This is an optimization exercise on Yosys and OpenROAD, whose aim is small area, not a production implementation.
Function was checked by simulation only, so behaviour that the tests miss may differ from the original.
Not every run is shown, and edits may drop behaviour that the tests do not exercise.

## flow/abc_area.script

```
strash
dc2
dch -f
amap
topo
```

## config.mk

```make
export PLATFORM = sky130hd
export DESIGN_NAME = Post_top
export DESIGN_NICKNAME = Post_top
export VERILOG_FILES = /design/flow/design.v
export SDC_FILE = /design/flow/constraint.sdc
export NUM_CORES = 4
export LEC_CHECK = 0
export ABC_AREA = 1
export CAP_MARGIN = 20
export CORE_MARGIN = 2
export CORE_UTILIZATION = 60
export GPL_TIMING_DRIVEN = 0
export SLEW_MARGIN = 20
```

## constraint.sdc

```tcl
create_clock -name core_clock -period 12.0 [get_ports {clk}]
set_input_delay 2.4000 -clock core_clock [delete_from_list [all_inputs] [get_ports {clk}]]
set_output_delay 2.4000 -clock core_clock [all_outputs]
set_load 0.01 [all_outputs]
```

## standard.sh

```bash
#!/bin/bash
# synth_recipe.tcl (not shown) runs the flow's synth.tcl, then flattens the netlist and writes it again
# the make line also repeats each setting of config.mk as NAME=value (left out here)
make -C /OpenROAD-flow-scripts/flow DESIGN_CONFIG=/design/flow/config.mk WORK_HOME=/design/flow/orfs CLKGATE_MAP_FILE= SYNTH_SCRIPT=/design/flow/synth_recipe.tcl "${@:-finish}"
```

## flow/run.sh

```bash
#!/bin/bash
# The standard layout with these changes:
#  - synthesis maps with an area-oriented ABC script (flow/abc_area.script)
#    and skips the generic pre-mapping ABC pass (synth -noabc); the
#    registers, their names and cell types are those of the standard
#    synthesis;
#  - the port buffers are the smallest buffer (buf_1) rather than the one
#    buffer_ports picks by default;
#  - CTS uses clkbuf_8 for larger sink clusters and no dummy loads.
# make's output goes to a log per call here; ORFS's step logs are under orfs/logs/.
set -euo pipefail
rm -rf scripts_local
cp -r "$FLOW_HOME/scripts" scripts_local
cp flow/abc_area.script scripts_local/abc_area.script
bash standard.sh "SCRIPTS_DIR=$PWD/scripts_local" "SYNTH_ARGS=-noabc" synth > make_synth.log 2>&1
bash standard.sh "BUFFER_PORTS_ARGS=-buffer_cell sky130_fd_sc_hd__buf_1" \
  "CTS_ARGS=-sink_clustering_enable -repair_clock_nets -buf_list sky130_fd_sc_hd__clkbuf_8 -sink_clustering_size 16 -sink_clustering_max_diameter 60 -dont_use_dummy_load" \
  finish > make_finish.log 2>&1
```

## design.v

```verilog
module BnMul (
  input  [14:0] r  ,
  input  [ 7:0] one,
  input  [ 7:0] two,
  input  [ 7:0] neg,
  output [15:0] q
);
  wire n1 = (one[0] & r[0]) ^ neg[0];
  wire n2 = ((one[0] & r[1]) | (two[0] & r[0])) ^ neg[0];
  wire n3 = ((one[0] & r[2]) | (two[0] & r[1])) ^ neg[0];
  wire n4 = ((one[0] & r[3]) | (two[0] & r[2])) ^ neg[0];
  wire n5 = ((one[0] & r[4]) | (two[0] & r[3])) ^ neg[0];
  wire n6 = ((one[0] & r[5]) | (two[0] & r[4])) ^ neg[0];
  wire n7 = ((one[0] & r[6]) | (two[0] & r[5])) ^ neg[0];
  wire n8 = ((one[0] & r[7]) | (two[0] & r[6])) ^ neg[0];
  wire n9 = ((one[0] & r[8]) | (two[0] & r[7])) ^ neg[0];
  wire n10 = ((one[0] & r[9]) | (two[0] & r[8])) ^ neg[0];
  wire n11 = ((one[0] & r[10]) | (two[0] & r[9])) ^ neg[0];
  wire n12 = ((one[0] & r[11]) | (two[0] & r[10])) ^ neg[0];
  wire n13 = ((one[0] & r[12]) | (two[0] & r[11])) ^ neg[0];
  wire n14 = ((one[0] & r[13]) | (two[0] & r[12])) ^ neg[0];
  wire n15 = ((one[0] & r[14]) | (two[0] & r[13])) ^ neg[0];
  wire n16 = (two[0] & r[14]) ^ neg[0];
  wire n17 = ~neg[0];
  wire n18 = (one[1] & r[0]) ^ neg[1];
  wire n19 = ((one[1] & r[1]) | (two[1] & r[0])) ^ neg[1];
  wire n20 = ((one[1] & r[2]) | (two[1] & r[1])) ^ neg[1];
  wire n21 = ((one[1] & r[3]) | (two[1] & r[2])) ^ neg[1];
  wire n22 = ((one[1] & r[4]) | (two[1] & r[3])) ^ neg[1];
  wire n23 = ((one[1] & r[5]) | (two[1] & r[4])) ^ neg[1];
  wire n24 = ((one[1] & r[6]) | (two[1] & r[5])) ^ neg[1];
  wire n25 = ((one[1] & r[7]) | (two[1] & r[6])) ^ neg[1];
  wire n26 = ((one[1] & r[8]) | (two[1] & r[7])) ^ neg[1];
  wire n27 = ((one[1] & r[9]) | (two[1] & r[8])) ^ neg[1];
  wire n28 = ((one[1] & r[10]) | (two[1] & r[9])) ^ neg[1];
  wire n29 = ((one[1] & r[11]) | (two[1] & r[10])) ^ neg[1];
  wire n30 = ((one[1] & r[12]) | (two[1] & r[11])) ^ neg[1];
  wire n31 = ((one[1] & r[13]) | (two[1] & r[12])) ^ neg[1];
  wire n32 = ((one[1] & r[14]) | (two[1] & r[13])) ^ neg[1];
  wire n33 = (two[1] & r[14]) ^ neg[1];
  wire n34 = ~neg[1];
  wire n35 = (one[2] & r[0]) ^ neg[2];
  wire n36 = ((one[2] & r[1]) | (two[2] & r[0])) ^ neg[2];
  wire n37 = ((one[2] & r[2]) | (two[2] & r[1])) ^ neg[2];
  wire n38 = ((one[2] & r[3]) | (two[2] & r[2])) ^ neg[2];
  wire n39 = ((one[2] & r[4]) | (two[2] & r[3])) ^ neg[2];
  wire n40 = ((one[2] & r[5]) | (two[2] & r[4])) ^ neg[2];
  wire n41 = ((one[2] & r[6]) | (two[2] & r[5])) ^ neg[2];
  wire n42 = ((one[2] & r[7]) | (two[2] & r[6])) ^ neg[2];
  wire n43 = ((one[2] & r[8]) | (two[2] & r[7])) ^ neg[2];
  wire n44 = ((one[2] & r[9]) | (two[2] & r[8])) ^ neg[2];
  wire n45 = ((one[2] & r[10]) | (two[2] & r[9])) ^ neg[2];
  wire n46 = ((one[2] & r[11]) | (two[2] & r[10])) ^ neg[2];
  wire n47 = ((one[2] & r[12]) | (two[2] & r[11])) ^ neg[2];
  wire n48 = ((one[2] & r[13]) | (two[2] & r[12])) ^ neg[2];
  wire n49 = ((one[2] & r[14]) | (two[2] & r[13])) ^ neg[2];
  wire n50 = (two[2] & r[14]) ^ neg[2];
  wire n51 = ~neg[2];
  wire n52 = (one[3] & r[0]) ^ neg[3];
  wire n53 = ((one[3] & r[1]) | (two[3] & r[0])) ^ neg[3];
  wire n54 = ((one[3] & r[2]) | (two[3] & r[1])) ^ neg[3];
  wire n55 = ((one[3] & r[3]) | (two[3] & r[2])) ^ neg[3];
  wire n56 = ((one[3] & r[4]) | (two[3] & r[3])) ^ neg[3];
  wire n57 = ((one[3] & r[5]) | (two[3] & r[4])) ^ neg[3];
  wire n58 = ((one[3] & r[6]) | (two[3] & r[5])) ^ neg[3];
  wire n59 = ((one[3] & r[7]) | (two[3] & r[6])) ^ neg[3];
  wire n60 = ((one[3] & r[8]) | (two[3] & r[7])) ^ neg[3];
  wire n61 = ((one[3] & r[9]) | (two[3] & r[8])) ^ neg[3];
  wire n62 = ((one[3] & r[10]) | (two[3] & r[9])) ^ neg[3];
  wire n63 = ((one[3] & r[11]) | (two[3] & r[10])) ^ neg[3];
  wire n64 = ((one[3] & r[12]) | (two[3] & r[11])) ^ neg[3];
  wire n65 = ((one[3] & r[13]) | (two[3] & r[12])) ^ neg[3];
  wire n66 = ((one[3] & r[14]) | (two[3] & r[13])) ^ neg[3];
  wire n67 = (two[3] & r[14]) ^ neg[3];
  wire n68 = ~neg[3];
  wire n69 = (one[4] & r[0]) ^ neg[4];
  wire n70 = ((one[4] & r[1]) | (two[4] & r[0])) ^ neg[4];
  wire n71 = ((one[4] & r[2]) | (two[4] & r[1])) ^ neg[4];
  wire n72 = ((one[4] & r[3]) | (two[4] & r[2])) ^ neg[4];
  wire n73 = ((one[4] & r[4]) | (two[4] & r[3])) ^ neg[4];
  wire n74 = ((one[4] & r[5]) | (two[4] & r[4])) ^ neg[4];
  wire n75 = ((one[4] & r[6]) | (two[4] & r[5])) ^ neg[4];
  wire n76 = ((one[4] & r[7]) | (two[4] & r[6])) ^ neg[4];
  wire n77 = ((one[4] & r[8]) | (two[4] & r[7])) ^ neg[4];
  wire n78 = ((one[4] & r[9]) | (two[4] & r[8])) ^ neg[4];
  wire n79 = ((one[4] & r[10]) | (two[4] & r[9])) ^ neg[4];
  wire n80 = ((one[4] & r[11]) | (two[4] & r[10])) ^ neg[4];
  wire n81 = ((one[4] & r[12]) | (two[4] & r[11])) ^ neg[4];
  wire n82 = ((one[4] & r[13]) | (two[4] & r[12])) ^ neg[4];
  wire n83 = ((one[4] & r[14]) | (two[4] & r[13])) ^ neg[4];
  wire n84 = (two[4] & r[14]) ^ neg[4];
  wire n85 = ~neg[4];
  wire n86 = (one[5] & r[0]) ^ neg[5];
  wire n87 = ((one[5] & r[1]) | (two[5] & r[0])) ^ neg[5];
  wire n88 = ((one[5] & r[2]) | (two[5] & r[1])) ^ neg[5];
  wire n89 = ((one[5] & r[3]) | (two[5] & r[2])) ^ neg[5];
  wire n90 = ((one[5] & r[4]) | (two[5] & r[3])) ^ neg[5];
  wire n91 = ((one[5] & r[5]) | (two[5] & r[4])) ^ neg[5];
  wire n92 = ((one[5] & r[6]) | (two[5] & r[5])) ^ neg[5];
  wire n93 = ((one[5] & r[7]) | (two[5] & r[6])) ^ neg[5];
  wire n94 = ((one[5] & r[8]) | (two[5] & r[7])) ^ neg[5];
  wire n95 = ((one[5] & r[9]) | (two[5] & r[8])) ^ neg[5];
  wire n96 = ((one[5] & r[10]) | (two[5] & r[9])) ^ neg[5];
  wire n97 = ((one[5] & r[11]) | (two[5] & r[10])) ^ neg[5];
  wire n98 = ((one[5] & r[12]) | (two[5] & r[11])) ^ neg[5];
  wire n99 = ((one[5] & r[13]) | (two[5] & r[12])) ^ neg[5];
  wire n100 = ((one[5] & r[14]) | (two[5] & r[13])) ^ neg[5];
  wire n101 = (two[5] & r[14]) ^ neg[5];
  wire n102 = ~neg[5];
  wire n103 = (one[6] & r[0]) ^ neg[6];
  wire n104 = ((one[6] & r[1]) | (two[6] & r[0])) ^ neg[6];
  wire n105 = ((one[6] & r[2]) | (two[6] & r[1])) ^ neg[6];
  wire n106 = ((one[6] & r[3]) | (two[6] & r[2])) ^ neg[6];
  wire n107 = ((one[6] & r[4]) | (two[6] & r[3])) ^ neg[6];
  wire n108 = ((one[6] & r[5]) | (two[6] & r[4])) ^ neg[6];
  wire n109 = ((one[6] & r[6]) | (two[6] & r[5])) ^ neg[6];
  wire n110 = ((one[6] & r[7]) | (two[6] & r[6])) ^ neg[6];
  wire n111 = ((one[6] & r[8]) | (two[6] & r[7])) ^ neg[6];
  wire n112 = ((one[6] & r[9]) | (two[6] & r[8])) ^ neg[6];
  wire n113 = ((one[6] & r[10]) | (two[6] & r[9])) ^ neg[6];
  wire n114 = ((one[6] & r[11]) | (two[6] & r[10])) ^ neg[6];
  wire n115 = ((one[6] & r[12]) | (two[6] & r[11])) ^ neg[6];
  wire n116 = ((one[6] & r[13]) | (two[6] & r[12])) ^ neg[6];
  wire n117 = ((one[6] & r[14]) | (two[6] & r[13])) ^ neg[6];
  wire n118 = (two[6] & r[14]) ^ neg[6];
  wire n119 = ~neg[6];
  wire n120 = (one[7] & r[0]) ^ neg[7];
  wire n121 = ((one[7] & r[1]) | (two[7] & r[0])) ^ neg[7];
  wire n122 = ((one[7] & r[2]) | (two[7] & r[1])) ^ neg[7];
  wire n123 = ((one[7] & r[3]) | (two[7] & r[2])) ^ neg[7];
  wire n124 = ((one[7] & r[4]) | (two[7] & r[3])) ^ neg[7];
  wire n125 = ((one[7] & r[5]) | (two[7] & r[4])) ^ neg[7];
  wire n126 = ((one[7] & r[6]) | (two[7] & r[5])) ^ neg[7];
  wire n127 = ((one[7] & r[7]) | (two[7] & r[6])) ^ neg[7];
  wire n128 = ((one[7] & r[8]) | (two[7] & r[7])) ^ neg[7];
  wire n129 = ((one[7] & r[9]) | (two[7] & r[8])) ^ neg[7];
  wire n130 = ((one[7] & r[10]) | (two[7] & r[9])) ^ neg[7];
  wire n131 = ((one[7] & r[11]) | (two[7] & r[10])) ^ neg[7];
  wire n132 = ((one[7] & r[12]) | (two[7] & r[11])) ^ neg[7];
  wire n133 = ((one[7] & r[13]) | (two[7] & r[12])) ^ neg[7];
  wire n134 = ((one[7] & r[14]) | (two[7] & r[13])) ^ neg[7];
  wire n135 = (two[7] & r[14]) ^ neg[7];
  wire n136 = ~neg[7];
  wire n137 = n11 ^ n26;
  wire n138 = n11 & n26;
  wire n139 = n12 ^ n27;
  wire n140 = n12 & n27;
  wire n141 = n13 ^ n28;
  wire n142 = n141 ^ n43;
  wire n143 = (n13 & n28) | (n141 & n43);
  wire n144 = n58 ^ n73;
  wire n145 = n58 & n73;
  wire n146 = n14 ^ n29;
  wire n147 = n146 ^ n44;
  wire n148 = (n14 & n29) | (n146 & n44);
  wire n149 = n59 ^ n74;
  wire n150 = n59 & n74;
  wire n151 = n15 ^ n30;
  wire n152 = n151 ^ n45;
  wire n153 = (n15 & n30) | (n151 & n45);
  wire n154 = n60 ^ n75;
  wire n155 = n154 ^ n90;
  wire n156 = (n60 & n75) | (n154 & n90);
  wire n157 = n105 ^ n120;
  wire n158 = n105 & n120;
  wire n159 = n16 ^ n31;
  wire n160 = n159 ^ n46;
  wire n161 = (n16 & n31) | (n159 & n46);
  wire n162 = n61 ^ n76;
  wire n163 = n162 ^ n91;
  wire n164 = (n61 & n76) | (n162 & n91);
  wire n165 = n106 ^ n121;
  wire n166 = n106 & n121;
  wire n167 = n17 ^ n32;
  wire n168 = n167 ^ n47;
  wire n169 = (n17 & n32) | (n167 & n47);
  wire n170 = n62 ^ n77;
  wire n171 = n170 ^ n92;
  wire n172 = (n62 & n77) | (n170 & n92);
  wire n173 = n107 ^ n122;
  wire n174 = n173 ^ 1'b1;
  wire n175 = (n107 & n122) | (n173 & 1'b1);
  wire n176 = n33 ^ n48;
  wire n177 = n176 ^ n63;
  wire n178 = (n33 & n48) | (n176 & n63);
  wire n179 = n78 ^ n93;
  wire n180 = n179 ^ n108;
  wire n181 = (n78 & n93) | (n179 & n108);
  wire n182 = n123 ^ 1'b1;
  wire n183 = n123 & 1'b1;
  wire n184 = n34 ^ n49;
  wire n185 = n184 ^ n64;
  wire n186 = (n34 & n49) | (n184 & n64);
  wire n187 = n79 ^ n94;
  wire n188 = n187 ^ n109;
  wire n189 = (n79 & n94) | (n187 & n109);
  wire n190 = n50 ^ n65;
  wire n191 = n190 ^ n80;
  wire n192 = (n50 & n65) | (n190 & n80);
  wire n193 = n95 ^ n110;
  wire n194 = n95 & n110;
  wire n195 = n51 ^ n66;
  wire n196 = n195 ^ n81;
  wire n197 = (n51 & n66) | (n195 & n81);
  wire n198 = n67 ^ n82;
  wire n199 = n67 & n82;
  wire n200 = n7 ^ n22;
  wire n201 = n7 & n22;
  wire n202 = n8 ^ n23;
  wire n203 = n8 & n23;
  wire n204 = n9 ^ n24;
  wire n205 = n204 ^ n39;
  wire n206 = (n9 & n24) | (n204 & n39);
  wire n207 = n54 ^ n69;
  wire n208 = n54 & n69;
  wire n209 = n10 ^ n25;
  wire n210 = n209 ^ n40;
  wire n211 = (n10 & n25) | (n209 & n40);
  wire n212 = n55 ^ n70;
  wire n213 = n55 & n70;
  wire n214 = n137 ^ n41;
  wire n215 = n214 ^ n56;
  wire n216 = (n137 & n41) | (n214 & n56);
  wire n217 = n71 ^ n86;
  wire n218 = n217 ^ neg[5];
  wire n219 = (n71 & n86) | (n217 & neg[5]);
  wire n220 = n138 ^ n139;
  wire n221 = n220 ^ n42;
  wire n222 = (n138 & n139) | (n220 & n42);
  wire n223 = n57 ^ n72;
  wire n224 = n223 ^ n87;
  wire n225 = (n57 & n72) | (n223 & n87);
  wire n226 = n140 ^ n142;
  wire n227 = n226 ^ n144;
  wire n228 = (n140 & n142) | (n226 & n144);
  wire n229 = n88 ^ n103;
  wire n230 = n229 ^ neg[6];
  wire n231 = (n88 & n103) | (n229 & neg[6]);
  wire n232 = n143 ^ n145;
  wire n233 = n232 ^ n147;
  wire n234 = (n143 & n145) | (n232 & n147);
  wire n235 = n149 ^ n89;
  wire n236 = n235 ^ n104;
  wire n237 = (n149 & n89) | (n235 & n104);
  wire n238 = n148 ^ n150;
  wire n239 = n238 ^ n152;
  wire n240 = (n148 & n150) | (n238 & n152);
  wire n241 = n155 ^ n157;
  wire n242 = n241 ^ neg[7];
  wire n243 = (n155 & n157) | (n241 & neg[7]);
  wire n244 = n153 ^ n156;
  wire n245 = n244 ^ n158;
  wire n246 = (n153 & n156) | (n244 & n158);
  wire n247 = n160 ^ n163;
  wire n248 = n247 ^ n165;
  wire n249 = (n160 & n163) | (n247 & n165);
  wire n250 = n161 ^ n164;
  wire n251 = n250 ^ n166;
  wire n252 = (n161 & n164) | (n250 & n166);
  wire n253 = n168 ^ n171;
  wire n254 = n253 ^ n174;
  wire n255 = (n168 & n171) | (n253 & n174);
  wire n256 = n169 ^ n172;
  wire n257 = n256 ^ n175;
  wire n258 = (n169 & n172) | (n256 & n175);
  wire n259 = n177 ^ n180;
  wire n260 = n259 ^ n182;
  wire n261 = (n177 & n180) | (n259 & n182);
  wire n262 = n178 ^ n181;
  wire n263 = n262 ^ n183;
  wire n264 = (n178 & n181) | (n262 & n183);
  wire n265 = n185 ^ n188;
  wire n266 = n265 ^ n124;
  wire n267 = (n185 & n188) | (n265 & n124);
  wire n268 = n186 ^ n189;
  wire n269 = n268 ^ n191;
  wire n270 = (n186 & n189) | (n268 & n191);
  wire n271 = n193 ^ n125;
  wire n272 = n271 ^ 1'b1;
  wire n273 = (n193 & n125) | (n271 & 1'b1);
  wire n274 = n192 ^ n194;
  wire n275 = n274 ^ n196;
  wire n276 = (n192 & n194) | (n274 & n196);
  wire n277 = n96 ^ n111;
  wire n278 = n277 ^ n126;
  wire n279 = (n96 & n111) | (n277 & n126);
  wire n280 = n197 ^ n198;
  wire n281 = n280 ^ n97;
  wire n282 = (n197 & n198) | (n280 & n97);
  wire n283 = n112 ^ n127;
  wire n284 = n283 ^ 1'b1;
  wire n285 = (n112 & n127) | (n283 & 1'b1);
  wire n286 = n199 ^ n68;
  wire n287 = n286 ^ n83;
  wire n288 = (n199 & n68) | (n286 & n83);
  wire n289 = n98 ^ n113;
  wire n290 = n289 ^ n128;
  wire n291 = (n98 & n113) | (n289 & n128);
  wire n292 = n84 ^ n99;
  wire n293 = n292 ^ n114;
  wire n294 = (n84 & n99) | (n292 & n114);
  wire n295 = n129 ^ 1'b1;
  wire n296 = n129 & 1'b1;
  wire n297 = n85 ^ n100;
  wire n298 = n297 ^ n115;
  wire n299 = (n85 & n100) | (n297 & n115);
  wire n300 = n101 ^ n116;
  wire n301 = n101 & n116;
  wire n302 = n5 ^ n20;
  wire n303 = n5 & n20;
  wire n304 = n6 ^ n21;
  wire n305 = n6 & n21;
  wire n306 = n200 ^ n37;
  wire n307 = n306 ^ n52;
  wire n308 = (n200 & n37) | (n306 & n52);
  wire n309 = n201 ^ n202;
  wire n310 = n309 ^ n38;
  wire n311 = (n201 & n202) | (n309 & n38);
  wire n312 = n203 ^ n205;
  wire n313 = n312 ^ n207;
  wire n314 = (n203 & n205) | (n312 & n207);
  wire n315 = n206 ^ n208;
  wire n316 = n315 ^ n210;
  wire n317 = (n206 & n208) | (n315 & n210);
  wire n318 = n211 ^ n213;
  wire n319 = n318 ^ n215;
  wire n320 = (n211 & n213) | (n318 & n215);
  wire n321 = n216 ^ n219;
  wire n322 = n321 ^ n221;
  wire n323 = (n216 & n219) | (n321 & n221);
  wire n324 = n222 ^ n225;
  wire n325 = n324 ^ n227;
  wire n326 = (n222 & n225) | (n324 & n227);
  wire n327 = n228 ^ n231;
  wire n328 = n327 ^ n233;
  wire n329 = (n228 & n231) | (n327 & n233);
  wire n330 = n234 ^ n237;
  wire n331 = n330 ^ n239;
  wire n332 = (n234 & n237) | (n330 & n239);
  wire n333 = n240 ^ n243;
  wire n334 = n333 ^ n245;
  wire n335 = (n240 & n243) | (n333 & n245);
  wire n336 = n246 ^ n249;
  wire n337 = n336 ^ n251;
  wire n338 = (n246 & n249) | (n336 & n251);
  wire n339 = n252 ^ n255;
  wire n340 = n339 ^ n257;
  wire n341 = (n252 & n255) | (n339 & n257);
  wire n342 = n258 ^ n261;
  wire n343 = n342 ^ n263;
  wire n344 = (n258 & n261) | (n342 & n263);
  wire n345 = n264 ^ n267;
  wire n346 = n345 ^ n269;
  wire n347 = (n264 & n267) | (n345 & n269);
  wire n348 = n270 ^ n273;
  wire n349 = n348 ^ n275;
  wire n350 = (n270 & n273) | (n348 & n275);
  wire n351 = n276 ^ n279;
  wire n352 = n351 ^ n281;
  wire n353 = (n276 & n279) | (n351 & n281);
  wire n354 = n282 ^ n285;
  wire n355 = n354 ^ n287;
  wire n356 = (n282 & n285) | (n354 & n287);
  wire n357 = n288 ^ n291;
  wire n358 = n357 ^ n293;
  wire n359 = (n288 & n291) | (n357 & n293);
  wire n360 = n294 ^ n296;
  wire n361 = n360 ^ n298;
  wire n362 = (n294 & n296) | (n360 & n298);
  wire n363 = n299 ^ n300;
  wire n364 = n363 ^ n131;
  wire n365 = (n299 & n300) | (n363 & n131);
  wire n366 = n301 ^ n102;
  wire n367 = n366 ^ n117;
  wire n368 = (n301 & n102) | (n366 & n117);
  wire n369 = n118 ^ n133;
  wire n370 = n118 & n133;
  wire n371 = n3 ^ n18;
  wire n372 = n3 & n18;
  wire n373 = n4 ^ n19;
  wire n374 = n4 & n19;
  wire n375 = n302 ^ n35;
  wire n376 = n375 ^ neg[2];
  wire n377 = (n302 & n35) | (n375 & neg[2]);
  wire n378 = n303 ^ n304;
  wire n379 = n378 ^ n36;
  wire n380 = (n303 & n304) | (n378 & n36);
  wire n381 = n305 ^ n307;
  wire n382 = n381 ^ neg[3];
  wire n383 = (n305 & n307) | (n381 & neg[3]);
  wire n384 = n308 ^ n310;
  wire n385 = n384 ^ n53;
  wire n386 = (n308 & n310) | (n384 & n53);
  wire n387 = n311 ^ n313;
  wire n388 = n387 ^ neg[4];
  wire n389 = (n311 & n313) | (n387 & neg[4]);
  wire n390 = n314 ^ n316;
  wire n391 = n390 ^ n212;
  wire n392 = (n314 & n316) | (n390 & n212);
  wire n393 = n317 ^ n319;
  wire n394 = n393 ^ n218;
  wire n395 = (n317 & n319) | (n393 & n218);
  wire n396 = n320 ^ n322;
  wire n397 = n396 ^ n224;
  wire n398 = (n320 & n322) | (n396 & n224);
  wire n399 = n323 ^ n325;
  wire n400 = n399 ^ n230;
  wire n401 = (n323 & n325) | (n399 & n230);
  wire n402 = n326 ^ n328;
  wire n403 = n402 ^ n236;
  wire n404 = (n326 & n328) | (n402 & n236);
  wire n405 = n329 ^ n331;
  wire n406 = n405 ^ n242;
  wire n407 = (n329 & n331) | (n405 & n242);
  wire n408 = n332 ^ n334;
  wire n409 = n408 ^ n248;
  wire n410 = (n332 & n334) | (n408 & n248);
  wire n411 = n335 ^ n337;
  wire n412 = n411 ^ n254;
  wire n413 = (n335 & n337) | (n411 & n254);
  wire n414 = n338 ^ n340;
  wire n415 = n414 ^ n260;
  wire n416 = (n338 & n340) | (n414 & n260);
  wire n417 = n341 ^ n343;
  wire n418 = n417 ^ n266;
  wire n419 = (n341 & n343) | (n417 & n266);
  wire n420 = n344 ^ n346;
  wire n421 = n420 ^ n272;
  wire n422 = (n344 & n346) | (n420 & n272);
  wire n423 = n347 ^ n349;
  wire n424 = n423 ^ n278;
  wire n425 = (n347 & n349) | (n423 & n278);
  wire n426 = n350 ^ n352;
  wire n427 = n426 ^ n284;
  wire n428 = (n350 & n352) | (n426 & n284);
  wire n429 = n353 ^ n355;
  wire n430 = n429 ^ n290;
  wire n431 = (n353 & n355) | (n429 & n290);
  wire n432 = n356 ^ n358;
  wire n433 = n432 ^ n295;
  wire n434 = (n356 & n358) | (n432 & n295);
  wire n435 = n359 ^ n361;
  wire n436 = n435 ^ n130;
  wire n437 = (n359 & n361) | (n435 & n130);
  wire n438 = n362 ^ n364;
  wire n439 = n438 ^ 1'b1;
  wire n440 = (n362 & n364) | (n438 & 1'b1);
  wire n441 = n365 ^ n367;
  wire n442 = n441 ^ n132;
  wire n443 = (n365 & n367) | (n441 & n132);
  wire n444 = n368 ^ n369;
  wire n445 = n444 ^ 1'b1;
  wire n446 = (n368 & n369) | (n444 & 1'b1);
  wire n447 = n370 ^ n119;
  wire n448 = n447 ^ n134;
  wire n449 = (n370 & n119) | (n447 & n134);
  wire n450 = n135 ^ 1'b1;
  wire n451 = n135 & 1'b1;
  wire n452 = n1 ^ neg[0];
  wire n453 = n1 & neg[0];
  wire n454 = n2 ^ n453;
  wire n455 = n2 & n453;
  wire n456 = n371 ^ neg[1];
  wire n457 = n456 ^ n455;
  wire n458 = (n371 & neg[1]) | (n456 & n455);
  wire n459 = n372 ^ n373;
  wire n460 = n459 ^ n458;
  wire n461 = (n372 & n373) | (n459 & n458);
  wire n462 = n374 ^ n376;
  wire n463 = n462 ^ n461;
  wire n464 = (n374 & n376) | (n462 & n461);
  wire n465 = n377 ^ n379;
  wire n466 = n465 ^ n464;
  wire n467 = (n377 & n379) | (n465 & n464);
  wire n468 = n380 ^ n382;
  wire n469 = n468 ^ n467;
  wire n470 = (n380 & n382) | (n468 & n467);
  wire n471 = n383 ^ n385;
  wire n472 = n471 ^ n470;
  wire n473 = (n383 & n385) | (n471 & n470);
  wire n474 = n386 ^ n388;
  wire n475 = n474 ^ n473;
  wire n476 = (n386 & n388) | (n474 & n473);
  wire n477 = n389 ^ n391;
  wire n478 = n477 ^ n476;
  wire n479 = (n389 & n391) | (n477 & n476);
  wire n480 = n392 ^ n394;
  wire n481 = n480 ^ n479;
  wire n482 = (n392 & n394) | (n480 & n479);
  wire n483 = n395 ^ n397;
  wire n484 = n483 ^ n482;
  wire n485 = (n395 & n397) | (n483 & n482);
  wire n486 = n398 ^ n400;
  wire n487 = n486 ^ n485;
  wire n488 = (n398 & n400) | (n486 & n485);
  wire n489 = n401 ^ n403;
  wire n490 = n489 ^ n488;
  wire n491 = (n401 & n403) | (n489 & n488);
  wire n492 = n404 ^ n406;
  wire n493 = n492 ^ n491;
  wire n494 = (n404 & n406) | (n492 & n491);
  wire n495 = n407 ^ n409;
  wire n496 = n495 ^ n494;
  wire n497 = (n407 & n409) | (n495 & n494);
  wire n498 = n410 ^ n412;
  wire n499 = n498 ^ n497;
  wire n500 = (n410 & n412) | (n498 & n497);
  wire n501 = n413 ^ n415;
  wire n502 = n501 ^ n500;
  wire n503 = (n413 & n415) | (n501 & n500);
  wire n504 = n416 ^ n418;
  wire n505 = n504 ^ n503;
  wire n506 = (n416 & n418) | (n504 & n503);
  wire n507 = n419 ^ n421;
  wire n508 = n507 ^ n506;
  wire n509 = (n419 & n421) | (n507 & n506);
  wire n510 = n422 ^ n424;
  wire n511 = n510 ^ n509;
  wire n512 = (n422 & n424) | (n510 & n509);
  wire n513 = n425 ^ n427;
  wire n514 = n513 ^ 1'b0;
  wire n515 = (n425 & n427) | (n513 & 1'b0);
  wire n516 = n428 ^ n430;
  wire n517 = n516 ^ n515;
  wire n518 = (n428 & n430) | (n516 & n515);
  wire n519 = n431 ^ n433;
  wire n520 = n519 ^ n518;
  wire n521 = (n431 & n433) | (n519 & n518);
  wire n522 = n434 ^ n436;
  wire n523 = n522 ^ n521;
  wire n524 = (n434 & n436) | (n522 & n521);
  wire n525 = n437 ^ n439;
  wire n526 = n525 ^ n524;
  wire n527 = (n437 & n439) | (n525 & n524);
  wire n528 = n440 ^ n442;
  wire n529 = n528 ^ n527;
  wire n530 = (n440 & n442) | (n528 & n527);
  wire n531 = n443 ^ n445;
  wire n532 = n531 ^ n530;
  wire n533 = (n443 & n445) | (n531 & n530);
  wire n534 = n446 ^ n448;
  wire n535 = n534 ^ n533;
  wire n536 = (n446 & n448) | (n534 & n533);
  wire n537 = n449 ^ n450;
  wire n538 = n537 ^ n536;
  wire n539 = (n449 & n450) | (n537 & n536);
  wire n540 = n451 ^ n136;
  wire n541 = n540 ^ n539;
  wire n542 = (n451 & n136) | (n540 & n539);
  wire n543 = n425 ^ n427;
  wire n544 = n543 ^ 1'b1;
  wire n545 = (n425 & n427) | (n543 & 1'b1);
  wire n546 = n428 ^ n430;
  wire n547 = n546 ^ n545;
  wire n548 = (n428 & n430) | (n546 & n545);
  wire n549 = n431 ^ n433;
  wire n550 = n549 ^ n548;
  wire n551 = (n431 & n433) | (n549 & n548);
  wire n552 = n434 ^ n436;
  wire n553 = n552 ^ n551;
  wire n554 = (n434 & n436) | (n552 & n551);
  wire n555 = n437 ^ n439;
  wire n556 = n555 ^ n554;
  wire n557 = (n437 & n439) | (n555 & n554);
  wire n558 = n440 ^ n442;
  wire n559 = n558 ^ n557;
  wire n560 = (n440 & n442) | (n558 & n557);
  wire n561 = n443 ^ n445;
  wire n562 = n561 ^ n560;
  wire n563 = (n443 & n445) | (n561 & n560);
  wire n564 = n446 ^ n448;
  wire n565 = n564 ^ n563;
  wire n566 = (n446 & n448) | (n564 & n563);
  wire n567 = n449 ^ n450;
  wire n568 = n567 ^ n566;
  wire n569 = (n449 & n450) | (n567 & n566);
  wire n570 = n451 ^ n136;
  wire n571 = n570 ^ n569;
  wire n572 = (n451 & n136) | (n570 & n569);
  wire n573 = (n512 & n544) | (~n512 & n514);
  wire n574 = (n512 & n547) | (~n512 & n517);
  wire n575 = (n512 & n550) | (~n512 & n520);
  wire n576 = (n512 & n553) | (~n512 & n523);
  wire n577 = (n512 & n556) | (~n512 & n526);
  wire n578 = (n512 & n559) | (~n512 & n529);
  wire n579 = (n512 & n562) | (~n512 & n532);
  wire n580 = (n512 & n565) | (~n512 & n535);
  wire n581 = (n512 & n568) | (~n512 & n538);
  wire n582 = (n512 & n571) | (~n512 & n541);
  wire [30:0] p = {n582, n581, n580, n579, n578, n577, n576, n575, n574, n573, n511, n508, n505, n502, n499, n496, n493, n490, n487, n484, n481, n478, n475, n472, n469, n466, n463, n460, n457, n454, n452};
  wire        ovf = p[30:26] != {5{p[30]}};
  assign q = ovf ? {p[30], {15{~p[30]}}} : p[26:11];
endmodule
module Post_top #(
  parameter INT_BITS  = 4,
  parameter POX       = 4,
  parameter POY       = 4,
  parameter CHANNEL_N = 2
) (
  input                             clk              ,
  input                             rst              ,
  input  [CHANNEL_N*POY*POX*16-1:0] mac_to_serializer,
  input                             mac_output_valid ,
  input  [         $clog2(POY)-1:0] mac_valid_number ,
  input  [                    15:0] K                ,
  input  [                    15:0] B                ,
  input  [              POX*16-1:0] bias             ,
  output [              POX*16-1:0] relu_out         ,
  output                            relu_out_valid   ,
  output [              POX*16-1:0] post_out         ,
  output                            post_out_valid   ,
  output [            POX/2*16-1:0] pooling_out      ,
  output                            pooling_out_valid
);
  reg  [447:0] chain;
  reg          active;
  reg  [  2:0] cnt;        
  reg  [  1:0] rm1;        
  always @(posedge clk) begin
    if (mac_output_valid) chain[383:0] <= mac_to_serializer[447:64];
    else                  chain[383:0] <= chain[447:64];
    chain[447:384] <= mac_to_serializer[511:448];
  end
  always @(posedge clk or posedge rst) begin
    if (rst) begin
      active <= 1'b0;
      cnt    <= 3'd0;
      rm1    <= 2'd0;
    end
    else if (mac_output_valid) begin
      active <= 1'b1;
      cnt    <= 3'd1;
      rm1    <= mac_valid_number - 1'b1;
    end
    else if (active) begin
      cnt <= cnt + 1'b1;
      if (cnt == {rm1, 1'b1}) active <= 1'b0;
    end
  end
  wire [ 1:0] slot = (cnt > {1'b0, rm1}) ? ~rm1 : 2'd0;
  reg  [63:0] chain_row;
  always @(*) begin
    case (slot)
      2'd0:    chain_row = chain[ 63:  0];
      2'd1:    chain_row = chain[127: 64];
      2'd2:    chain_row = chain[191:128];
      default: chain_row = chain[255:192];
    endcase
  end
  wire [63:0] row    = mac_output_valid ? mac_to_serializer[63:0] : chain_row;
  wire        row_ok = mac_output_valid | active;
  reg  [59:0] relu_r;
  reg         v1, v2;
  genvar x, i;
  generate
    for (x = 0; x < POX; x = x + 1) begin : g_relu
      wire [15:0] a = row[16*x +: 16];
      wire [15:0] b = bias[16*x +: 16];
      wire [15:0] h = a ^ b;
      wire [16:0] c;
      assign c[0] = 1'b0;
      for (i = 0; i < 16; i = i + 1) begin : g_c
        assign c[i+1] = (a[i] & b[i]) | (h[i] & c[i]);
      end
      wire [15:0] s = h ^ c[15:0];
      always @(posedge clk) relu_r[15*x +: 15] <= s[15] ? 15'd0 : s[14:0];
      assign relu_out[16*x +: 16] = {1'b0, relu_r[15*x +: 15]};
    end
  endgenerate
  always @(posedge clk or posedge rst) begin
    if (rst) begin
      v1 <= 1'b0;
      v2 <= 1'b0;
    end
    else begin
      v1 <= row_ok;
      v2 <= v1;
    end
  end
  assign relu_out_valid = v1;
  wire [16:0] kx = {K, 1'b0};
  reg  [ 7:0] one, two, neg;
  always @(posedge clk) begin : p_booth
    integer j;
    for (j = 0; j < 8; j = j + 1) begin
      one[j] <= kx[2*j+1] ^ kx[2*j];
      two[j] <= (kx[2*j+2] & ~kx[2*j+1] & ~kx[2*j]) | (~kx[2*j+2] & kx[2*j+1] & kx[2*j]);
      neg[j] <= kx[2*j+2];
    end
  end
  reg [63:0] q_r;
  generate
    for (x = 0; x < POX; x = x + 1) begin : g_mul
      wire [15:0] q;
      BnMul U_BnMul (
        .r  (relu_r[15*x +: 15]),
        .one(one               ),
        .two(two               ),
        .neg(neg               ),
        .q  (q                 )
      );
      always @(posedge clk) q_r[16*x +: 16] <= q;
    end
  endgenerate
  generate
    for (x = 0; x < POX; x = x + 1) begin : g_bn
      wire [15:0] a = q_r[16*x +: 16];
      wire [15:0] h = a ^ B;
      wire [16:0] c;
      assign c[0] = 1'b0;
      for (i = 0; i < 16; i = i + 1) begin : g_c
        assign c[i+1] = (a[i] & B[i]) | (h[i] & c[i]);
      end
      assign post_out[16*x +: 16] = h ^ c[15:0];
    end
  endgenerate
  assign post_out_valid = v2;
  reg        second;
  reg [31:0] pool_r;
  reg        pool_valid;
  generate
    for (x = 0; x < POX/2; x = x + 1) begin : g_pool
      wire [15:0] a = post_out[32*x +: 16];
      wire [15:0] b = post_out[32*x+16 +: 16];
      wire [15:0] m = pool_r[16*x +: 16];
      wire [16:0] ab, ma, mb;
      assign ab[0] = 1'b0;
      assign ma[0] = 1'b0;
      assign mb[0] = 1'b0;
      for (i = 0; i < 16; i = i + 1) begin : g_cmp
        if (i < 15) begin : g_lo
          assign ab[i+1] = (a[i] & ~b[i]) | (a[i] & ab[i]) | (~b[i] & ab[i]);
          assign ma[i+1] = (m[i] & ~a[i]) | (m[i] & ma[i]) | (~a[i] & ma[i]);
          assign mb[i+1] = (m[i] & ~b[i]) | (m[i] & mb[i]) | (~b[i] & mb[i]);
        end
        else begin : g_hi
          assign ab[i+1] = (~a[i] & b[i]) | (~a[i] & ab[i]) | (b[i] & ab[i]);
          assign ma[i+1] = (~m[i] & a[i]) | (~m[i] & ma[i]) | (a[i] & ma[i]);
          assign mb[i+1] = (~m[i] & b[i]) | (~m[i] & mb[i]) | (b[i] & mb[i]);
        end
      end
      wire [15:0] ab_max = ab[16] ? a : b;
      always @(posedge clk)
        pool_r[16*x +: 16] <= (second & ma[16] & mb[16]) ? m : ab_max;
    end
  endgenerate
  always @(posedge clk or posedge rst) begin
    if (rst) begin
      second     <= 1'b0;
      pool_valid <= 1'b0;
    end
    else begin
      if (v2) second <= ~second;
      pool_valid <= v2 & second;
    end
  end
  assign pooling_out       = pool_r;
  assign pooling_out_valid = pool_valid;
endmodule
```

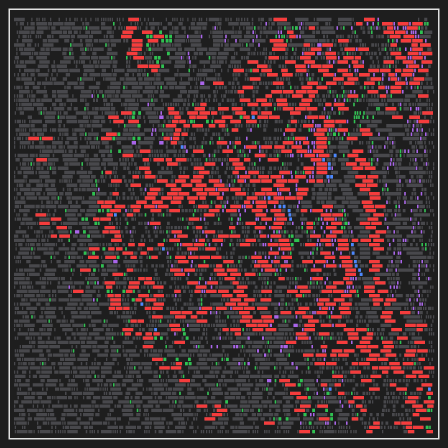
Fig. 1. Selected gate families (run 1).
legend:
  green:
    family: NOR gates
    cells: 344
    where: widely spread
  blue:
    family: AND and OR gates
    cells: 26
  purple:
    family: inverters
    cells: 424
  red:
    family: adder and majority cells
    cells: 719
Layout Cells excl Fill: 6403
multi-input combinational area share: 58.15%
most common cell after layout, fill and taps aside: buf_1

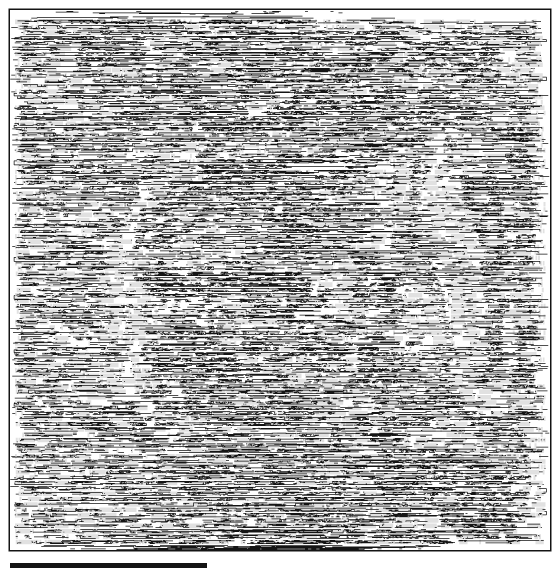
Fig. 2. Metal 1 (run 1).
Bar = 100 um.
share of all routed wire: 38%
longest straight run: 126 um
nets with wire on the layer: 6200
main direction: horizontal
Post-Route WL: 167.4 mm
Via Count: 41570

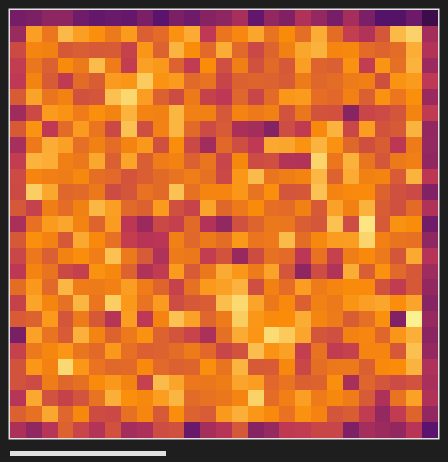
Fig. 3. Local utilization (run 1).
Bar = 100 um. The die is cut into 27 by 27 equal tiles; black is low, pale yellow is high, 0 to 100% covered.
mean over tiles: 65%
fullest tile: 97%
tiles over 75% full: 25%
starting density of the core: 60.85%
Core ar.: 71850 um2
Final Core Density: 69.48%

==> reports/metrics.cfg, run 1 <==
[status]
run_status = timing/DRC/antenna clean

[synth]
synth_top_family_by_area = adder cells
synthAdderAreaFrac_pct = 30.19
synthTopCellsByArea = dfxtp_1, fa_1, a22o_1
synthXorXnorAreaFrac_pct = 0
yosysMostFrequentCell = dfxtp_1
syn_area_um2 = 43720
synth-compound-area-share_pct = 27.18
synthMuxAreaShare_pct = 0
synth-simple-area-share_pct = 8.782
ys.flop_type = dfxtp_1
synth_common_cells = dfxtp_1, nand2_1, fa_1
syn_area_per_cell_um2 = 9.622
synth_top_area_share_pct = 27.29

[floorplanning]
die_y_um = 274.0
ioPinCount = 776
die_width_um = 274.0
row_count = 98

[global_routing]
overflow = 0
grtUsageMet2_pct = 62.66
grt_max_degree = 113
grt_pass1_vias = 38870
antenna_found_initial = 49
grt_pass1_wl_mm = 246.6
grt-busiest-layer = met2
grtUsageMet1_pct = 59.13

[worst_setup_path]
reg2reg_depth = 29
crit_chain = buf_1 -> ha_1 -> fa_1 -> fa_1 -> fa_1 -> fa_1 -> fa_1 -> fa_1 -> fa_1 -> fa_1 -> fa_1 -> fa_1 -> fa_1 -> fa_1 -> fa_1 -> fa_1 -> nor2_1 -> a21oi_1 -> o21ai_0 -> clkinv_1 -> buf_1
max_stage_delay_ns = 0.45
crit_path_start = B[0]
r2r_start = neg[0]
critPathCapture = post_out[31]
crit_path_max_fanout = 4
crit_top_cell = fa_1
cpMaxStageDelayCell = fa_1
cp.arrival_ns = 9.46
criticalPathCategory = input port to output pin
required_ns = 9.60
cp-start-kind = input port
end_kind = output pin

[clock_network]
ctsResizeCount = 0
cts_setup_buffers = 0
clk_latency_ns = 0.72
postCtsHoldBufs = 0
clkSlewWorstSetupHoldPaths_ns = 0.06
h-tree-depth = 2
cts_buffers = 53
cts_buffer_depth = 3
cts_num_sinks = 638
cts_tree = built

[timing]
finalSetupViolCount = 0
final.setup.tns_ns = 0
period_needed_ns = 11.86
fin_crit_sh_pct = 98.85
maxSlewHeadroom_pct = 29.80
fmax_mhz = 84.30
finalHoldViolCount = 0
fin_skew_ns = 0.08595

[detailed_routing]
drt-wirelength-per-cell_um = 26.14
antenna_left = 0
m1WireLength_mm = 63.14
route.met2.wl_mm = 70.17
firstDrtPassIters = 10
viasPerCell = 6.492

[layout]
synthToLayoutAreaGrowth_pct = 14.18
drive_above_1_share_pct = 2.931
fin_nets = 6758

[run]
drv_cap = 0

[placed_design]
gp_congestion = 1.044
port_buffers = 771
dp_hpwl_mm = 127.4

[worst_hold_path]
worstHoldPathCells = 0
worstHoldStart = v1
min_to = v2

[run 1: critical path, delay by kind of cell]
kind                     cells  cell delay, ns
AO/OA/AOI/OAI                2            0.45
adder cells (fa/ha/maj)     15            5.97
buffers and inverters        3            0.54
AND/OR/NAND/NOR              1            0.12
[run 1: sequential cells by signal (all words and copies together) (netlist names)]
name        flops
rm1             2
pool_r         32
cnt             3
neg             8
second          1
chain         448
v1              1
active          1
q_r            64
pool_valid      1
relu_r         60
two             8
v2              1
one             8
[run 1: cell usage in the layout, fill, tap and decap left out, types with 11 or more instances in the layout]
cell type and instances:
nand2_1 576, a22o_1 381, diode_2 29, a222oi_1 70, buf_4 15, clkinv_1 399
edfxtp_1 32, clkbuf_8 53, fa_1 560, o221ai_1 16, buf_16 21, buf_12 25
or2_0 26, buf_1 770, nor2b_1 73, a31o_1 12, ha_1 155, dfxtp_1 588
a21oi_1 169, o21ai_0 538, o22ai_1 491, clkinv_2 14, a21o_1 46, nor2_1 261
a221oi_1 17, clkinv_4 11
[run 1: through the flow]
| step | setup slack, ns | std cells | hold WS [ns] | cell area (um2) |
|---|---|---|---|---|
| after floorplan | 0.3781 | 4547 | 0.4160 | 43730 |
| after global placement | -28.01 | 6268 | 0.3550 | 47820 |
| after detailed placement | 0.1014 | 6321 | 0.3668 | 49110 |
| after CTS | 0.08619 | 6374 | 0.3817 | 49840 |
| after global routing | 0.01536 | 6389 | 0.3860 | 49890 |
| final | 0.1382 | 6403 | 0.3791 | 49920 |
[run 1: logic make-up after synthesis]
family | Yosys count
buffers and inverters | 432
other | 1
adder cells (fa/ha/maj) | 719
AND/OR/NAND/NOR | 950
flip-flops | 638
AO/OA/AOI/OAI | 1804
[run 1: layout make-up]
| cell class | count | area [um2] |
|---|---|---|
| Antenna cell | 29 | 72.57 |
| Buffer | 8 | 60.06 |
| Clock buffer | 53 | 729.5 |
| Fill cell | 5885 | 21930 |
| Inverter | 424 | 1664 |
| Multi-Input combinational cell | 3477 | 29030 |
| Sequential cell | 638 | 13150 |
| Tap cell | 950 | 1189 |
| Timing Repair Buffer | 824 | 4026 |
==> run 2: changes to the inputs <==
--- a/design.v
+++ b/design.v
@@ -617,7 +617,8 @@
   reg  [  2:0] cnt;        
   reg  [  1:0] rm1;        
+  wire [447:0] chain_n = {64'd0, {64{1'b1}}, 64'd0, {64{1'b1}}, 64'd0, {64{1'b1}}, 64'd0};
   always @(posedge clk) begin
-    if (mac_output_valid) chain[383:0] <= mac_to_serializer[447:64];
-    else                  chain[383:0] <= chain[447:64];
+    if (mac_output_valid) chain[383:0] <= mac_to_serializer[447:64] ^ chain_n[383:0];
+    else                  chain[383:0] <= chain[447:64] ^ chain_n[447:64] ^ chain_n[383:0];
     chain[447:384] <= mac_to_serializer[511:448];
   end
@@ -642,8 +643,8 @@
   always @(*) begin
     case (slot)
-      2'd0:    chain_row = chain[ 63:  0];
-      2'd1:    chain_row = chain[127: 64];
-      2'd2:    chain_row = chain[191:128];
-      default: chain_row = chain[255:192];
+      2'd0:    chain_row =  chain[ 63:  0];
+      2'd1:    chain_row = ~chain[127: 64];
+      2'd2:    chain_row =  chain[191:128];
+      default: chain_row = ~chain[255:192];
     endcase
   end
--- a/config.mk
+++ b/config.mk
@@ -9,5 +9,5 @@
 export CAP_MARGIN = 20
 export CORE_MARGIN = 2
-export CORE_UTILIZATION = 60
+export CORE_UTILIZATION = 50
 export GPL_TIMING_DRIVEN = 0
 export SLEW_MARGIN = 20
==> run 2 against run 1 <==
Routed wire length decreased by 1.9%. Clock skew increased by 0.0024 ns. Die area is 18% higher. Sequential share of layout area up 0.15 points. Core utilization is 11 points lower. Still clean.
==> reports/metrics.cfg, run 2 <==
[status]
run_status = timing/DRC/antenna clean

[synth]
synth_top_family_by_area = adder cells
synthAdderAreaFrac_pct = 30.52
synthMuxAreaShare_pct = 0
synth-compound-area-share_pct = 24.71
synthXorXnorAreaFrac_pct = 0
syn_area_per_cell_um2 = 9.017
yosysMostFrequentCell = nand2_1
ys.flop_type = dfxtp_1
synthTopCellsByArea = dfxtp_1, fa_1, o22ai_1
synth-simple-area-share_pct = 10.58

[placed_design]
post-place-cells = 6762
dp_hpwl_mm = 123.8
placed_area_um2 = 48750
port_buffers = 771
pre_cts_slack_ns = 0.1463
gp_congestion = 0.9426

[layout]
fin_nets = 7010
largest_registers = chain (448), q_r (64), relu_r (60)
most-common-layout-cells = nand2_1, o21ai_0, buf_1, o22ai_1, dfxtp_1
largest-register = chain
seqCellArea_um2 = 13150
fillers = 8040
synthToLayoutAreaGrowth_pct = 14.74

[timing]
fin_crit_sh_pct = 97.37
fmax_mhz = 85.59
maxSlewHeadroom_pct = 31.33
period_needed_ns = 11.68
fin_skew_ns = 0.08837
finalHoldViolCount = 0

[floorplanning]
die_y_um = 298.1
row_count = 107
die_width_um = 298.1

[detailed_routing]
wirelength_mm = 164.3
viasPerCell = 5.918
firstDrtPassIters = 5
route.met2.wl_mm = 74.70
m1WireLength_mm = 67.75
drt-wirelength-per-cell_um = 23.98

[global_routing]
grt_max_degree = 113
grt_pass1_vias = 38280
grt_pass1_wl_mm = 244.2
antenna_found_initial = 63
overflow = 0

[clock_network]
clk_latency_ns = 0.76
cts_num_sinks = 638
clkSlewWorstSetupHoldPaths_ns = 0.10
cts_tree = built
cts_buffer_depth = 3
h-tree-depth = 2
cts_buffers = 58

[worst_setup_path]
cp.arrival_ns = 9.28
cp-start-kind = input port
crit_path_max_fanout = 4
criticalPathCategory = input port to output pin
max_stage_delay_ns = 0.41
end_kind = output pin
crit_chain = buf_1 -> ha_1 -> fa_1 -> fa_1 -> fa_1 -> fa_1 -> fa_1 -> fa_1 -> fa_1 -> fa_1 -> fa_1 -> fa_1 -> fa_1 -> fa_1 -> fa_1 -> fa_1 -> a21oi_1 -> nand2_1 -> o21ai_1 -> clkinv_1 -> buf_1
cpMaxStageDelayCell = fa_1
required_ns = 9.60
crit_top_cell = fa_1

[run]
drv_cap = 0

[run 2: cell types whose count changed after synthesis, moves of 5 or more]
cell / delta
a22o_1: -377
o21ai_0: +259
nand2_1: +238
o22ai_1: +200
a22oi_1: +66
a222oi_1: -65
a21o_1: -29
or2_0: -18
a31o_1: -12
a221oi_1: +9
a21oi_1: -6
o21bai_1: -5
o221ai_1: +5
[run 2: metal layers]
metal | vias up | global-route usage, %
met5 | - | 0
met4 | 38 | 9.739
met3 | 282 | 9.764
met2 | 1978 | 56.84
met1 | 19350 | 49.52
li1 | 18890 | -
[run 2: what timing repair did]
| item | CTS | global route |
|---|---|---|
| setup buffers | 0 | 0 |
| resized for setup | 0 | 6 |
| endpoints found under the setup margin | 0 | 17 |
| hold buffers | 0 | 0 |
[run 2: worst paths after layout]
kind | endpoint | slack, ns | startpoint | depth (start not counted)
worst max-delay path | post_out[63] | 0.32 | B[0] | 21
worst min-delay path | chain[24] | 0.36 | chain[88] | 1
worst max register to register | q_r[30] | 0.56 | neg[2] | 30
worst min register to register | chain[24] | 0.36 | chain[88] | 1
max in group asynchronous | pool_valid | 10.15 | rst | 2
min in group asynchronous | rm1[1] | 1.54 | rst | 2
[run 2: layout make-up]
class,instances,share of cell area (%)
Buffer,8,0.1210
Timing Repair Buffer,818,7.840
Clock buffer,58,1.608
Tap cell,1144,2.884
Multi-Input combinational cell,3732,57.50
Antenna cell,29,0.1462
Inverter,422,3.398
Sequential cell,638,26.50
[run 2: through the flow]
step | setup TNS, ns | hold WS [ns]
2_1_floorplan | 0 | 0.3882
3_3_place_gp | -9221.63 | 0.3699
3_5_place_dp | 0 | 0.3761
4_1_cts | 0 | 0.3710
5_1_grt | 0 | 0.3740
6_report | 0 | 0.3566
[run 2: critical path: cells and delay by family]
family | cells | cell delay, ns
compound gates | 2 | 0.40
fa+ha+maj | 15 | 5.87
simple gates | 1 | 0.07
buf+inv | 3 | 0.55
[run 2: kinds of logic after synthesis]
group | after synthesis
adder cells (fa/ha/maj) | 719
AO/OA/AOI/OAI | 1847
flip-flops | 638
other | 1
AND/OR/NAND/NOR | 1162
buffers and inverters | 430
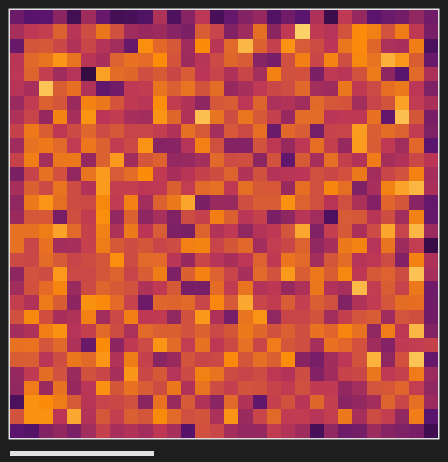
Fig. 4. Local utilization (run 2).
Bar = 100 um. The die is cut into 30 by 30 equal tiles; black is low, pale yellow is high, 0 to 100% covered.
fullest tile: 90%
mean over tiles: 54%
tiles over 75% full: 6.3%
Final Core Density: 58.11%
Core ar.: 85410 um2
starting density of the core: 50.64%

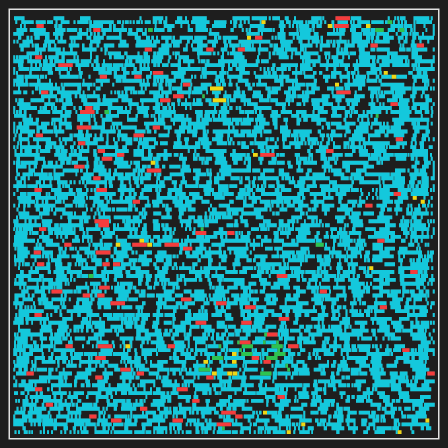
Fig. 5. Sizing map (run 2).
legend:
  yellow:
    size: drive 3 to 4
    cells: 29
    share: 0.51%
    most_used: clkinv_4
  cyan:
    size: drive 1 or less
    cells: 5518
    share: 97%
    most_used: nand2_1
  red:
    size: drive 6 and up
    cells: 101
    share: 1.8%
    most_used: clkbuf_8
  green:
    size: drive 2
    cells: 28
    share: 0.49%
    most_used: clkinv_2

==> run 3: changes to the inputs <==
--- a/design.v
+++ b/design.v
@@ -519,12 +519,12 @@
   wire n512 = (n422 & n424) | (n510 & n509);
   wire n513 = n425 ^ n427;
-  wire n514 = n513 ^ 1'b0;
-  wire n515 = (n425 & n427) | (n513 & 1'b0);
+  wire n514 = n513 ^ n512;
+  wire n515 = (n425 & n427) | (n513 & n512);
   wire n516 = n428 ^ n430;
   wire n517 = n516 ^ n515;
   wire n518 = (n428 & n430) | (n516 & n515);
   wire n519 = n431 ^ n433;
-  wire n520 = n519 ^ n518;
-  wire n521 = (n431 & n433) | (n519 & n518);
+  wire n520 = n519 ^ 1'b0;
+  wire n521 = (n431 & n433) | (n519 & 1'b0);
   wire n522 = n434 ^ n436;
   wire n523 = n522 ^ n521;
@@ -548,45 +548,37 @@
   wire n541 = n540 ^ n539;
   wire n542 = (n451 & n136) | (n540 & n539);
-  wire n543 = n425 ^ n427;
+  wire n543 = n431 ^ n433;
   wire n544 = n543 ^ 1'b1;
-  wire n545 = (n425 & n427) | (n543 & 1'b1);
-  wire n546 = n428 ^ n430;
+  wire n545 = (n431 & n433) | (n543 & 1'b1);
+  wire n546 = n434 ^ n436;
   wire n547 = n546 ^ n545;
-  wire n548 = (n428 & n430) | (n546 & n545);
-  wire n549 = n431 ^ n433;
+  wire n548 = (n434 & n436) | (n546 & n545);
+  wire n549 = n437 ^ n439;
   wire n550 = n549 ^ n548;
-  wire n551 = (n431 & n433) | (n549 & n548);
-  wire n552 = n434 ^ n436;
+  wire n551 = (n437 & n439) | (n549 & n548);
+  wire n552 = n440 ^ n442;
   wire n553 = n552 ^ n551;
-  wire n554 = (n434 & n436) | (n552 & n551);
-  wire n555 = n437 ^ n439;
+  wire n554 = (n440 & n442) | (n552 & n551);
+  wire n555 = n443 ^ n445;
   wire n556 = n555 ^ n554;
-  wire n557 = (n437 & n439) | (n555 & n554);
-  wire n558 = n440 ^ n442;
+  wire n557 = (n443 & n445) | (n555 & n554);
+  wire n558 = n446 ^ n448;
   wire n559 = n558 ^ n557;
-  wire n560 = (n440 & n442) | (n558 & n557);
-  wire n561 = n443 ^ n445;
+  wire n560 = (n446 & n448) | (n558 & n557);
+  wire n561 = n449 ^ n450;
   wire n562 = n561 ^ n560;
-  wire n563 = (n443 & n445) | (n561 & n560);
-  wire n564 = n446 ^ n448;
+  wire n563 = (n449 & n450) | (n561 & n560);
+  wire n564 = n451 ^ n136;
   wire n565 = n564 ^ n563;
-  wire n566 = (n446 & n448) | (n564 & n563);
-  wire n567 = n449 ^ n450;
-  wire n568 = n567 ^ n566;
-  wire n569 = (n449 & n450) | (n567 & n566);
-  wire n570 = n451 ^ n136;
-  wire n571 = n570 ^ n569;
-  wire n572 = (n451 & n136) | (n570 & n569);
-  wire n573 = (n512 & n544) | (~n512 & n514);
-  wire n574 = (n512 & n547) | (~n512 & n517);
-  wire n575 = (n512 & n550) | (~n512 & n520);
-  wire n576 = (n512 & n553) | (~n512 & n523);
-  wire n577 = (n512 & n556) | (~n512 & n526);
-  wire n578 = (n512 & n559) | (~n512 & n529);
-  wire n579 = (n512 & n562) | (~n512 & n532);
-  wire n580 = (n512 & n565) | (~n512 & n535);
-  wire n581 = (n512 & n568) | (~n512 & n538);
-  wire n582 = (n512 & n571) | (~n512 & n541);
-  wire [30:0] p = {n582, n581, n580, n579, n578, n577, n576, n575, n574, n573, n511, n508, n505, n502, n499, n496, n493, n490, n487, n484, n481, n478, n475, n472, n469, n466, n463, n460, n457, n454, n452};
+  wire n566 = (n451 & n136) | (n564 & n563);
+  wire n567 = (n518 & n544) | (~n518 & n520);
+  wire n568 = (n518 & n547) | (~n518 & n523);
+  wire n569 = (n518 & n550) | (~n518 & n526);
+  wire n570 = (n518 & n553) | (~n518 & n529);
+  wire n571 = (n518 & n556) | (~n518 & n532);
+  wire n572 = (n518 & n559) | (~n518 & n535);
+  wire n573 = (n518 & n562) | (~n518 & n538);
+  wire n574 = (n518 & n565) | (~n518 & n541);
+  wire [30:0] p = {n574, n573, n572, n571, n570, n569, n568, n567, n517, n514, n511, n508, n505, n502, n499, n496, n493, n490, n487, n484, n481, n478, n475, n472, n469, n466, n463, n460, n457, n454, n452};
   wire        ovf = p[30:26] != {5{p[30]}};
   assign q = ovf ? {p[30], {15{~p[30]}}} : p[26:11];
==> run 3 against run 2 <==
Synthesized cell count decreased by 0.75%. Routed wire length decreased by 1.3%. Hold slack improved by 0.016 ns. Via count decreased by 1.4%. First-iteration DRC count decreased by 6.6%. Register-to-register slack got worse by 0.18 ns. Cell count decreased by 0.35%. Die area decreased by 0.26%. Clock skew increased by 0.031 ns. Synthesized area decreased by 0.26%.
==> reports/metrics.cfg, run 3 <==
[placed_design]
port_buffers = 771
dp_hpwl_mm = 121.4
post-place-cells = 6723
pre_cts_slack_ns = -0.5093

[worst_setup_path]
crit_chain = buf_1 -> ha_1 -> fa_1 -> fa_1 -> fa_1 -> fa_1 -> fa_1 -> fa_1 -> fa_1 -> fa_1 -> fa_1 -> fa_1 -> fa_1 -> fa_1 -> fa_1 -> fa_1 -> nor2_1 -> a21oi_2 -> o21ai_1 -> clkinv_1 -> buf_1
reg2reg_depth = 32
cp_num_buf_inv = 3
cp.arrival_ns = 9.35
crit_family = adder cells
max_stage_delay_ns = 0.42
required_ns = 9.60
crit_top_cell = fa_1
cp-start-kind = input port
criticalPathCategory = input port to output pin
path_depth = 21

[timing]
fin_crit_sh_pct = 97.92
finalHoldViolCount = 0

[synth]
synthTopCellsByArea = dfxtp_1, fa_1, o22ai_1
syn_area_um2 = 43140
syn_area_per_cell_um2 = 9.061
synth_top_area_share_pct = 27.66
synth_common_cells = o21ai_0, nand2_1, o22ai_1
ys.flop_type = dfxtp_1

[detailed_routing]
firstDrtPassIters = 8
wirelength_mm = 162.1
antenna_left = 0

[global_routing]
grt_pass1_wl_mm = 241.6
grt_pass1_vias = 38030

[floorplanning]
row_count = 107
die_width_um = 297.7
die_y_um = 297.7
start_util_pct = 50.59
ioPinCount = 776

[clock_network]
clkSlewWorstSetupHoldPaths_ns = 0.10
cts_num_sinks = 638
cts_buffer_depth = 3
cts_buffers = 56
clk_latency_ns = 0.74
postCtsHoldBufs = 0

[layout]
fin_nets = 6975
most-common-layout-cells = o21ai_0, buf_1, nand2_1, o22ai_1, dfxtp_1
seqCellArea_um2 = 13160
multi_input_area_um2 = 28430
largest-register = chain
fin_cells = 6825
mostFrequentLayoutCell = o21ai_0
fillers = 7911
drive_above_1_share_pct = 3.275

[worst_hold_path]
worstHoldPathCells = 1

[run]
drv_cap = 0

[status]
run_status = timing/DRC/antenna clean

run 3: cell count changes in the layout (fill, tap and decap cells not counted), moves of 10 or more:
cell        delta
nand2_1       -55
buf_4         +14
o21ai_0       -22
nor2_1        -10
clkinv_1      -11
a21o_1        +46
clkinvlp_4    +13
run 3: logic make-up (layout without fill, tap and decap cells):
logic type               count (synthesis)  after routing  share of synthesized area (%)
adder cells (fa/ha/maj)                711            711                          30.23
AND/OR/NAND/NOR                       1118           1118                          10.32
AO/OA/AOI/OAI                         1861           1861                          25.16
flip-flops                             638            638                          30.46
buffers and inverters                  432           1317                          3.828
other                                    1             36                       0.008692
run 3: layer usage:
| metal | vias up | part of all wire [%] | global-route usage [%] |
|---|---|---|---|
| met3 | 266 | 11 | 10.22 |
| li1 | 18790 | - | - |
| met1 | 19010 | 41 | 48.79 |
| met5 | - | 0.11 | 0 |
| met4 | 26 | 2.9 | 11.12 |
| met2 | 1871 | 45 | 55.14 |
run 3: final timing paths:
path	start	slack, ns	to
max in group asynchronous	rst	10.03	second
hold / removal	chain[129]	0.37	chain[65]
setup reg to reg	relu_r[37]	0.38	q_r[46]
min in group asynchronous	rst	1.61	v2
setup / recovery	B[0]	0.25	post_out[47]
hold reg to reg	chain[129]	0.37	chain[65]
run 3: metrics by stage:
step	TNS (ns)	instance area [um2]	util (%)
2_1_floorplan	0	43160	-
3_5_place_dp	-9.646	48550	56.92
5_1_grt	0	49590	58.14
3_3_place_gp	-9332.75	47490	55.69
6_report	0	49600	58.16
4_1_cts	0	49330	57.85
run 3: final cells by class:
| class | count | share of cell area [%] |
|---|---|---|
| Buffer | 8 | 0.1211 |
| Antenna cell | 32 | 0.1614 |
| Sequential cell | 638 | 26.53 |
| Timing Repair Buffer | 829 | 7.888 |
| Inverter | 424 | 3.549 |
| Clock buffer | 56 | 1.554 |
| Tap cell | 1144 | 2.886 |
| Multi-Input combinational cell | 3694 | 57.31 |
run 3: timing repair:
action                                  in CTS  in global routing
pin swaps                                    0                  0
setup buffers                                0                 14
resized for setup                            4                 28
endpoints found under the setup margin      42                 63
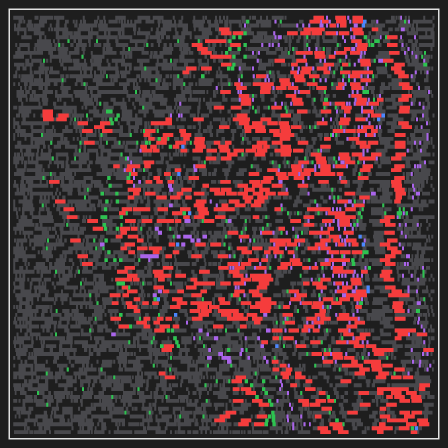
Fig. 6. Selected gate families (run 3).
legend:
  blue:
    family: AND and OR gates
    cells: 16
  red:
    family: adder and majority cells
    cells: 711
  green:
    family: NOR gates
    cells: 337
    where: widely spread
  purple:
    family: inverters
    cells: 424

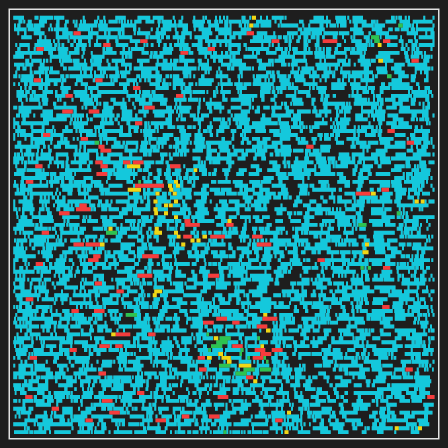
Fig. 7. Sizing map (run 3).
legend:
  yellow:
    size: drive 3 to 4
    cells: 57
    share: 1.0%
    most_used: buf_4
  cyan:
    size: drive 1 or less
    cells: 5464
    share: 97%
    most_used: o21ai_0
  red:
    size: drive 6 and up
    cells: 100
    share: 1.8%
    most_used: clkbuf_8
  green:
    size: drive 2
    cells: 28
    share: 0.50%
setup ws final: 0.2502 ns
Area Growth Syn to Fin: 14.97%
post-route cell area: 49600 um2
Non-clk bufs: 837

==> run 4: changes to the inputs <==
--- a/config.mk
+++ b/config.mk
@@ -9,5 +9,5 @@
 export CAP_MARGIN = 20
 export CORE_MARGIN = 2
-export CORE_UTILIZATION = 50
+export CORE_UTILIZATION = 60
 export GPL_TIMING_DRIVEN = 0
 export SLEW_MARGIN = 20
==> run 4 against run 3 <==
Via count is 3.4% higher. Hold slack better by 0.035 ns. Synthesized cell count stayed put. Sequential share of layout area is 0.079 points higher. Setup slack worse by 0.049 ns. Highest routed layer unchanged.
==> reports/metrics.cfg, run 4 <==
[status]
run_status = timing/DRC/antenna clean

[global_routing]
antenna_found_initial = 37
grt_max_degree = 129
overflow = 0
grt_pass1_wl_mm = 236.3

[synth]
synth_common_cells = o21ai_0, nand2_1, o22ai_1
ys.flop_type = dfxtp_1
syn_area_per_cell_um2 = 9.061
yosysMostFrequentCell = o21ai_0
synth_top_area_share_pct = 27.66
syn_area_um2 = 43140

[timing]
finalHoldViolCount = 0
finalSetupViolCount = 0
period_needed_ns = 11.80
hold_ws_ns = 0.4076
fin_skew_ns = 0.1152
maxSlewHeadroom_pct = 32.16
fin_crit_sh_pct = 98.33
fmax_mhz = 84.75

[worst_setup_path]
cp-start-kind = register
crit_top_cell = fa_1
required_ns = 12.50
max_stage_delay_ns = 0.66
cpMaxStageDelayCell = dfxtp_1
crit_path_max_fanout = 16
end_kind = register
cp.arrival_ns = 12.30

[layout]
most-common-layout-cells = o21ai_0, buf_1, nand2_1, o22ai_1, dfxtp_1
mostFrequentLayoutCell = o21ai_0
seqCellArea_um2 = 13160
multi_input_area_um2 = 28450
synthToLayoutAreaGrowth_pct = 14.62
largest-register = chain
largest_registers = chain (448), q_r (64), relu_r (60)
fin_nets = 6979
fillers = 5966
largest_reg_flops = 448

[clock_network]
cts_num_sinks = 638
h-tree-depth = 2
cts_buffers = 49
clkSlewWorstSetupHoldPaths_ns = 0.10
cts_tree = built
clk_latency_ns = 0.73

[detailed_routing]
wirelength_mm = 160.4
drt-wirelength-per-cell_um = 24.22
viasPerCell = 6.236
vias = 41300
antenna_left = 0
firstDrtPassIters = 6

[floorplanning]
ioPinCount = 776
die_width_um = 272.1
row_count = 98
die_y_um = 272.1

[placed_design]
dp_hpwl_mm = 121.4
port_buffers = 771
gp_congestion = 0.9918

[run]
drv_cap = 0

## run 4: area by class of cell
class	count	share of cell area (%)
antenna	20	0.1012
sequential	638	26.61
buffer	8	0.1215
clock buffer	49	1.364
inverter	424	3.570
timing repair buffer	840	8.307
multi-input combinational	3694	57.53
tap	950	2.404
## run 4: final timing paths
| path | depth (start not counted) | start | to |
|---|---|---|---|
| worst max-delay path | 31 | relu_r[24] | q_r[16] |
| worst min register to register | 1 | chain[313] | chain[249] |
| max in group asynchronous | 2 | rst | pool_valid |
| worst min-delay path | 1 | chain[313] | chain[249] |
| min in group asynchronous | 2 | rst | active |
| worst max register to register | 31 | relu_r[24] | q_r[16] |
## run 4: kinds of logic after synthesis
family          count (synthesis)  synth area share (%)
flops                         638                 30.46
fa+ha+maj                     711                 30.23
compound gates               1861                 25.16
simple gates                 1118                 10.32
buf+inv                       432                 3.828
other cells                     1              0.008692
## run 4: metrics by stage
step	area, um2	util (%)	setup TNS (ns)	setup WS (ns)	cells
floorplan	43160	-	0	0.001808	4764
global placement	47250	66.21	-8803.98	-27.64	6485
detailed placement	48450	67.89	-25.87	-0.9317	6536
CTS	49170	68.90	0	0.1024	6586
global route	49430	69.27	-0.005939	-0.003452	6617
finish	49450	69.29	0	0.2007	6623
## run 4: routing by layer
layer / vias to the layer above / part of all wire [%] / wire length, um / track usage (%)
li1: 18800 / - / - / -
met1: 19440 / 38 / 61260 / 57.32
met2: 2654 / 43 / 68760 / 62.46
met3: 381 / 15 / 24200 / 16.56
met4: 24 / 3.7 / 5989 / 13.82
met5: - / 0.11 / 172 / 0
## run 4: worst max-delay path: cells and delay by family (launching register included)
kind / cells / cell delay (ns)
and+or+nand+nor: 6 / 0.99
buffers and inverters: 3 / 0.95
adders and majority gates: 17 / 7.93
DFF: 1 / 0.66
AOI/OAI and AO/OA: 5 / 1.02
## run 4: timing repair
item	4_1_cts	5_1_grt
setup buffers	1	17
pin swaps	1	0
resized for setup	7	32
hold buffers	0	0
endpoints found under the setup margin	60	52
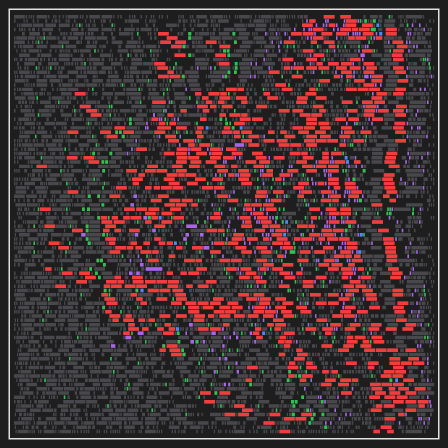
Fig. 8. Selected gate families (run 4).
legend:
  green:
    family: NOR gates
    cells: 337
    where: widely spread
  blue:
    family: AND and OR gates
    cells: 16
  purple:
    family: inverters
    cells: 424
  red:
    family: adder and majority cells
    cells: 711

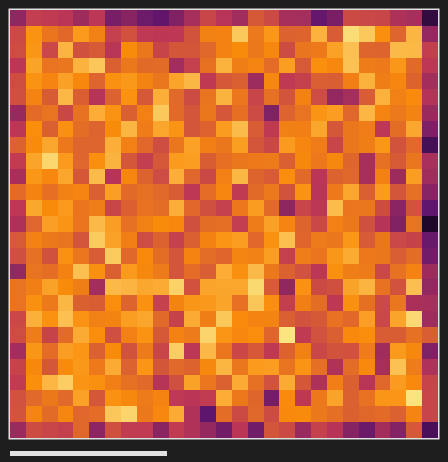
Fig. 9. Local utilization (run 4).
Bar = 100 um. The die is cut into 27 by 27 equal tiles; black is low, pale yellow is high, 0 to 100% covered.
tiles over 75% full: 25%
fullest tile: 94%
mean over tiles: 65%
starting density of the core: 60.45%
Core ar.: 71360 um2
Final Core Density: 69.29%

==> run 5: changes to the inputs <==
--- a/design.v
+++ b/design.v
@@ -609,8 +609,7 @@
   reg  [  2:0] cnt;        
   reg  [  1:0] rm1;        
-  wire [447:0] chain_n = {64'd0, {64{1'b1}}, 64'd0, {64{1'b1}}, 64'd0, {64{1'b1}}, 64'd0};
   always @(posedge clk) begin
-    if (mac_output_valid) chain[383:0] <= mac_to_serializer[447:64] ^ chain_n[383:0];
-    else                  chain[383:0] <= chain[447:64] ^ chain_n[447:64] ^ chain_n[383:0];
+    if (mac_output_valid) chain[383:0] <= mac_to_serializer[447:64];
+    else                  chain[383:0] <= chain[447:64];
     chain[447:384] <= mac_to_serializer[511:448];
   end
@@ -635,8 +634,8 @@
   always @(*) begin
     case (slot)
-      2'd0:    chain_row =  chain[ 63:  0];
-      2'd1:    chain_row = ~chain[127: 64];
-      2'd2:    chain_row =  chain[191:128];
-      default: chain_row = ~chain[255:192];
+      2'd0:    chain_row = chain[ 63:  0];
+      2'd1:    chain_row = chain[127: 64];
+      2'd2:    chain_row = chain[191:128];
+      default: chain_row = chain[255:192];
     endcase
   end
==> run 5 against run 4 <==
Core utilization rose by 0.20 points. Clock skew fell by 0.0072 ns. First-iteration DRC count rose by 31%. Still clean on timing, DRC and antenna. Setup slack improved by 0.059 ns. Largest cell class unchanged. Routed wire length rose by 4.2%. Hold slack improved by 0.020 ns.
==> reports/metrics.cfg, run 5 <==
[layout]
drive_above_1_share_pct = 3.430
largest-register = chain
most-common-layout-cells = buf_1, nand2_1, dfxtp_1, fa_1, o21ai_0
largest_registers = chain (448), q_r (64), relu_r (60)
synthToLayoutAreaGrowth_pct = 14.48
fin_nets = 6749
mostFrequentLayoutCell = buf_1

[clock_network]
postCtsHoldBufs = 0
clk_latency_ns = 0.73
clkSlewWorstSetupHoldPaths_ns = 0.10
cts_buffer_depth = 3
cts_tree = built
cts_buffers = 52
h-tree-depth = 2
cts_num_sinks = 638

[detailed_routing]
antenna_left = 0
drt-wirelength-per-cell_um = 26.12
viasPerCell = 6.451
firstDrtPassIters = 8
wirelength_mm = 167.1
vias = 41280

[floorplanning]
fp.coreArea_um2 = 71610
die_y_um = 273.2
start_util_pct = 60.70
die_width_um = 273.2
ioPinCount = 776
row_count = 98

[run]
drv_cap = 0

[placed_design]
pre_cts_slack_ns = -0.6380
dp_hpwl_mm = 125.5
port_buffers = 771
gp_congestion = 0.9808

[timing]
finalHoldViolCount = 0
fin_crit_sh_pct = 97.83
finalSetupViolCount = 0
finalWorstSetupSlack_ns = 0.2598
hold_ws_ns = 0.4278
fin_skew_ns = 0.1080
maxSlewHeadroom_pct = 21.39
fmax_mhz = 85.18

[worst_setup_path]
cpMaxStageDelayCell = fa_1
crit_path_max_fanout = 4
cp_num_buf_inv = 3
end_kind = output pin
reg2reg_depth = 31
crit_chain = buf_1 -> ha_1 -> fa_1 -> fa_1 -> fa_1 -> fa_1 -> fa_1 -> fa_1 -> fa_1 -> fa_1 -> fa_1 -> fa_1 -> fa_1 -> fa_1 -> fa_1 -> fa_1 -> a21oi_1 -> nand2_1 -> o21ai_1 -> clkinv_1 -> buf_1
required_ns = 9.60
max_stage_delay_ns = 0.43
criticalPathCategory = input port to output pin
crit_family = adder cells
crit_top_cell = fa_1

[worst_hold_path]
worstHoldPathCells = 1

[synth]
synth_area_leader_cell = dfxtp_1
ys.flop_type = dfxtp_1
syn_area_um2 = 43470
synthTopCellsByArea = dfxtp_1, fa_1, a22o_1
synth_top_area_share_pct = 27.45
synth_common_cells = nand2_1, dfxtp_1, o21ai_0
syn_area_per_cell_um2 = 9.583
yosysMostFrequentCell = nand2_1
synthCells = 4536

[global_routing]
antenna_found_initial = 34
grt_max_degree = 113
grt_pass1_wl_mm = 245.2
grt_pass1_vias = 38490

[status]
run_status = timing/DRC/antenna clean

run 5: cell types whose count changed after synthesis, moves of 12 or more:
cell	delta
a21o_1	-32
a22oi_1	-56
o21ai_0	-225
nand2_1	-136
a222oi_1	+64
o21a_1	+13
o22ai_1	-200
nor2_1	-12
a22o_1	+382
run 5: cells by family (layout without fill, tap and decap cells):
kind of cell / count (synthesis) / in the layout / synth area share, %
adder cells (fa/ha/maj): 711 / 711 / 30.00
buffers and inverters: 430 / 1314 / 3.782
other: 1 / 30 / 0.008627
flip-flops: 638 / 638 / 30.24
AND/OR/NAND/NOR: 965 / 965 / 8.883
AO/OA/AOI/OAI: 1791 / 1791 / 27.09
run 5: final timing paths:
| check | startpoint | slack [ns] | end |
|---|---|---|---|
| hold reg to reg | chain[397] | 0.43 | chain[333] |
| min in group asynchronous | rst | 1.65 | rm1[0] |
| hold / removal | chain[397] | 0.43 | chain[333] |
| setup reg to reg | relu_r[53] | 0.36 | q_r[49] |
| setup / recovery | B[0] | 0.26 | post_out[63] |
| max in group asynchronous | rst | 10.13 | rm1[1] |
run 5: final cells by class:
cell class | count | area [um2]
Antenna cell | 26 | 65.06
Buffer | 8 | 60.06
Clock buffer | 52 | 715.7
Fill cell | 5935 | 21850
Inverter | 422 | 1743
Multi-Input combinational cell | 3471 | 28790
Sequential cell | 638 | 13160
Tap cell | 950 | 1189
Timing Repair Buffer | 832 | 4039
run 5: repair_timing:
| action | CTS | global route |
|---|---|---|
| setup buffers | 0 | 12 |
| setup endpoints to repair | 34 | 42 |
| gates resized for setup | 9 | 33 |
run 5: through the flow:
stage	instances	utilization (%)	area, um2	setup TNS, ns
floorplan	4539	-	43480	0
global placement	6260	66.43	47570	-
detailed placement	6309	68.10	48770	-12.83
CTS	6361	69.14	49510	0
global route	6389	69.46	49740	0
finish	6399	69.49	49760	0
run 5: per-layer routing:
metal / GRT usage, % / up-vias / share of wire, %
met3: 18.16 / 387 / 16
met4: 14.42 / 26 / 4.0
met2: 64.10 / 2936 / 43
met1: 59.50 / 19620 / 38
li1: - / 18310 / -
met5: 0 / - / 0.10
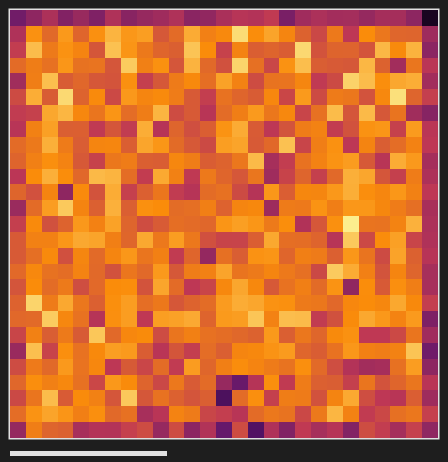
Fig. 10. Local utilization (run 5).
Bar = 100 um. The die is cut into 27 by 27 equal tiles; black is low, pale yellow is high, 0 to 100% covered.
mean over tiles: 65%
tiles over 75% full: 24%
fullest tile: 96%

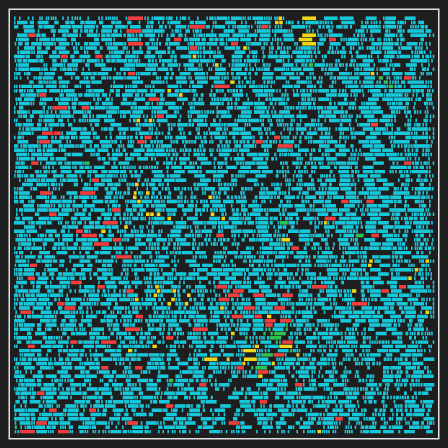
Fig. 11. Sizing map (run 5).
legend:
  cyan:
    size: drive 1 or less
    cells: 5237
    share: 97%
    most_used: buf_1
  yellow:
    size: drive 3 to 4
    cells: 64
    share: 1.2%
    most_used: buf_4
  green:
    size: drive 2
    cells: 23
    share: 0.42%
    most_used: clkinv_2
  red:
    size: drive 6 and up
    cells: 99
    share: 1.8%
    most_used: clkbuf_8

==> run 6: changes to the inputs <==
--- a/design.v
+++ b/design.v
@@ -525,9 +525,9 @@
   wire n518 = (n428 & n430) | (n516 & n515);
   wire n519 = n431 ^ n433;
-  wire n520 = n519 ^ 1'b0;
-  wire n521 = (n431 & n433) | (n519 & 1'b0);
+  wire n520 = n519 ^ n518;
+  wire n521 = (n431 & n433) | (n519 & n518);
   wire n522 = n434 ^ n436;
-  wire n523 = n522 ^ n521;
-  wire n524 = (n434 & n436) | (n522 & n521);
+  wire n523 = n522 ^ 1'b0;
+  wire n524 = (n434 & n436) | (n522 & 1'b0);
   wire n525 = n437 ^ n439;
   wire n526 = n525 ^ n524;
@@ -548,37 +548,33 @@
   wire n541 = n540 ^ n539;
   wire n542 = (n451 & n136) | (n540 & n539);
-  wire n543 = n431 ^ n433;
+  wire n543 = n434 ^ n436;
   wire n544 = n543 ^ 1'b1;
-  wire n545 = (n431 & n433) | (n543 & 1'b1);
-  wire n546 = n434 ^ n436;
+  wire n545 = (n434 & n436) | (n543 & 1'b1);
+  wire n546 = n437 ^ n439;
   wire n547 = n546 ^ n545;
-  wire n548 = (n434 & n436) | (n546 & n545);
-  wire n549 = n437 ^ n439;
+  wire n548 = (n437 & n439) | (n546 & n545);
+  wire n549 = n440 ^ n442;
   wire n550 = n549 ^ n548;
-  wire n551 = (n437 & n439) | (n549 & n548);
-  wire n552 = n440 ^ n442;
+  wire n551 = (n440 & n442) | (n549 & n548);
+  wire n552 = n443 ^ n445;
   wire n553 = n552 ^ n551;
-  wire n554 = (n440 & n442) | (n552 & n551);
-  wire n555 = n443 ^ n445;
+  wire n554 = (n443 & n445) | (n552 & n551);
+  wire n555 = n446 ^ n448;
   wire n556 = n555 ^ n554;
-  wire n557 = (n443 & n445) | (n555 & n554);
-  wire n558 = n446 ^ n448;
+  wire n557 = (n446 & n448) | (n555 & n554);
+  wire n558 = n449 ^ n450;
   wire n559 = n558 ^ n557;
-  wire n560 = (n446 & n448) | (n558 & n557);
-  wire n561 = n449 ^ n450;
+  wire n560 = (n449 & n450) | (n558 & n557);
+  wire n561 = n451 ^ n136;
   wire n562 = n561 ^ n560;
-  wire n563 = (n449 & n450) | (n561 & n560);
-  wire n564 = n451 ^ n136;
-  wire n565 = n564 ^ n563;
-  wire n566 = (n451 & n136) | (n564 & n563);
-  wire n567 = (n518 & n544) | (~n518 & n520);
-  wire n568 = (n518 & n547) | (~n518 & n523);
-  wire n569 = (n518 & n550) | (~n518 & n526);
-  wire n570 = (n518 & n553) | (~n518 & n529);
-  wire n571 = (n518 & n556) | (~n518 & n532);
-  wire n572 = (n518 & n559) | (~n518 & n535);
-  wire n573 = (n518 & n562) | (~n518 & n538);
-  wire n574 = (n518 & n565) | (~n518 & n541);
-  wire [30:0] p = {n574, n573, n572, n571, n570, n569, n568, n567, n517, n514, n511, n508, n505, n502, n499, n496, n493, n490, n487, n484, n481, n478, n475, n472, n469, n466, n463, n460, n457, n454, n452};
+  wire n563 = (n451 & n136) | (n561 & n560);
+  wire n564 = (n521 & n544) | (~n521 & n523);
+  wire n565 = (n521 & n547) | (~n521 & n526);
+  wire n566 = (n521 & n550) | (~n521 & n529);
+  wire n567 = (n521 & n553) | (~n521 & n532);
+  wire n568 = (n521 & n556) | (~n521 & n535);
+  wire n569 = (n521 & n559) | (~n521 & n538);
+  wire n570 = (n521 & n562) | (~n521 & n541);
+  wire [30:0] p = {n570, n569, n568, n567, n566, n565, n564, n520, n517, n514, n511, n508, n505, n502, n499, n496, n493, n490, n487, n484, n481, n478, n475, n472, n469, n466, n463, n460, n457, n454, n452};
   wire        ovf = p[30:26] != {5{p[30]}};
   assign q = ovf ? {p[30], {15{~p[30]}}} : p[26:11];
@@ -609,7 +605,8 @@
   reg  [  2:0] cnt;        
   reg  [  1:0] rm1;        
+  wire [447:0] chain_n = {64'd0, {64{1'b1}}, 64'd0, {64{1'b1}}, 64'd0, {64{1'b1}}, 64'd0};
   always @(posedge clk) begin
-    if (mac_output_valid) chain[383:0] <= mac_to_serializer[447:64];
-    else                  chain[383:0] <= chain[447:64];
+    if (mac_output_valid) chain[383:0] <= mac_to_serializer[447:64] ^ chain_n[383:0];
+    else                  chain[383:0] <= chain[447:64] ^ chain_n[447:64] ^ chain_n[383:0];
     chain[447:384] <= mac_to_serializer[511:448];
   end
@@ -634,8 +631,8 @@
   always @(*) begin
     case (slot)
-      2'd0:    chain_row = chain[ 63:  0];
-      2'd1:    chain_row = chain[127: 64];
-      2'd2:    chain_row = chain[191:128];
-      default: chain_row = chain[255:192];
+      2'd0:    chain_row =  chain[ 63:  0];
+      2'd1:    chain_row = ~chain[127: 64];
+      2'd2:    chain_row =  chain[191:128];
+      default: chain_row = ~chain[255:192];
     endcase
   end
--- a/config.mk
+++ b/config.mk
@@ -9,5 +9,5 @@
 export CAP_MARGIN = 20
 export CORE_MARGIN = 2
-export CORE_UTILIZATION = 60
+export CORE_UTILIZATION = 50
 export GPL_TIMING_DRIVEN = 0
 export SLEW_MARGIN = 20
==> run 6 against run 5 <==
Still clean on timing, DRC and antenna. Non-clock buffer count up 20. Synthesized cell count up 4.6%. Hold slack worse by 0.060 ns. Cell count up 6.6%. Global-route usage down 7.9 points. Fmax up 0.34%. Count of clock-buffer cells in the layout up 5. Core utilization down 11 points. Clock skew down 0.0067 ns. Critical endpoint unchanged. Largest cell class unchanged.
==> reports/metrics.cfg, run 6 <==
[synth]
synth-simple-area-share_pct = 10.30
ys_seq_area_share_pct = 30.59
ys.flop_type = dfxtp_1
syn_area_um2 = 42970
yosys_warnings = 1
synthTopCellsByArea = dfxtp_1, fa_1, o22ai_1
synth-compound-area-share_pct = 25.21
synthMuxAreaShare_pct = 0
synth-seq-cells = 638
synth-edff-count = 32
synth_common_cells = o21ai_0, nand2_1, o22ai_1
synth_top_family_by_area = adder cells
synth_top_area_share_pct = 27.77
synth-async-reset-ratio_pct = 1.567
synthXorXnorAreaFrac_pct = 0
yosysMostFrequentCell = o21ai_0
yosysUniqueCellTypes = 40
synthCells = 4746
syn_area_per_cell_um2 = 9.054
synth_area_leader_cell = dfxtp_1
synthAdderAreaFrac_pct = 30.16

[clock_network]
cts_tree = built
clkSlewWorstSetupHoldPaths_ns = 0.10
cts_num_sinks = 638
cts-root-buf = clkbuf_8
cts_buffer_depth = 3
cts_buffers = 57
h-tree-depth = 2
postCtsHoldBufs = 0
clk_latency_ns = 0.76

[detailed_routing]
drt-initial-drc-count = 3949
drt-wirelength-per-cell_um = 23.90
antenna_left = 0
firstDrtPassIters = 7
vias = 40030
viasPerCell = 5.871

[global_routing]
grt_use_total_pct = 36.04
grt_pass1_vias = 38090
antenna_found_initial = 38
overflow = 0
grt_pass1_wl_mm = 241.8
grt_max_degree = 103

[worst_hold_path]
worstHoldPathCells = 1
worstHoldStart = chain[374]
min_to = chain[310]

[timing]
fin_crit_sh_pct = 97.50
period_needed_ns = 11.70
maxSlewHeadroom_pct = 40.39
finalHoldViolCount = 0
finalWorstSetupSlack_ns = 0.2999
fin_skew_ns = 0.1013
final.setup.tns_ns = 0
drv_slew = 0
tightest_slew_ns = 0.8942
finalSetupViolCount = 0
rsz0062_at_grt = false
fmax_mhz = 85.47

[worst_setup_path]
cp-start-kind = input port
cpMaxStageDelayCell = fa_1
crit_chain = buf_1 -> ha_1 -> fa_1 -> fa_1 -> fa_1 -> fa_1 -> fa_1 -> fa_1 -> fa_1 -> fa_1 -> fa_1 -> fa_1 -> fa_1 -> fa_1 -> fa_1 -> fa_1 -> a21oi_1 -> nand2_1 -> o21ai_1 -> clkinv_1 -> buf_1
crit_family = adder cells
rrSetupSlack_ns = 0.46
reg2reg_to = q_r[46]
required_ns = 9.60
path_depth = 21
cp.arrival_ns = 9.30
end_kind = output pin
cp_num_buf_inv = 3
criticalPathCategory = input port to output pin
reg2reg_depth = 29
r2r_start = relu_r[39]
crit_top_cell = fa_1
crit_path_max_fanout = 5
max_stage_delay_ns = 0.42

[layout]
most-common-layout-cells = o21ai_0, nand2_1, buf_1, o22ai_1, dfxtp_1
largest_registers = chain (448), q_r (64), relu_r (60)
fin_nets = 6980
mostFrequentLayoutCell = o21ai_0
fillers = 7968
synthToLayoutAreaGrowth_pct = 15.72
seqCellArea_um2 = 13160
multi_input_area_um2 = 28310
drive_above_1_share_pct = 4.012
largest_reg_flops = 448
largest-register = chain

[floorplanning]
start_util_pct = 50.46
row_count = 107
dieArea_um2 = 88300
fp.coreArea_um2 = 85150
ioPinCount = 776

[placed_design]
gp_congestion = 0.9349
dp_hpwl_mm = 119.9
port_buffers = 771
pre_cts_slack_ns = -0.4629

[status]
run_status = timing/DRC/antenna clean

[run]
drv_cap = 0

[run 6: cell types whose count changed after synthesis, sizes merged, moves of 8 or more]
cell and change:
o21ai +235, a22oi +59, nand2 +154, o22ai +195
nor2 +8, a21o +26, a22o -381, o21a -14
clkinv -10, a222oi -62
[run 6: cell type report]
type | instances | share of cell area, %
inverters | 412 | 3.674
well taps | 1144 | 2.879
multi-input cells | 3691 | 56.93
repair buffers | 852 | 8.258
diodes | 17 | 0.08555
plain buffers | 8 | 0.1208
flip-flops and latches | 638 | 26.47
clock buffers | 57 | 1.578
[run 6: metal layers]
| layer | vias to the layer above | GRT usage [%] | part of all wire [%] |
|---|---|---|---|
| met5 | - | 0 | 0.071 |
| met4 | 18 | 11.11 | 3.3 |
| met3 | 303 | 9.159 | 10 |
| met2 | 1975 | 56.63 | 45 |
| met1 | 18960 | 49.02 | 41 |
| li1 | 18770 | - | - |
[run 6: cells by family after synthesis]
kind of cell	count (synthesis)
compound gates	1861
simple gates	1119
other cells	1
flops	638
buf+inv	420
fa+ha+maj	707
[run 6: repair_timing]
| item | 4_1_cts | 5_1_grt |
|---|---|---|
| buffers inserted | 1 | 33 |
| gates resized for setup | 12 | 58 |
| endpoints found under the setup margin | 59 | 61 |
| pin swaps | 0 | 0 |
| cloned | 0 | 0 |
[run 6: worst max-delay path by stage]
| stage | from | to | slack, ns |
|---|---|---|---|
| detailed placement | one[0] | q_r[46] | -0.46 |
| CTS | relu_r[34] | q_r[46] | 0.02 |
| finish | B[0] | post_out[63] | 0.30 |
| global placement | mac_output_valid | relu_r[1] | -28.76 |
| global route | neg[1] | q_r[46] | 0.01 |
| floorplan | neg[2] | q_r[62] | 0.01 |
[run 6: per-stage QoR]
stage	hold slack, ns	utilization [%]	std cells	instance area, um2
floorplan	0.3882	-	4749	42990
global placement	0.3576	55.57	6664	47310
detailed placement	0.3616	56.88	6711	48430
CTS	0.3657	57.85	6769	49260
global route	0.3949	58.38	6814	49710
finish	0.3678	58.40	6819	49730
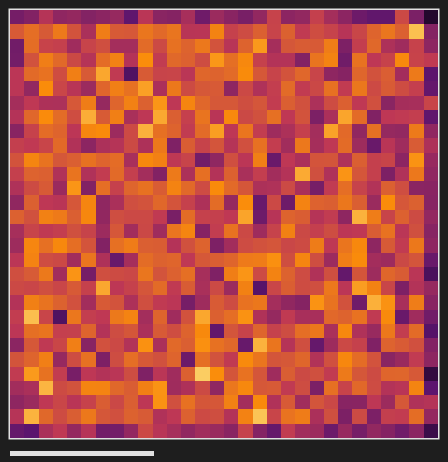
Fig. 12. Local utilization (run 6).
Bar = 100 um. The die is cut into 30 by 30 equal tiles; black is low, pale yellow is high, 0 to 100% covered.
tiles over 75% full: 4.9%
fullest tile: 89%
mean over tiles: 55%

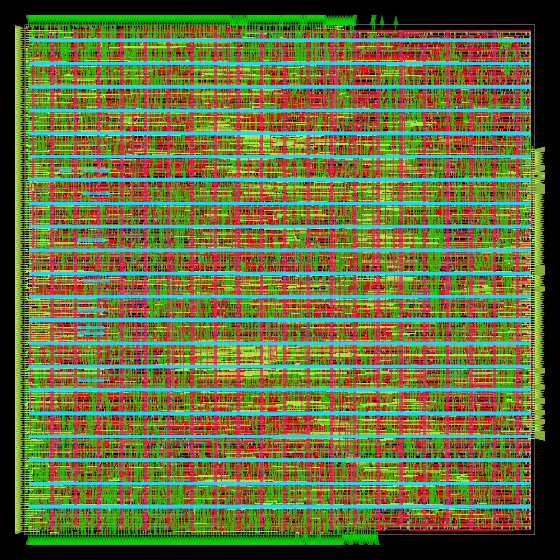
Fig. 13. Top view of the die (run 6).
Layout Cells excl Fill: 6819
die extent in x: 297.2 um
Post-Route WL: 163.0 mm
Final Core Density: 58.40%

--- run 7: outline of the changes from run 6 ---
design.v: 748 -> 782 lines; modules unchanged: 0
  BnMul: edited, 581 -> 609 lines
  Post_top: edited, 167 -> 173 lines
==> module Post_top as of run 7 <==
module Post_top #(
  parameter INT_BITS  = 4,
  parameter POX       = 4,
  parameter POY       = 4,
  parameter CHANNEL_N = 2
) (
  input                             clk              ,
  input                             rst              ,
  input  [CHANNEL_N*POY*POX*16-1:0] mac_to_serializer,
  input                             mac_output_valid ,
  input  [         $clog2(POY)-1:0] mac_valid_number ,
  input  [                    15:0] K                ,
  input  [                    15:0] B                ,
  input  [              POX*16-1:0] bias             ,
  output [              POX*16-1:0] relu_out         ,
  output                            relu_out_valid   ,
  output [              POX*16-1:0] post_out         ,
  output                            post_out_valid   ,
  output [            POX/2*16-1:0] pooling_out      ,
  output                            pooling_out_valid
);
  reg  [447:0] chain;
  reg          active;
  reg  [  2:0] cnt;        
  reg  [  1:0] rm1;        
  wire [447:0] chain_n = {64'd0, {64{1'b1}}, 64'd0, {64{1'b1}}, 64'd0, {64{1'b1}}, 64'd0};
  always @(posedge clk) begin
    if (mac_output_valid) chain[383:0] <= mac_to_serializer[447:64] ^ chain_n[383:0];
    else                  chain[383:0] <= chain[447:64] ^ chain_n[447:64] ^ chain_n[383:0];
    chain[447:384] <= mac_to_serializer[511:448];
  end
  always @(posedge clk or posedge rst) begin
    if (rst) begin
      active <= 1'b0;
      cnt    <= 3'd0;
      rm1    <= 2'd0;
    end
    else if (mac_output_valid) begin
      active <= 1'b1;
      cnt    <= 3'd1;
      rm1    <= mac_valid_number - 1'b1;
    end
    else if (active) begin
      cnt <= cnt + 1'b1;
      if (cnt == {rm1, 1'b1}) active <= 1'b0;
    end
  end
  wire [ 1:0] slot = (cnt > {1'b0, rm1}) ? ~rm1 : 2'd0;
  reg  [63:0] chain_row;
  always @(*) begin
    case (slot)
      2'd0:    chain_row =  chain[ 63:  0];
      2'd1:    chain_row = ~chain[127: 64];
      2'd2:    chain_row =  chain[191:128];
      default: chain_row = ~chain[255:192];
    endcase
  end
  wire [63:0] row    = mac_output_valid ? mac_to_serializer[63:0] : chain_row;
  wire        row_ok = mac_output_valid | active;
  reg  [59:0] relu_r;
  reg         v1, v2;
  genvar x, i;
  generate
    for (x = 0; x < POX; x = x + 1) begin : g_relu
      wire [15:0] a = row[16*x +: 16];
      wire [15:0] b = bias[16*x +: 16];
      wire [15:0] h = a ^ b;
      wire [16:0] c;
      assign c[0] = 1'b0;
      for (i = 0; i < 16; i = i + 1) begin : g_c
        assign c[i+1] = (a[i] & b[i]) | (h[i] & c[i]);
      end
      wire [15:0] s = h ^ c[15:0];
      always @(posedge clk) relu_r[15*x +: 15] <= s[15] ? 15'd0 : s[14:0];
      assign relu_out[16*x +: 16] = {1'b0, relu_r[15*x +: 15]};
    end
  endgenerate
  always @(posedge clk or posedge rst) begin
    if (rst) begin
      v1 <= 1'b0;
      v2 <= 1'b0;
    end
    else begin
      v1 <= row_ok;
      v2 <= v1;
    end
  end
  assign relu_out_valid = v1;
  reg  [ 6:0] s1, s2, s3;
  reg         one7, two7, neg7;
  always @(posedge clk) begin : p_digits
    integer j;
    for (j = 0; j < 7; j = j + 1) begin
      s1[j] <= ~K[2*j+1] &  K[2*j];
      s2[j] <=  K[2*j+1] & ~K[2*j];
      s3[j] <=  K[2*j+1] &  K[2*j];
    end
    one7 <= K[14];
    two7 <= K[15] & ~K[14];
    neg7 <= K[15];
  end
  reg [63:0] q_r;
  generate
    for (x = 0; x < POX; x = x + 1) begin : g_mul
      wire [15:0] q;
      BnMul U_BnMul (
        .r   (relu_r[15*x +: 15]),
        .s1  (s1                ),
        .s2  (s2                ),
        .s3  (s3                ),
        .one7(one7              ),
        .two7(two7              ),
        .neg7(neg7              ),
        .q   (q                 )
      );
      always @(posedge clk) q_r[16*x +: 16] <= q;
    end
  endgenerate
  generate
    for (x = 0; x < POX; x = x + 1) begin : g_bn
      wire [15:0] a = q_r[16*x +: 16];
      wire [15:0] h = a ^ B;
      wire [16:0] c;
      assign c[0] = 1'b0;
      for (i = 0; i < 16; i = i + 1) begin : g_c
        assign c[i+1] = (a[i] & B[i]) | (h[i] & c[i]);
      end
      assign post_out[16*x +: 16] = h ^ c[15:0];
    end
  endgenerate
  assign post_out_valid = v2;
  reg        second;
  reg [31:0] pool_r;
  reg        pool_valid;
  generate
    for (x = 0; x < POX/2; x = x + 1) begin : g_pool
      wire [15:0] a = post_out[32*x +: 16];
      wire [15:0] b = post_out[32*x+16 +: 16];
      wire [15:0] m = pool_r[16*x +: 16];
      wire [16:0] ab, ma, mb;
      assign ab[0] = 1'b0;
      assign ma[0] = 1'b0;
      assign mb[0] = 1'b0;
      for (i = 0; i < 16; i = i + 1) begin : g_cmp
        if (i < 15) begin : g_lo
          assign ab[i+1] = (a[i] & ~b[i]) | (a[i] & ab[i]) | (~b[i] & ab[i]);
          assign ma[i+1] = (m[i] & ~a[i]) | (m[i] & ma[i]) | (~a[i] & ma[i]);
          assign mb[i+1] = (m[i] & ~b[i]) | (m[i] & mb[i]) | (~b[i] & mb[i]);
        end
        else begin : g_hi
          assign ab[i+1] = (~a[i] & b[i]) | (~a[i] & ab[i]) | (b[i] & ab[i]);
          assign ma[i+1] = (~m[i] & a[i]) | (~m[i] & ma[i]) | (a[i] & ma[i]);
          assign mb[i+1] = (~m[i] & b[i]) | (~m[i] & mb[i]) | (b[i] & mb[i]);
        end
      end
      wire [15:0] ab_max = ab[16] ? a : b;
      always @(posedge clk)
        pool_r[16*x +: 16] <= (second & ma[16] & mb[16]) ? m : ab_max;
    end
  endgenerate
  always @(posedge clk or posedge rst) begin
    if (rst) begin
      second     <= 1'b0;
      pool_valid <= 1'b0;
    end
    else begin
      if (v2) second <= ~second;
      pool_valid <= v2 & second;
    end
  end
  assign pooling_out       = pool_r;
  assign pooling_out_valid = pool_valid;
endmodule
==> run 7 against run 6 <==
Still clean on timing, DRC and antenna. Clock skew grew 0.013 ns. Sequential cell count did not move. Count of clock-buffer cells in the layout up 9. Via count shrank 4.4%. Sequential share of layout area up 0.093 points. Synthesized cell count decreased by 15%. Core utilization up 1.2 points. Synthesized area fell by 2.1%. Non-clock buffer count up 26. Register-to-register slack got worse by 0.16 ns. Die area fell by 2.1%. Routed wire length is 3.2% lower.
==> reports/metrics.cfg, run 7 <==
[placed_design]
post-place-cells = 5952
port_buffers = 771
gp_congestion = 0.9313
dp_hpwl_mm = 114.7

[layout]
mostFrequentLayoutCell = buf_1
drive_above_1_share_pct = 7.554
largest-register = chain
utilization_pct = 59.59
synthToLayoutAreaGrowth_pct = 18.16
largest_registers = chain (448), q_r (64), relu_r (60)
largest_reg_flops = 448
fin_nets = 6350
most-common-layout-cells = buf_1, dfxtp_1, fa_1, o21ai_0, nand2_1
fin_cells = 6088

[clock_network]
cts_buffers = 66
h-tree-depth = 3
cts-root-buf = clkbuf_8
postCtsHoldBufs = 0
clkSlewWorstSetupHoldPaths_ns = 0.10
cts_num_sinks = 638
cts_buffer_depth = 3
clk_latency_ns = 0.74
cts_tree = built

[detailed_routing]
antenna_left = 0
drt-wirelength-per-cell_um = 25.91
drt-initial-drc-count = 4269
viasPerCell = 6.283
vias = 38250
drc = 0
firstDrtPassIters = 9

[timing]
fin_crit_sh_pct = 98.45
fin_skew_ns = 0.1143
maxSlewHeadroom_pct = 19.09
finalHoldViolCount = 0
drv_slew = 0
fmax_mhz = 84.64
finalSetupViolCount = 0
final.setup.tns_ns = 0
period_needed_ns = 11.81
hold_ws_ns = 0.3724
tightest_slew_ns = 1.206

[worst_setup_path]
path_depth = 20
critPathCapture = post_out[15]
required_ns = 9.60
cpMaxStageDelayCell = fa_1
r2r_start = relu_r[30]
crit_top_cell = fa_1
end_kind = output pin
crit_path_max_fanout = 5
cp_num_buf_inv = 2
cp.arrival_ns = 9.41
rrSetupSlack_ns = 0.30
criticalPathCategory = input port to output pin
cp-start-kind = input port
crit_chain = buf_1 -> ha_1 -> fa_1 -> fa_1 -> fa_1 -> fa_1 -> fa_1 -> fa_1 -> fa_1 -> fa_1 -> fa_1 -> fa_1 -> fa_1 -> fa_1 -> fa_1 -> fa_1 -> a21oi_1 -> nor2_1 -> a21oi_2 -> buf_1
max_stage_delay_ns = 0.43
reg2reg_to = q_r[41]
reg2reg_depth = 34
crit_path_start = B[0]
crit_family = adder cells

[synth]
synthTopCellsByArea = fa_1, dfxtp_1, o21ai_0
ys_seq_area_share_pct = 31.24
yosysMostFrequentCell = fa_1
synth_common_cells = fa_1, dfxtp_1, o21ai_0
synth-async-reset-ratio_pct = 1.567
syn_area_um2 = 42070
synth_area_leader_cell = fa_1
synth_top_area_share_pct = 28.55
ys.flop_type = dfxtp_1
synthCells = 4054
synth-edff-count = 32
syn_area_per_cell_um2 = 10.38
yosys_warnings = 1
synth-seq-cells = 638
yosysUniqueCellTypes = 36

[floorplanning]
fp.coreArea_um2 = 83420
start_util_pct = 50.43
dieArea_um2 = 86480
ioPinCount = 776

[global_routing]
grt_pass1_vias = 37910
overflow = 0
grt_pass1_wl_mm = 233.4
grt_use_total_pct = 35.33
antenna_found_initial = 9
grt_max_degree = 141

[worst_hold_path]
min_path_type = register to register

[status]
run_status = timing/DRC/antenna clean

[run]
drv_cap = 0

==> run 7: cell count changes after synthesis, sizes merged, moves of 96 or more <==
| cell | delta |
|---|---|
| nand2 | -400 |
| o22ai | -358 |
| o21ai | -246 |
| a22oi | +194 |
| a21oi | -122 |
| a222oi | +97 |
| clkinv | -96 |
==> run 7: kinds of logic (layout without fill, tap and decap cells) <==
logic type	after synthesis	in the layout	share of synthesized area, %
AO/OA/AOI/OAI	1623	1624	26.09
adder cells (fa/ha/maj)	731	731	32.45
buffers and inverters	324	1270	2.962
flip-flops	638	638	31.24
other	1	8	0.008913
AND/OR/NAND/NOR	737	737	7.253
==> run 7: layer usage <==
| layer | global-route usage, % | vias to the layer above | share of wire [%] |
|---|---|---|---|
| li1 | - | 17050 | - |
| met1 | 46.10 | 18760 | 39 |
| met2 | 56.18 | 2100 | 46 |
| met3 | 9.063 | 345 | 10 |
| met4 | 14.11 | 4 | 4.6 |
| met5 | 0.2269 | - | 0.015 |
==> run 7: through the flow <==
step,area (um2),setup WS [ns]
2_1_floorplan,42090,0.1650
3_3_place_gp,46330,-30.76
3_5_place_dp,47380,-1.133
4_1_cts,48820,0.00003819
5_1_grt,49710,-0.03319
6_report,49720,0.1858
==> run 7: worst min-delay path by stage <==
stage	cells after the start	slack, ns	from	to
3_3_place_gp	0	0.37	v1	v2
4_1_cts	1	0.37	chain[363]	chain[299]
3_5_place_dp	0	0.36	v1	v2
5_1_grt	1	0.37	chain[197]	chain[133]
2_1_floorplan	1	0.39	chain[320]	chain[256]
6_report	1	0.37	chain[363]	chain[299]
==> run 7: what timing repair did <==
action                                  in CTS  in global routing
buffers inserted                            17                 44
cloned                                       1                  4
gates resized for setup                     76                142
endpoints found under the setup margin     109                110
pin swaps                                   12                 43
==> run 7: final cells by class <==
type	instances	area (um2)
Tap cell	1080	1351
Buffer	8	60.06
Multi-Input combinational cell	3096	28540
Clock buffer	66	908.4
Timing Repair Buffer	878	4358
Inverter	316	1257
Antenna cell	4	10.01
Sequential cell	638	13210
Timing Repair inverter	2	22.52
Fill cell	7516	33710
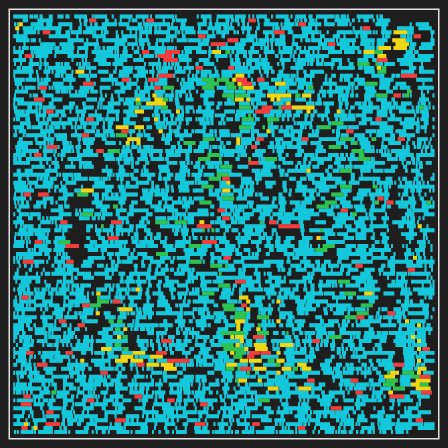
Fig. 14. Sizing map (run 7).
legend:
  red:
    size: drive 6 and up
    cells: 119
    share: 2.4%
    most_used: clkbuf_8
  yellow:
    size: drive 3 to 4
    cells: 124
    share: 2.5%
    most_used: buf_4
  cyan:
    size: drive 1 or less
    cells: 4626
    share: 92%
    most_used: buf_1
  green:
    size: drive 2
    cells: 135
    share: 2.7%
    most_used: fa_2
setup ws final: 0.1858 ns
post-route cell area: 49720 um2
Non-clk bufs: 886

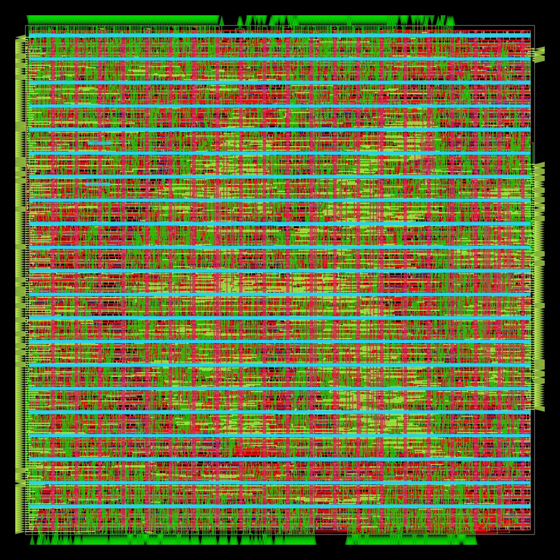
Fig. 15. Top view of the die (run 7).
row cnt: 106
Post-Route WL: 157.7 mm
die extent in x: 294.1 um
die height: 294.1 um

==> run 8: changes to the inputs <==
--- a/design.v
+++ b/design.v
@@ -519,6 +519,6 @@
   wire n509 = (n427 & n429) | (n507 & n506);
   wire n510 = n430 ^ n432;
-  wire n511 = n510 ^ n509;
-  wire n512 = (n430 & n432) | (n510 & n509);
+  wire n511 = n510 ^ 1'b0;
+  wire n512 = (n430 & n432) | (n510 & 1'b0);
   wire n513 = n433 ^ n435;
   wire n514 = n513 ^ n512;
@@ -528,6 +528,6 @@
   wire n518 = (n436 & n438) | (n516 & n515);
   wire n519 = n439 ^ n441;
-  wire n520 = n519 ^ 1'b0;
-  wire n521 = (n439 & n441) | (n519 & 1'b0);
+  wire n520 = n519 ^ n518;
+  wire n521 = (n439 & n441) | (n519 & n518);
   wire n522 = n442 ^ n444;
   wire n523 = n522 ^ n521;
@@ -536,73 +536,86 @@
   wire n526 = n525 ^ n524;
   wire n527 = (n445 & n447) | (n525 & n524);
-  wire n528 = n448 ^ n450;
-  wire n529 = n528 ^ n527;
-  wire n530 = (n448 & n450) | (n528 & n527);
-  wire n531 = n451 ^ n453;
+  wire n528 = n430 ^ n432;
+  wire n529 = n528 ^ 1'b1;
+  wire n530 = (n430 & n432) | (n528 & 1'b1);
+  wire n531 = n433 ^ n435;
   wire n532 = n531 ^ n530;
-  wire n533 = (n451 & n453) | (n531 & n530);
-  wire n534 = n454 ^ n456;
+  wire n533 = (n433 & n435) | (n531 & n530);
+  wire n534 = n436 ^ n438;
   wire n535 = n534 ^ n533;
-  wire n536 = (n454 & n456) | (n534 & n533);
-  wire n537 = n457 ^ n459;
+  wire n536 = (n436 & n438) | (n534 & n533);
+  wire n537 = n439 ^ n441;
   wire n538 = n537 ^ n536;
-  wire n539 = (n457 & n459) | (n537 & n536);
-  wire n540 = n460 ^ n462;
+  wire n539 = (n439 & n441) | (n537 & n536);
+  wire n540 = n442 ^ n444;
   wire n541 = n540 ^ n539;
-  wire n542 = (n460 & n462) | (n540 & n539);
-  wire n543 = n463 ^ n464;
+  wire n542 = (n442 & n444) | (n540 & n539);
+  wire n543 = n445 ^ n447;
   wire n544 = n543 ^ n542;
-  wire n545 = (n463 & n464) | (n543 & n542);
-  wire n546 = n465 ^ n206;
-  wire n547 = n546 ^ n545;
-  wire n548 = (n465 & n206) | (n546 & n545);
-  wire n549 = n207 ^ 1'b1;
-  wire n550 = n549 ^ n548;
-  wire n551 = (n207 & 1'b1) | (n549 & n548);
-  wire n552 = n439 ^ n441;
-  wire n553 = n552 ^ 1'b1;
-  wire n554 = (n439 & n441) | (n552 & 1'b1);
-  wire n555 = n442 ^ n444;
-  wire n556 = n555 ^ n554;
-  wire n557 = (n442 & n444) | (n555 & n554);
-  wire n558 = n445 ^ n447;
-  wire n559 = n558 ^ n557;
-  wire n560 = (n445 & n447) | (n558 & n557);
-  wire n561 = n448 ^ n450;
-  wire n562 = n561 ^ n560;
-  wire n563 = (n448 & n450) | (n561 & n560);
-  wire n564 = n451 ^ n453;
-  wire n565 = n564 ^ n563;
-  wire n566 = (n451 & n453) | (n564 & n563);
-  wire n567 = n454 ^ n456;
-  wire n568 = n567 ^ n566;
-  wire n569 = (n454 & n456) | (n567 & n566);
-  wire n570 = n457 ^ n459;
-  wire n571 = n570 ^ n569;
-  wire n572 = (n457 & n459) | (n570 & n569);
-  wire n573 = n460 ^ n462;
-  wire n574 = n573 ^ n572;
-  wire n575 = (n460 & n462) | (n573 & n572);
-  wire n576 = n463 ^ n464;
-  wire n577 = n576 ^ n575;
-  wire n578 = (n463 & n464) | (n576 & n575);
-  wire n579 = n465 ^ n206;
-  wire n580 = n579 ^ n578;
-  wire n581 = (n465 & n206) | (n579 & n578);
-  wire n582 = n207 ^ 1'b1;
-  wire n583 = n582 ^ n581;
-  wire n584 = (n207 & 1'b1) | (n582 & n581);
-  wire n585 = (n518 & n553) | (~n518 & n520);
-  wire n586 = (n518 & n556) | (~n518 & n523);
-  wire n587 = (n518 & n559) | (~n518 & n526);
-  wire n588 = (n518 & n562) | (~n518 & n529);
-  wire n589 = (n518 & n565) | (~n518 & n532);
-  wire n590 = (n518 & n568) | (~n518 & n535);
-  wire n591 = (n518 & n571) | (~n518 & n538);
-  wire n592 = (n518 & n574) | (~n518 & n541);
-  wire n593 = (n518 & n577) | (~n518 & n544);
-  wire n594 = (n518 & n580) | (~n518 & n547);
-  wire n595 = (n518 & n583) | (~n518 & n550);
-  wire [30:0] p = {n595, n594, n593, n592, n591, n590, n589, n588, n587, n586, n585, n517, n514, n511, n508, n505, n502, n499, n496, n493, n490, n487, n484, n481, n478, n475, n472, n469, n466, n73, n72};
+  wire n545 = (n445 & n447) | (n543 & n542);
+  wire n546 = (n509 & n529) | (~n509 & n511);
+  wire n547 = (n509 & n532) | (~n509 & n514);
+  wire n548 = (n509 & n535) | (~n509 & n517);
+  wire n549 = (n509 & n538) | (~n509 & n520);
+  wire n550 = (n509 & n541) | (~n509 & n523);
+  wire n551 = (n509 & n544) | (~n509 & n526);
+  wire n552 = (n509 & n545) | (~n509 & n527);
+  wire n553 = n448 ^ n450;
+  wire n554 = n553 ^ 1'b0;
+  wire n555 = (n448 & n450) | (n553 & 1'b0);
+  wire n556 = n451 ^ n453;
+  wire n557 = n556 ^ n555;
+  wire n558 = (n451 & n453) | (n556 & n555);
+  wire n559 = n454 ^ n456;
+  wire n560 = n559 ^ n558;
+  wire n561 = (n454 & n456) | (n559 & n558);
+  wire n562 = n457 ^ n459;
+  wire n563 = n562 ^ n561;
+  wire n564 = (n457 & n459) | (n562 & n561);
+  wire n565 = n460 ^ n462;
+  wire n566 = n565 ^ n564;
+  wire n567 = (n460 & n462) | (n565 & n564);
+  wire n568 = n463 ^ n464;
+  wire n569 = n568 ^ n567;
+  wire n570 = (n463 & n464) | (n568 & n567);
+  wire n571 = n465 ^ n206;
+  wire n572 = n571 ^ n570;
+  wire n573 = (n465 & n206) | (n571 & n570);
+  wire n574 = n207 ^ 1'b1;
+  wire n575 = n574 ^ n573;
+  wire n576 = (n207 & 1'b1) | (n574 & n573);
+  wire n577 = n448 ^ n450;
+  wire n578 = n577 ^ 1'b1;
+  wire n579 = (n448 & n450) | (n577 & 1'b1);
+  wire n580 = n451 ^ n453;
+  wire n581 = n580 ^ n579;
+  wire n582 = (n451 & n453) | (n580 & n579);
+  wire n583 = n454 ^ n456;
+  wire n584 = n583 ^ n582;
+  wire n585 = (n454 & n456) | (n583 & n582);
+  wire n586 = n457 ^ n459;
+  wire n587 = n586 ^ n585;
+  wire n588 = (n457 & n459) | (n586 & n585);
+  wire n589 = n460 ^ n462;
+  wire n590 = n589 ^ n588;
+  wire n591 = (n460 & n462) | (n589 & n588);
+  wire n592 = n463 ^ n464;
+  wire n593 = n592 ^ n591;
+  wire n594 = (n463 & n464) | (n592 & n591);
+  wire n595 = n465 ^ n206;
+  wire n596 = n595 ^ n594;
+  wire n597 = (n465 & n206) | (n595 & n594);
+  wire n598 = n207 ^ 1'b1;
+  wire n599 = n598 ^ n597;
+  wire n600 = (n207 & 1'b1) | (n598 & n597);
+  wire n601 = (n552 & n578) | (~n552 & n554);
+  wire n602 = (n552 & n581) | (~n552 & n557);
+  wire n603 = (n552 & n584) | (~n552 & n560);
+  wire n604 = (n552 & n587) | (~n552 & n563);
+  wire n605 = (n552 & n590) | (~n552 & n566);
+  wire n606 = (n552 & n593) | (~n552 & n569);
+  wire n607 = (n552 & n596) | (~n552 & n572);
+  wire n608 = (n552 & n599) | (~n552 & n575);
+  wire [30:0] p = {n608, n607, n606, n605, n604, n603, n602, n601, n551, n550, n549, n548, n547, n546, n508, n505, n502, n499, n496, n493, n490, n487, n484, n481, n478, n475, n472, n469, n466, n73, n72};
   wire        ovf = p[30:26] != {5{p[30]}};
   assign q = ovf ? {p[30], {15{~p[30]}}} : p[26:11];
==> run 8 against run 7 <==
Synthesized cell count rose by 1.6%. Routed wire length fell by 0.73%. Via count rose by 0.22%. Setup slack improved by 0.033 ns. Critical endpoint is now post_out[31]. Largest cell class unchanged.
==> reports/metrics.cfg, run 8 <==
[status]
run_status = timing/DRC/antenna clean

[detailed_routing]
drc = 0
firstDrtPassIters = 10
wirelength_mm = 156.6
drt-wirelength-per-cell_um = 25.54
vias = 38340
viasPerCell = 6.252
drt-initial-drc-count = 4422
antenna_left = 0

[synth]
synth_common_cells = fa_1, dfxtp_1, o21ai_0
ys.flop_type = dfxtp_1
synthTopCellsByArea = fa_1, dfxtp_1, o21ai_0
synth_top_area_share_pct = 28.61
syn_area_um2 = 42260
synth_area_leader_cell = fa_1
synth-seq-cells = 638
synth-async-reset-ratio_pct = 1.567
synthCells = 4117
yosysUniqueCellTypes = 37
yosys_warnings = 1
yosysMostFrequentCell = fa_1

[clock_network]
h-tree-depth = 2
postCtsHoldBufs = 0
clkSlewWorstSetupHoldPaths_ns = 0.10
clk_latency_ns = 0.72
cts-root-buf = clkbuf_8
cts_tree = built
cts_num_sinks = 638
cts_buffers = 55
cts_setup_buffers = 0
cts_buffer_depth = 3

[global_routing]
overflow = 0
grt_use_total_pct = 34.86
antenna_found_initial = 7
grt_pass1_vias = 37730
grtUsageMet2_pct = 55.70
grt_max_degree = 132
grt-busiest-layer = met2
met3_usage_pct = 9.811

[timing]
tightest_slew_ns = 1.264
maxSlewHeadroom_pct = 15.19
finalSetupViolCount = 0
fin_skew_ns = 0.09978
period_needed_ns = 11.78
hold_ws_ns = 0.3770
finalHoldViolCount = 0
fin_crit_sh_pct = 98.18
drv_slew = 0
final.setup.tns_ns = 0
finalWorstSetupSlack_ns = 0.2184

[worst_setup_path]
end_kind = output pin
crit_path_start = B[0]
criticalPathCategory = input port to output pin
reg2reg_depth = 32
cp.arrival_ns = 9.38
cp-start-kind = input port
reg2reg_to = q_r[56]
required_ns = 9.60
r2r_start = relu_r[46]
crit_path_max_fanout = 4

[run]
drv_cap = 0

[floorplanning]
ioPinCount = 776
die_width_um = 294.7
fp.coreArea_um2 = 83690
row_count = 106
die_y_um = 294.7

[worst_hold_path]
worstHoldPathCells = 1
min_path_type = register to register
worstHoldStart = chain[119]

[layout]
largest_reg_flops = 448
fin_nets = 6355
largest-register = chain
most-common-layout-cells = buf_1, fa_1, dfxtp_1, o21ai_0, nand2_1
drive_above_1_share_pct = 3.545
largest_registers = chain (448), q_r (64), relu_r (60)
mostFrequentLayoutCell = buf_1

[placed_design]
placed_area_um2 = 47600
dp_hpwl_mm = 112.6
post-place-cells = 6067
pre_cts_slack_ns = -0.8545

run 8: cell count changes after synthesis, moves of 26 or more:
| cell | change |
|---|---|
| a21o_1 | -35 |
| clkinv_1 | +30 |
| nand2_1 | +32 |
| nor2_1 | +26 |
| o22ai_1 | +31 |
| or2_0 | -40 |
run 8: kinds of logic (layout without fill, tap and decap cells):
family	Yosys count	after routing	synth area share, %
AO/OA/AOI/OAI	1611	1611	25.53
AND/OR/NAND/NOR	766	766	7.298
adder cells (fa/ha/maj)	747	747	32.85
other	1	9	0.008874
buffers and inverters	354	1227	3.215
flip-flops	638	638	31.10
run 8: layout make-up:
class,instances,area (um2)
buffer,8,60.06
timing repair buffer,816,3849
fill,7668,35010
antenna,5,12.51
inverter,346,1355
timing repair inverter,2,22.52
clock buffer,55,757.0
sequential,638,13190
multi-input combinational,3128,28010
tap,1134,1419
run 8: worst max-delay path: stages:
cell      delay [ns]
buf_1           0.15
ha_1            0.24
fa_1            0.40
fa_1            0.39
fa_1            0.42
fa_1            0.39
fa_1            0.39
fa_1            0.39
fa_1            0.39
fa_1            0.42
fa_1            0.41
fa_1            0.42
fa_1            0.41
fa_1            0.39
fa_1            0.40
fa_1            0.40
nor2_1          0.10
a21oi_1         0.05
o21ai_0         0.40
clkinv_1        0.16
buf_1           0.23
run 8: layer usage:
| metal | routed length (um) | share of wire (%) | vias to the layer above |
|---|---|---|---|
| met1 | 60320 | 39 | 18640 |
| met2 | 72130 | 46 | 2204 |
| met5 | 30 | 0.019 | - |
| met4 | 6781 | 4.3 | 4 |
| li1 | - | - | 17060 |
| met3 | 17320 | 11 | 430 |
run 8: worst max path at each step:
stage                    to  slack (ns)
2_1_floorplan     relu_r[0]        0.53
3_3_place_gp     relu_r[17]      -30.75
3_5_place_dp     relu_r[20]       -0.85
4_1_cts             q_r[14]        0.02
5_1_grt          relu_r[26]       -0.05
6_report       post_out[31]        0.22
run 8: repair_timing:
item	in CTS	in global routing
pin swaps	0	0
endpoints found under the setup margin	62	122
resized for setup	19	35
hold endpoints to repair	0	0
gates cloned	0	4
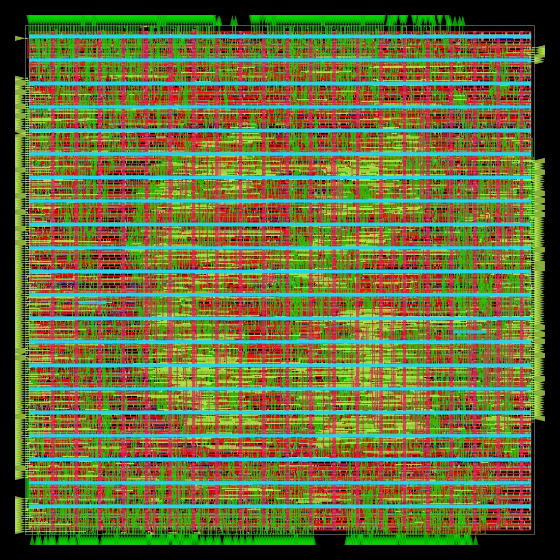
Fig. 16. Top view of the die (run 8).
Final Core Density: 58.16%
Layout Cells excl Fill: 6132
post-route cell area: 48670 um2

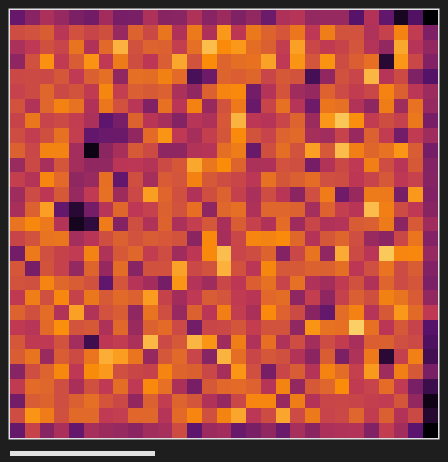
Fig. 17. Local utilization (run 8).
Bar = 100 um. The die is cut into 29 by 29 equal tiles; black is low, pale yellow is high, 0 to 100% covered.
nearly empty tiles: 0.20%
tiles over 75% full: 6.1%
mean over tiles: 54%
fullest tile: 90%

## Run 9: large edit since run 8, in outline
design.v: 795 -> 788 lines; modules unchanged: 1
  BnMul: edited, 622 -> 615 lines
==> run 9 against run 8 <==
Still clean on timing, DRC and antenna. Non-clock buffer count is the same. Design area shrank 1.6%. Global-route usage grew 0.23 points. Critical path depth is the same. First-iteration DRC count shrank 0.47%. Synthesized area shrank 1.3%. Core utilization is essentially flat. Die area shrank 1.3%. Sequential cell count is the same. Largest cell class unchanged.
==> reports/metrics.cfg, run 9 <==
[detailed_routing]
drc = 0
drt-wirelength-per-cell_um = 25.61
viasPerCell = 6.285
firstDrtPassIters = 8
drt-initial-drc-count = 4401
antenna_left = 0

[status]
run_status = timing/DRC/antenna clean

[clock_network]
cts_buffer_depth = 3
cts_buffers = 57
postCtsHoldBufs = 0
cts_num_sinks = 638
clkSlewWorstSetupHoldPaths_ns = 0.08
cts_tree = built
h-tree-depth = 2
clk_latency_ns = 0.72
cts-root-buf = clkbuf_8

[layout]
synthToLayoutAreaGrowth_pct = 14.79
fillers = 7593
mostFrequentLayoutCell = buf_1
largest_registers = chain (448), q_r (64), relu_r (60)
fin_nets = 6259
largest_reg_flops = 448
most-common-layout-cells = buf_1, o21ai_0, fa_1, dfxtp_1, nand2_1
drive_above_1_share_pct = 3.188
multi_input_area_um2 = 27410
largest-register = chain
seqCellArea_um2 = 13200

[worst_setup_path]
reg2reg_depth = 30
rrSetupSlack_ns = 0.52
crit_family = adder cells
end_kind = output pin
cp_num_buf_inv = 3
crit_top_cell = fa_1
max_stage_delay_ns = 0.42
cp-start-kind = input port
r2r_start = relu_r[1]
crit_path_max_fanout = 4
cp.arrival_ns = 9.35
crit_chain = clkbuf_2 -> ha_1 -> fa_1 -> fa_1 -> fa_1 -> fa_2 -> fa_1 -> fa_1 -> fa_1 -> fa_1 -> fa_1 -> fa_1 -> fa_1 -> fa_1 -> fa_1 -> fa_1 -> a21oi_2 -> nand2_1 -> o21ai_1 -> clkinv_1 -> buf_1
criticalPathCategory = input port to output pin
cpMaxStageDelayCell = fa_2
required_ns = 9.60
reg2reg_to = q_r[1]

[global_routing]
grt_max_degree = 140
grt_use_total_pct = 35.10
grt_pass1_vias = 37350
grt_pass1_wl_mm = 230.1
overflow = 0
antenna_found_initial = 7

[floorplanning]
dieArea_um2 = 85760
die_width_um = 292.9
fp.coreArea_um2 = 82370
start_util_pct = 50.65

[timing]
maxSlewHeadroom_pct = 24.55
fmax_mhz = 85.08
fin_skew_ns = 0.07548
finalSetupViolCount = 0
fin_crit_sh_pct = 97.95
drv_slew = 0
period_needed_ns = 11.75
rsz0062_at_grt = false
tightest_slew_ns = 1.132
finalWorstSetupSlack_ns = 0.2465
final.setup.tns_ns = 0
finalHoldViolCount = 0

[placed_design]
gp_congestion = 0.9527
dp_hpwl_mm = 113.0
placed_area_um2 = 47030
pre_cts_slack_ns = 0.01824
post-place-cells = 5938
port_buffers = 771

[synth]
synthTopCellsByArea = dfxtp_1, fa_1, o21ai_0
synth_top_area_share_pct = 28.60
ys_seq_area_share_pct = 31.50
yosys_warnings = 1
syn_area_um2 = 41720
synth-async-reset-ratio_pct = 1.567
yosysMostFrequentCell = o21ai_0
synth_area_leader_cell = dfxtp_1
ys.flop_type = dfxtp_1
yosysUniqueCellTypes = 38
syn_area_per_cell_um2 = 10.30
synth_common_cells = o21ai_0, dfxtp_1, fa_1
synth-edff-count = 32
synthCells = 4049
synth-seq-cells = 638

[worst_hold_path]
worstHoldPathCells = 1
worstHoldStart = chain[324]
min_path_type = register to register

[run]
drv_cap = 0

run 9: changes by cell type after synthesis, moves of 8 or more:
cell	before	now
a22oi_1	259	328
nand2_1	410	344
o221ai_1	120	54
o21ai_0	568	623
a21o_1	23	1
ha_1	143	123
clkinv_1	346	328
a31o_1	0	11
or2_0	5	15
a21oi_1	44	35
fa_1	604	596
run 9: how the worst max path moves through the flow:
stage	from	end	slack [ns]	depth (start not counted)
5_1_grt	B[0]	post_out[63]	0.02	21
6_report	B[0]	post_out[63]	0.25	21
4_1_cts	B[0]	post_out[63]	0.03	21
2_1_floorplan	mac_output_valid	relu_r[0]	0.52	21
3_3_place_gp	mac_output_valid	relu_r[44]	-30.21	22
3_5_place_dp	B[0]	post_out[47]	0.02	21
run 9: cell families (layout without fill, tap and decap cells):
family	Yosys count	after routing	synth area share [%]
compound gates	1657	1657	26.30
other cells	1	9	0.008989
simple gates	698	698	6.808
buf+inv	336	1209	3.095
fa+ha+maj	719	719	32.29
flops	638	638	31.50
run 9: layer usage:
metal	track usage (%)	vias up	share of wire (%)
met5	0.6807	-	0.060
met4	13.25	4	4.4
met3	10.45	386	11
met2	55.57	2212	46
met1	45.42	18240	38
li1	-	16870	-
run 9: area by class of cell:
type                            instances  share of cell area, %
Sequential cell                       638                  27.55
Inverter                              328                  2.641
Antenna cell                            5                0.02613
Timing Repair Buffer                  816                  7.982
Clock buffer                           57                  1.638
Multi-Input combinational cell       3078                  57.24
Buffer                                  8                 0.1254
Tap cell                             1070                  2.796
run 9: timing repair:
| action | CTS | global route |
|---|---|---|
| buffers inserted | 0 | 0 |
| setup endpoints to repair | 1 | 44 |
| resized for setup | 1 | 15 |
| pin swaps | 0 | 0 |
run 9: through the flow:
stage | utilization, % | hold WS [ns]
floorplan | - | 0.3882
global placement | 55.80 | 0.3920
detailed placement | 57.09 | 0.3894
CTS | 58.05 | 0.3988
global route | 58.13 | 0.4122
finish | 58.14 | 0.3958
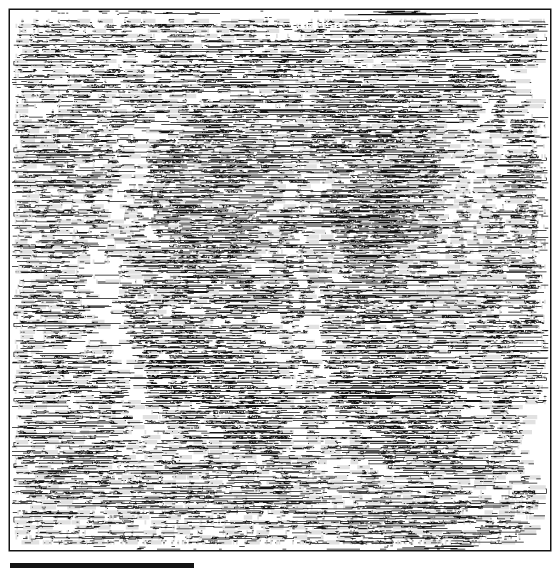
Fig. 18. Metal 1 (run 9).
Bar = 100 um.
share of all routed wire: 38%
nets with wire on the layer: 5626
longest straight run: 68.5 um
main direction: horizontal
wire length on this layer: 59.1 mm
met1 global-route usage: 45.42%
Post-Route WL: 153.7 mm
Via Count: 37710

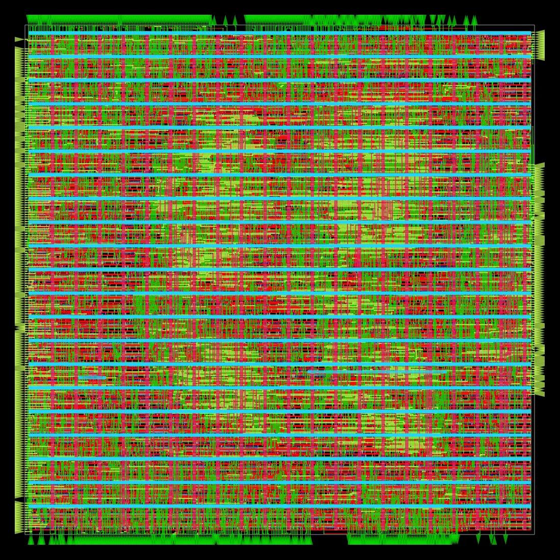
Fig. 19. Top view of the die (run 9).
row cnt: 105
Layout Cells excl Fill: 6000
post-route cell area: 47890 um2
die height: 292.9 um
I/O pin total: 776

==> static timing again, ports no longer ideal <==
The results above use ideal ports. As a check the final layouts listed here were re-extracted and re-timed, cells and wires unchanged.
Step 1 sets driving cells, clkbuf_16 on the clock port and buf_2 on the other inputs (assumed; they add their load-dependent delay and slew).
Step 2 moves the port delays by t, midway between the first and last clock arrival at a register: inputs arrive t later, outputs are due t later. That takes back most of the time a late clock gives input paths.
Slacks: no drivers / after step 1 / after step 2; pairs: no drivers / after step 1.
run | t, ns | slack for setup (ns) | cell pins on the clock port's net
run 1 | 0.752 | 0.138 / 0.115 / 0.115 | 1
run 2 | 0.795 | 0.316 / 0.293 / 0.179 | 1
run 3 | 0.768 | 0.250 / 0.229 / 0.094 | 1
run 4 | 0.738 | 0.201 / 0.201 / 0.201 | 1
run 5 | 0.748 | 0.260 / 0.238 / 0.238 | 1
run 6 | 0.789 | 0.300 / 0.280 / 0.280 | 1
run 7 | 0.754 | 0.186 / 0.164 / -0.454 | 1
run 8 | 0.744 | 0.218 / 0.185 / -0.399 | 1
run 9 | 0.754 | 0.246 / 0.221 / 0.194 | 1
With both steps, setup timing fails in run 7 and run 8, where it was met with ideal ports. The setup slack of run 7, which loses most, moves by -0.022 ns with the drivers and by -0.640 ns with both steps.
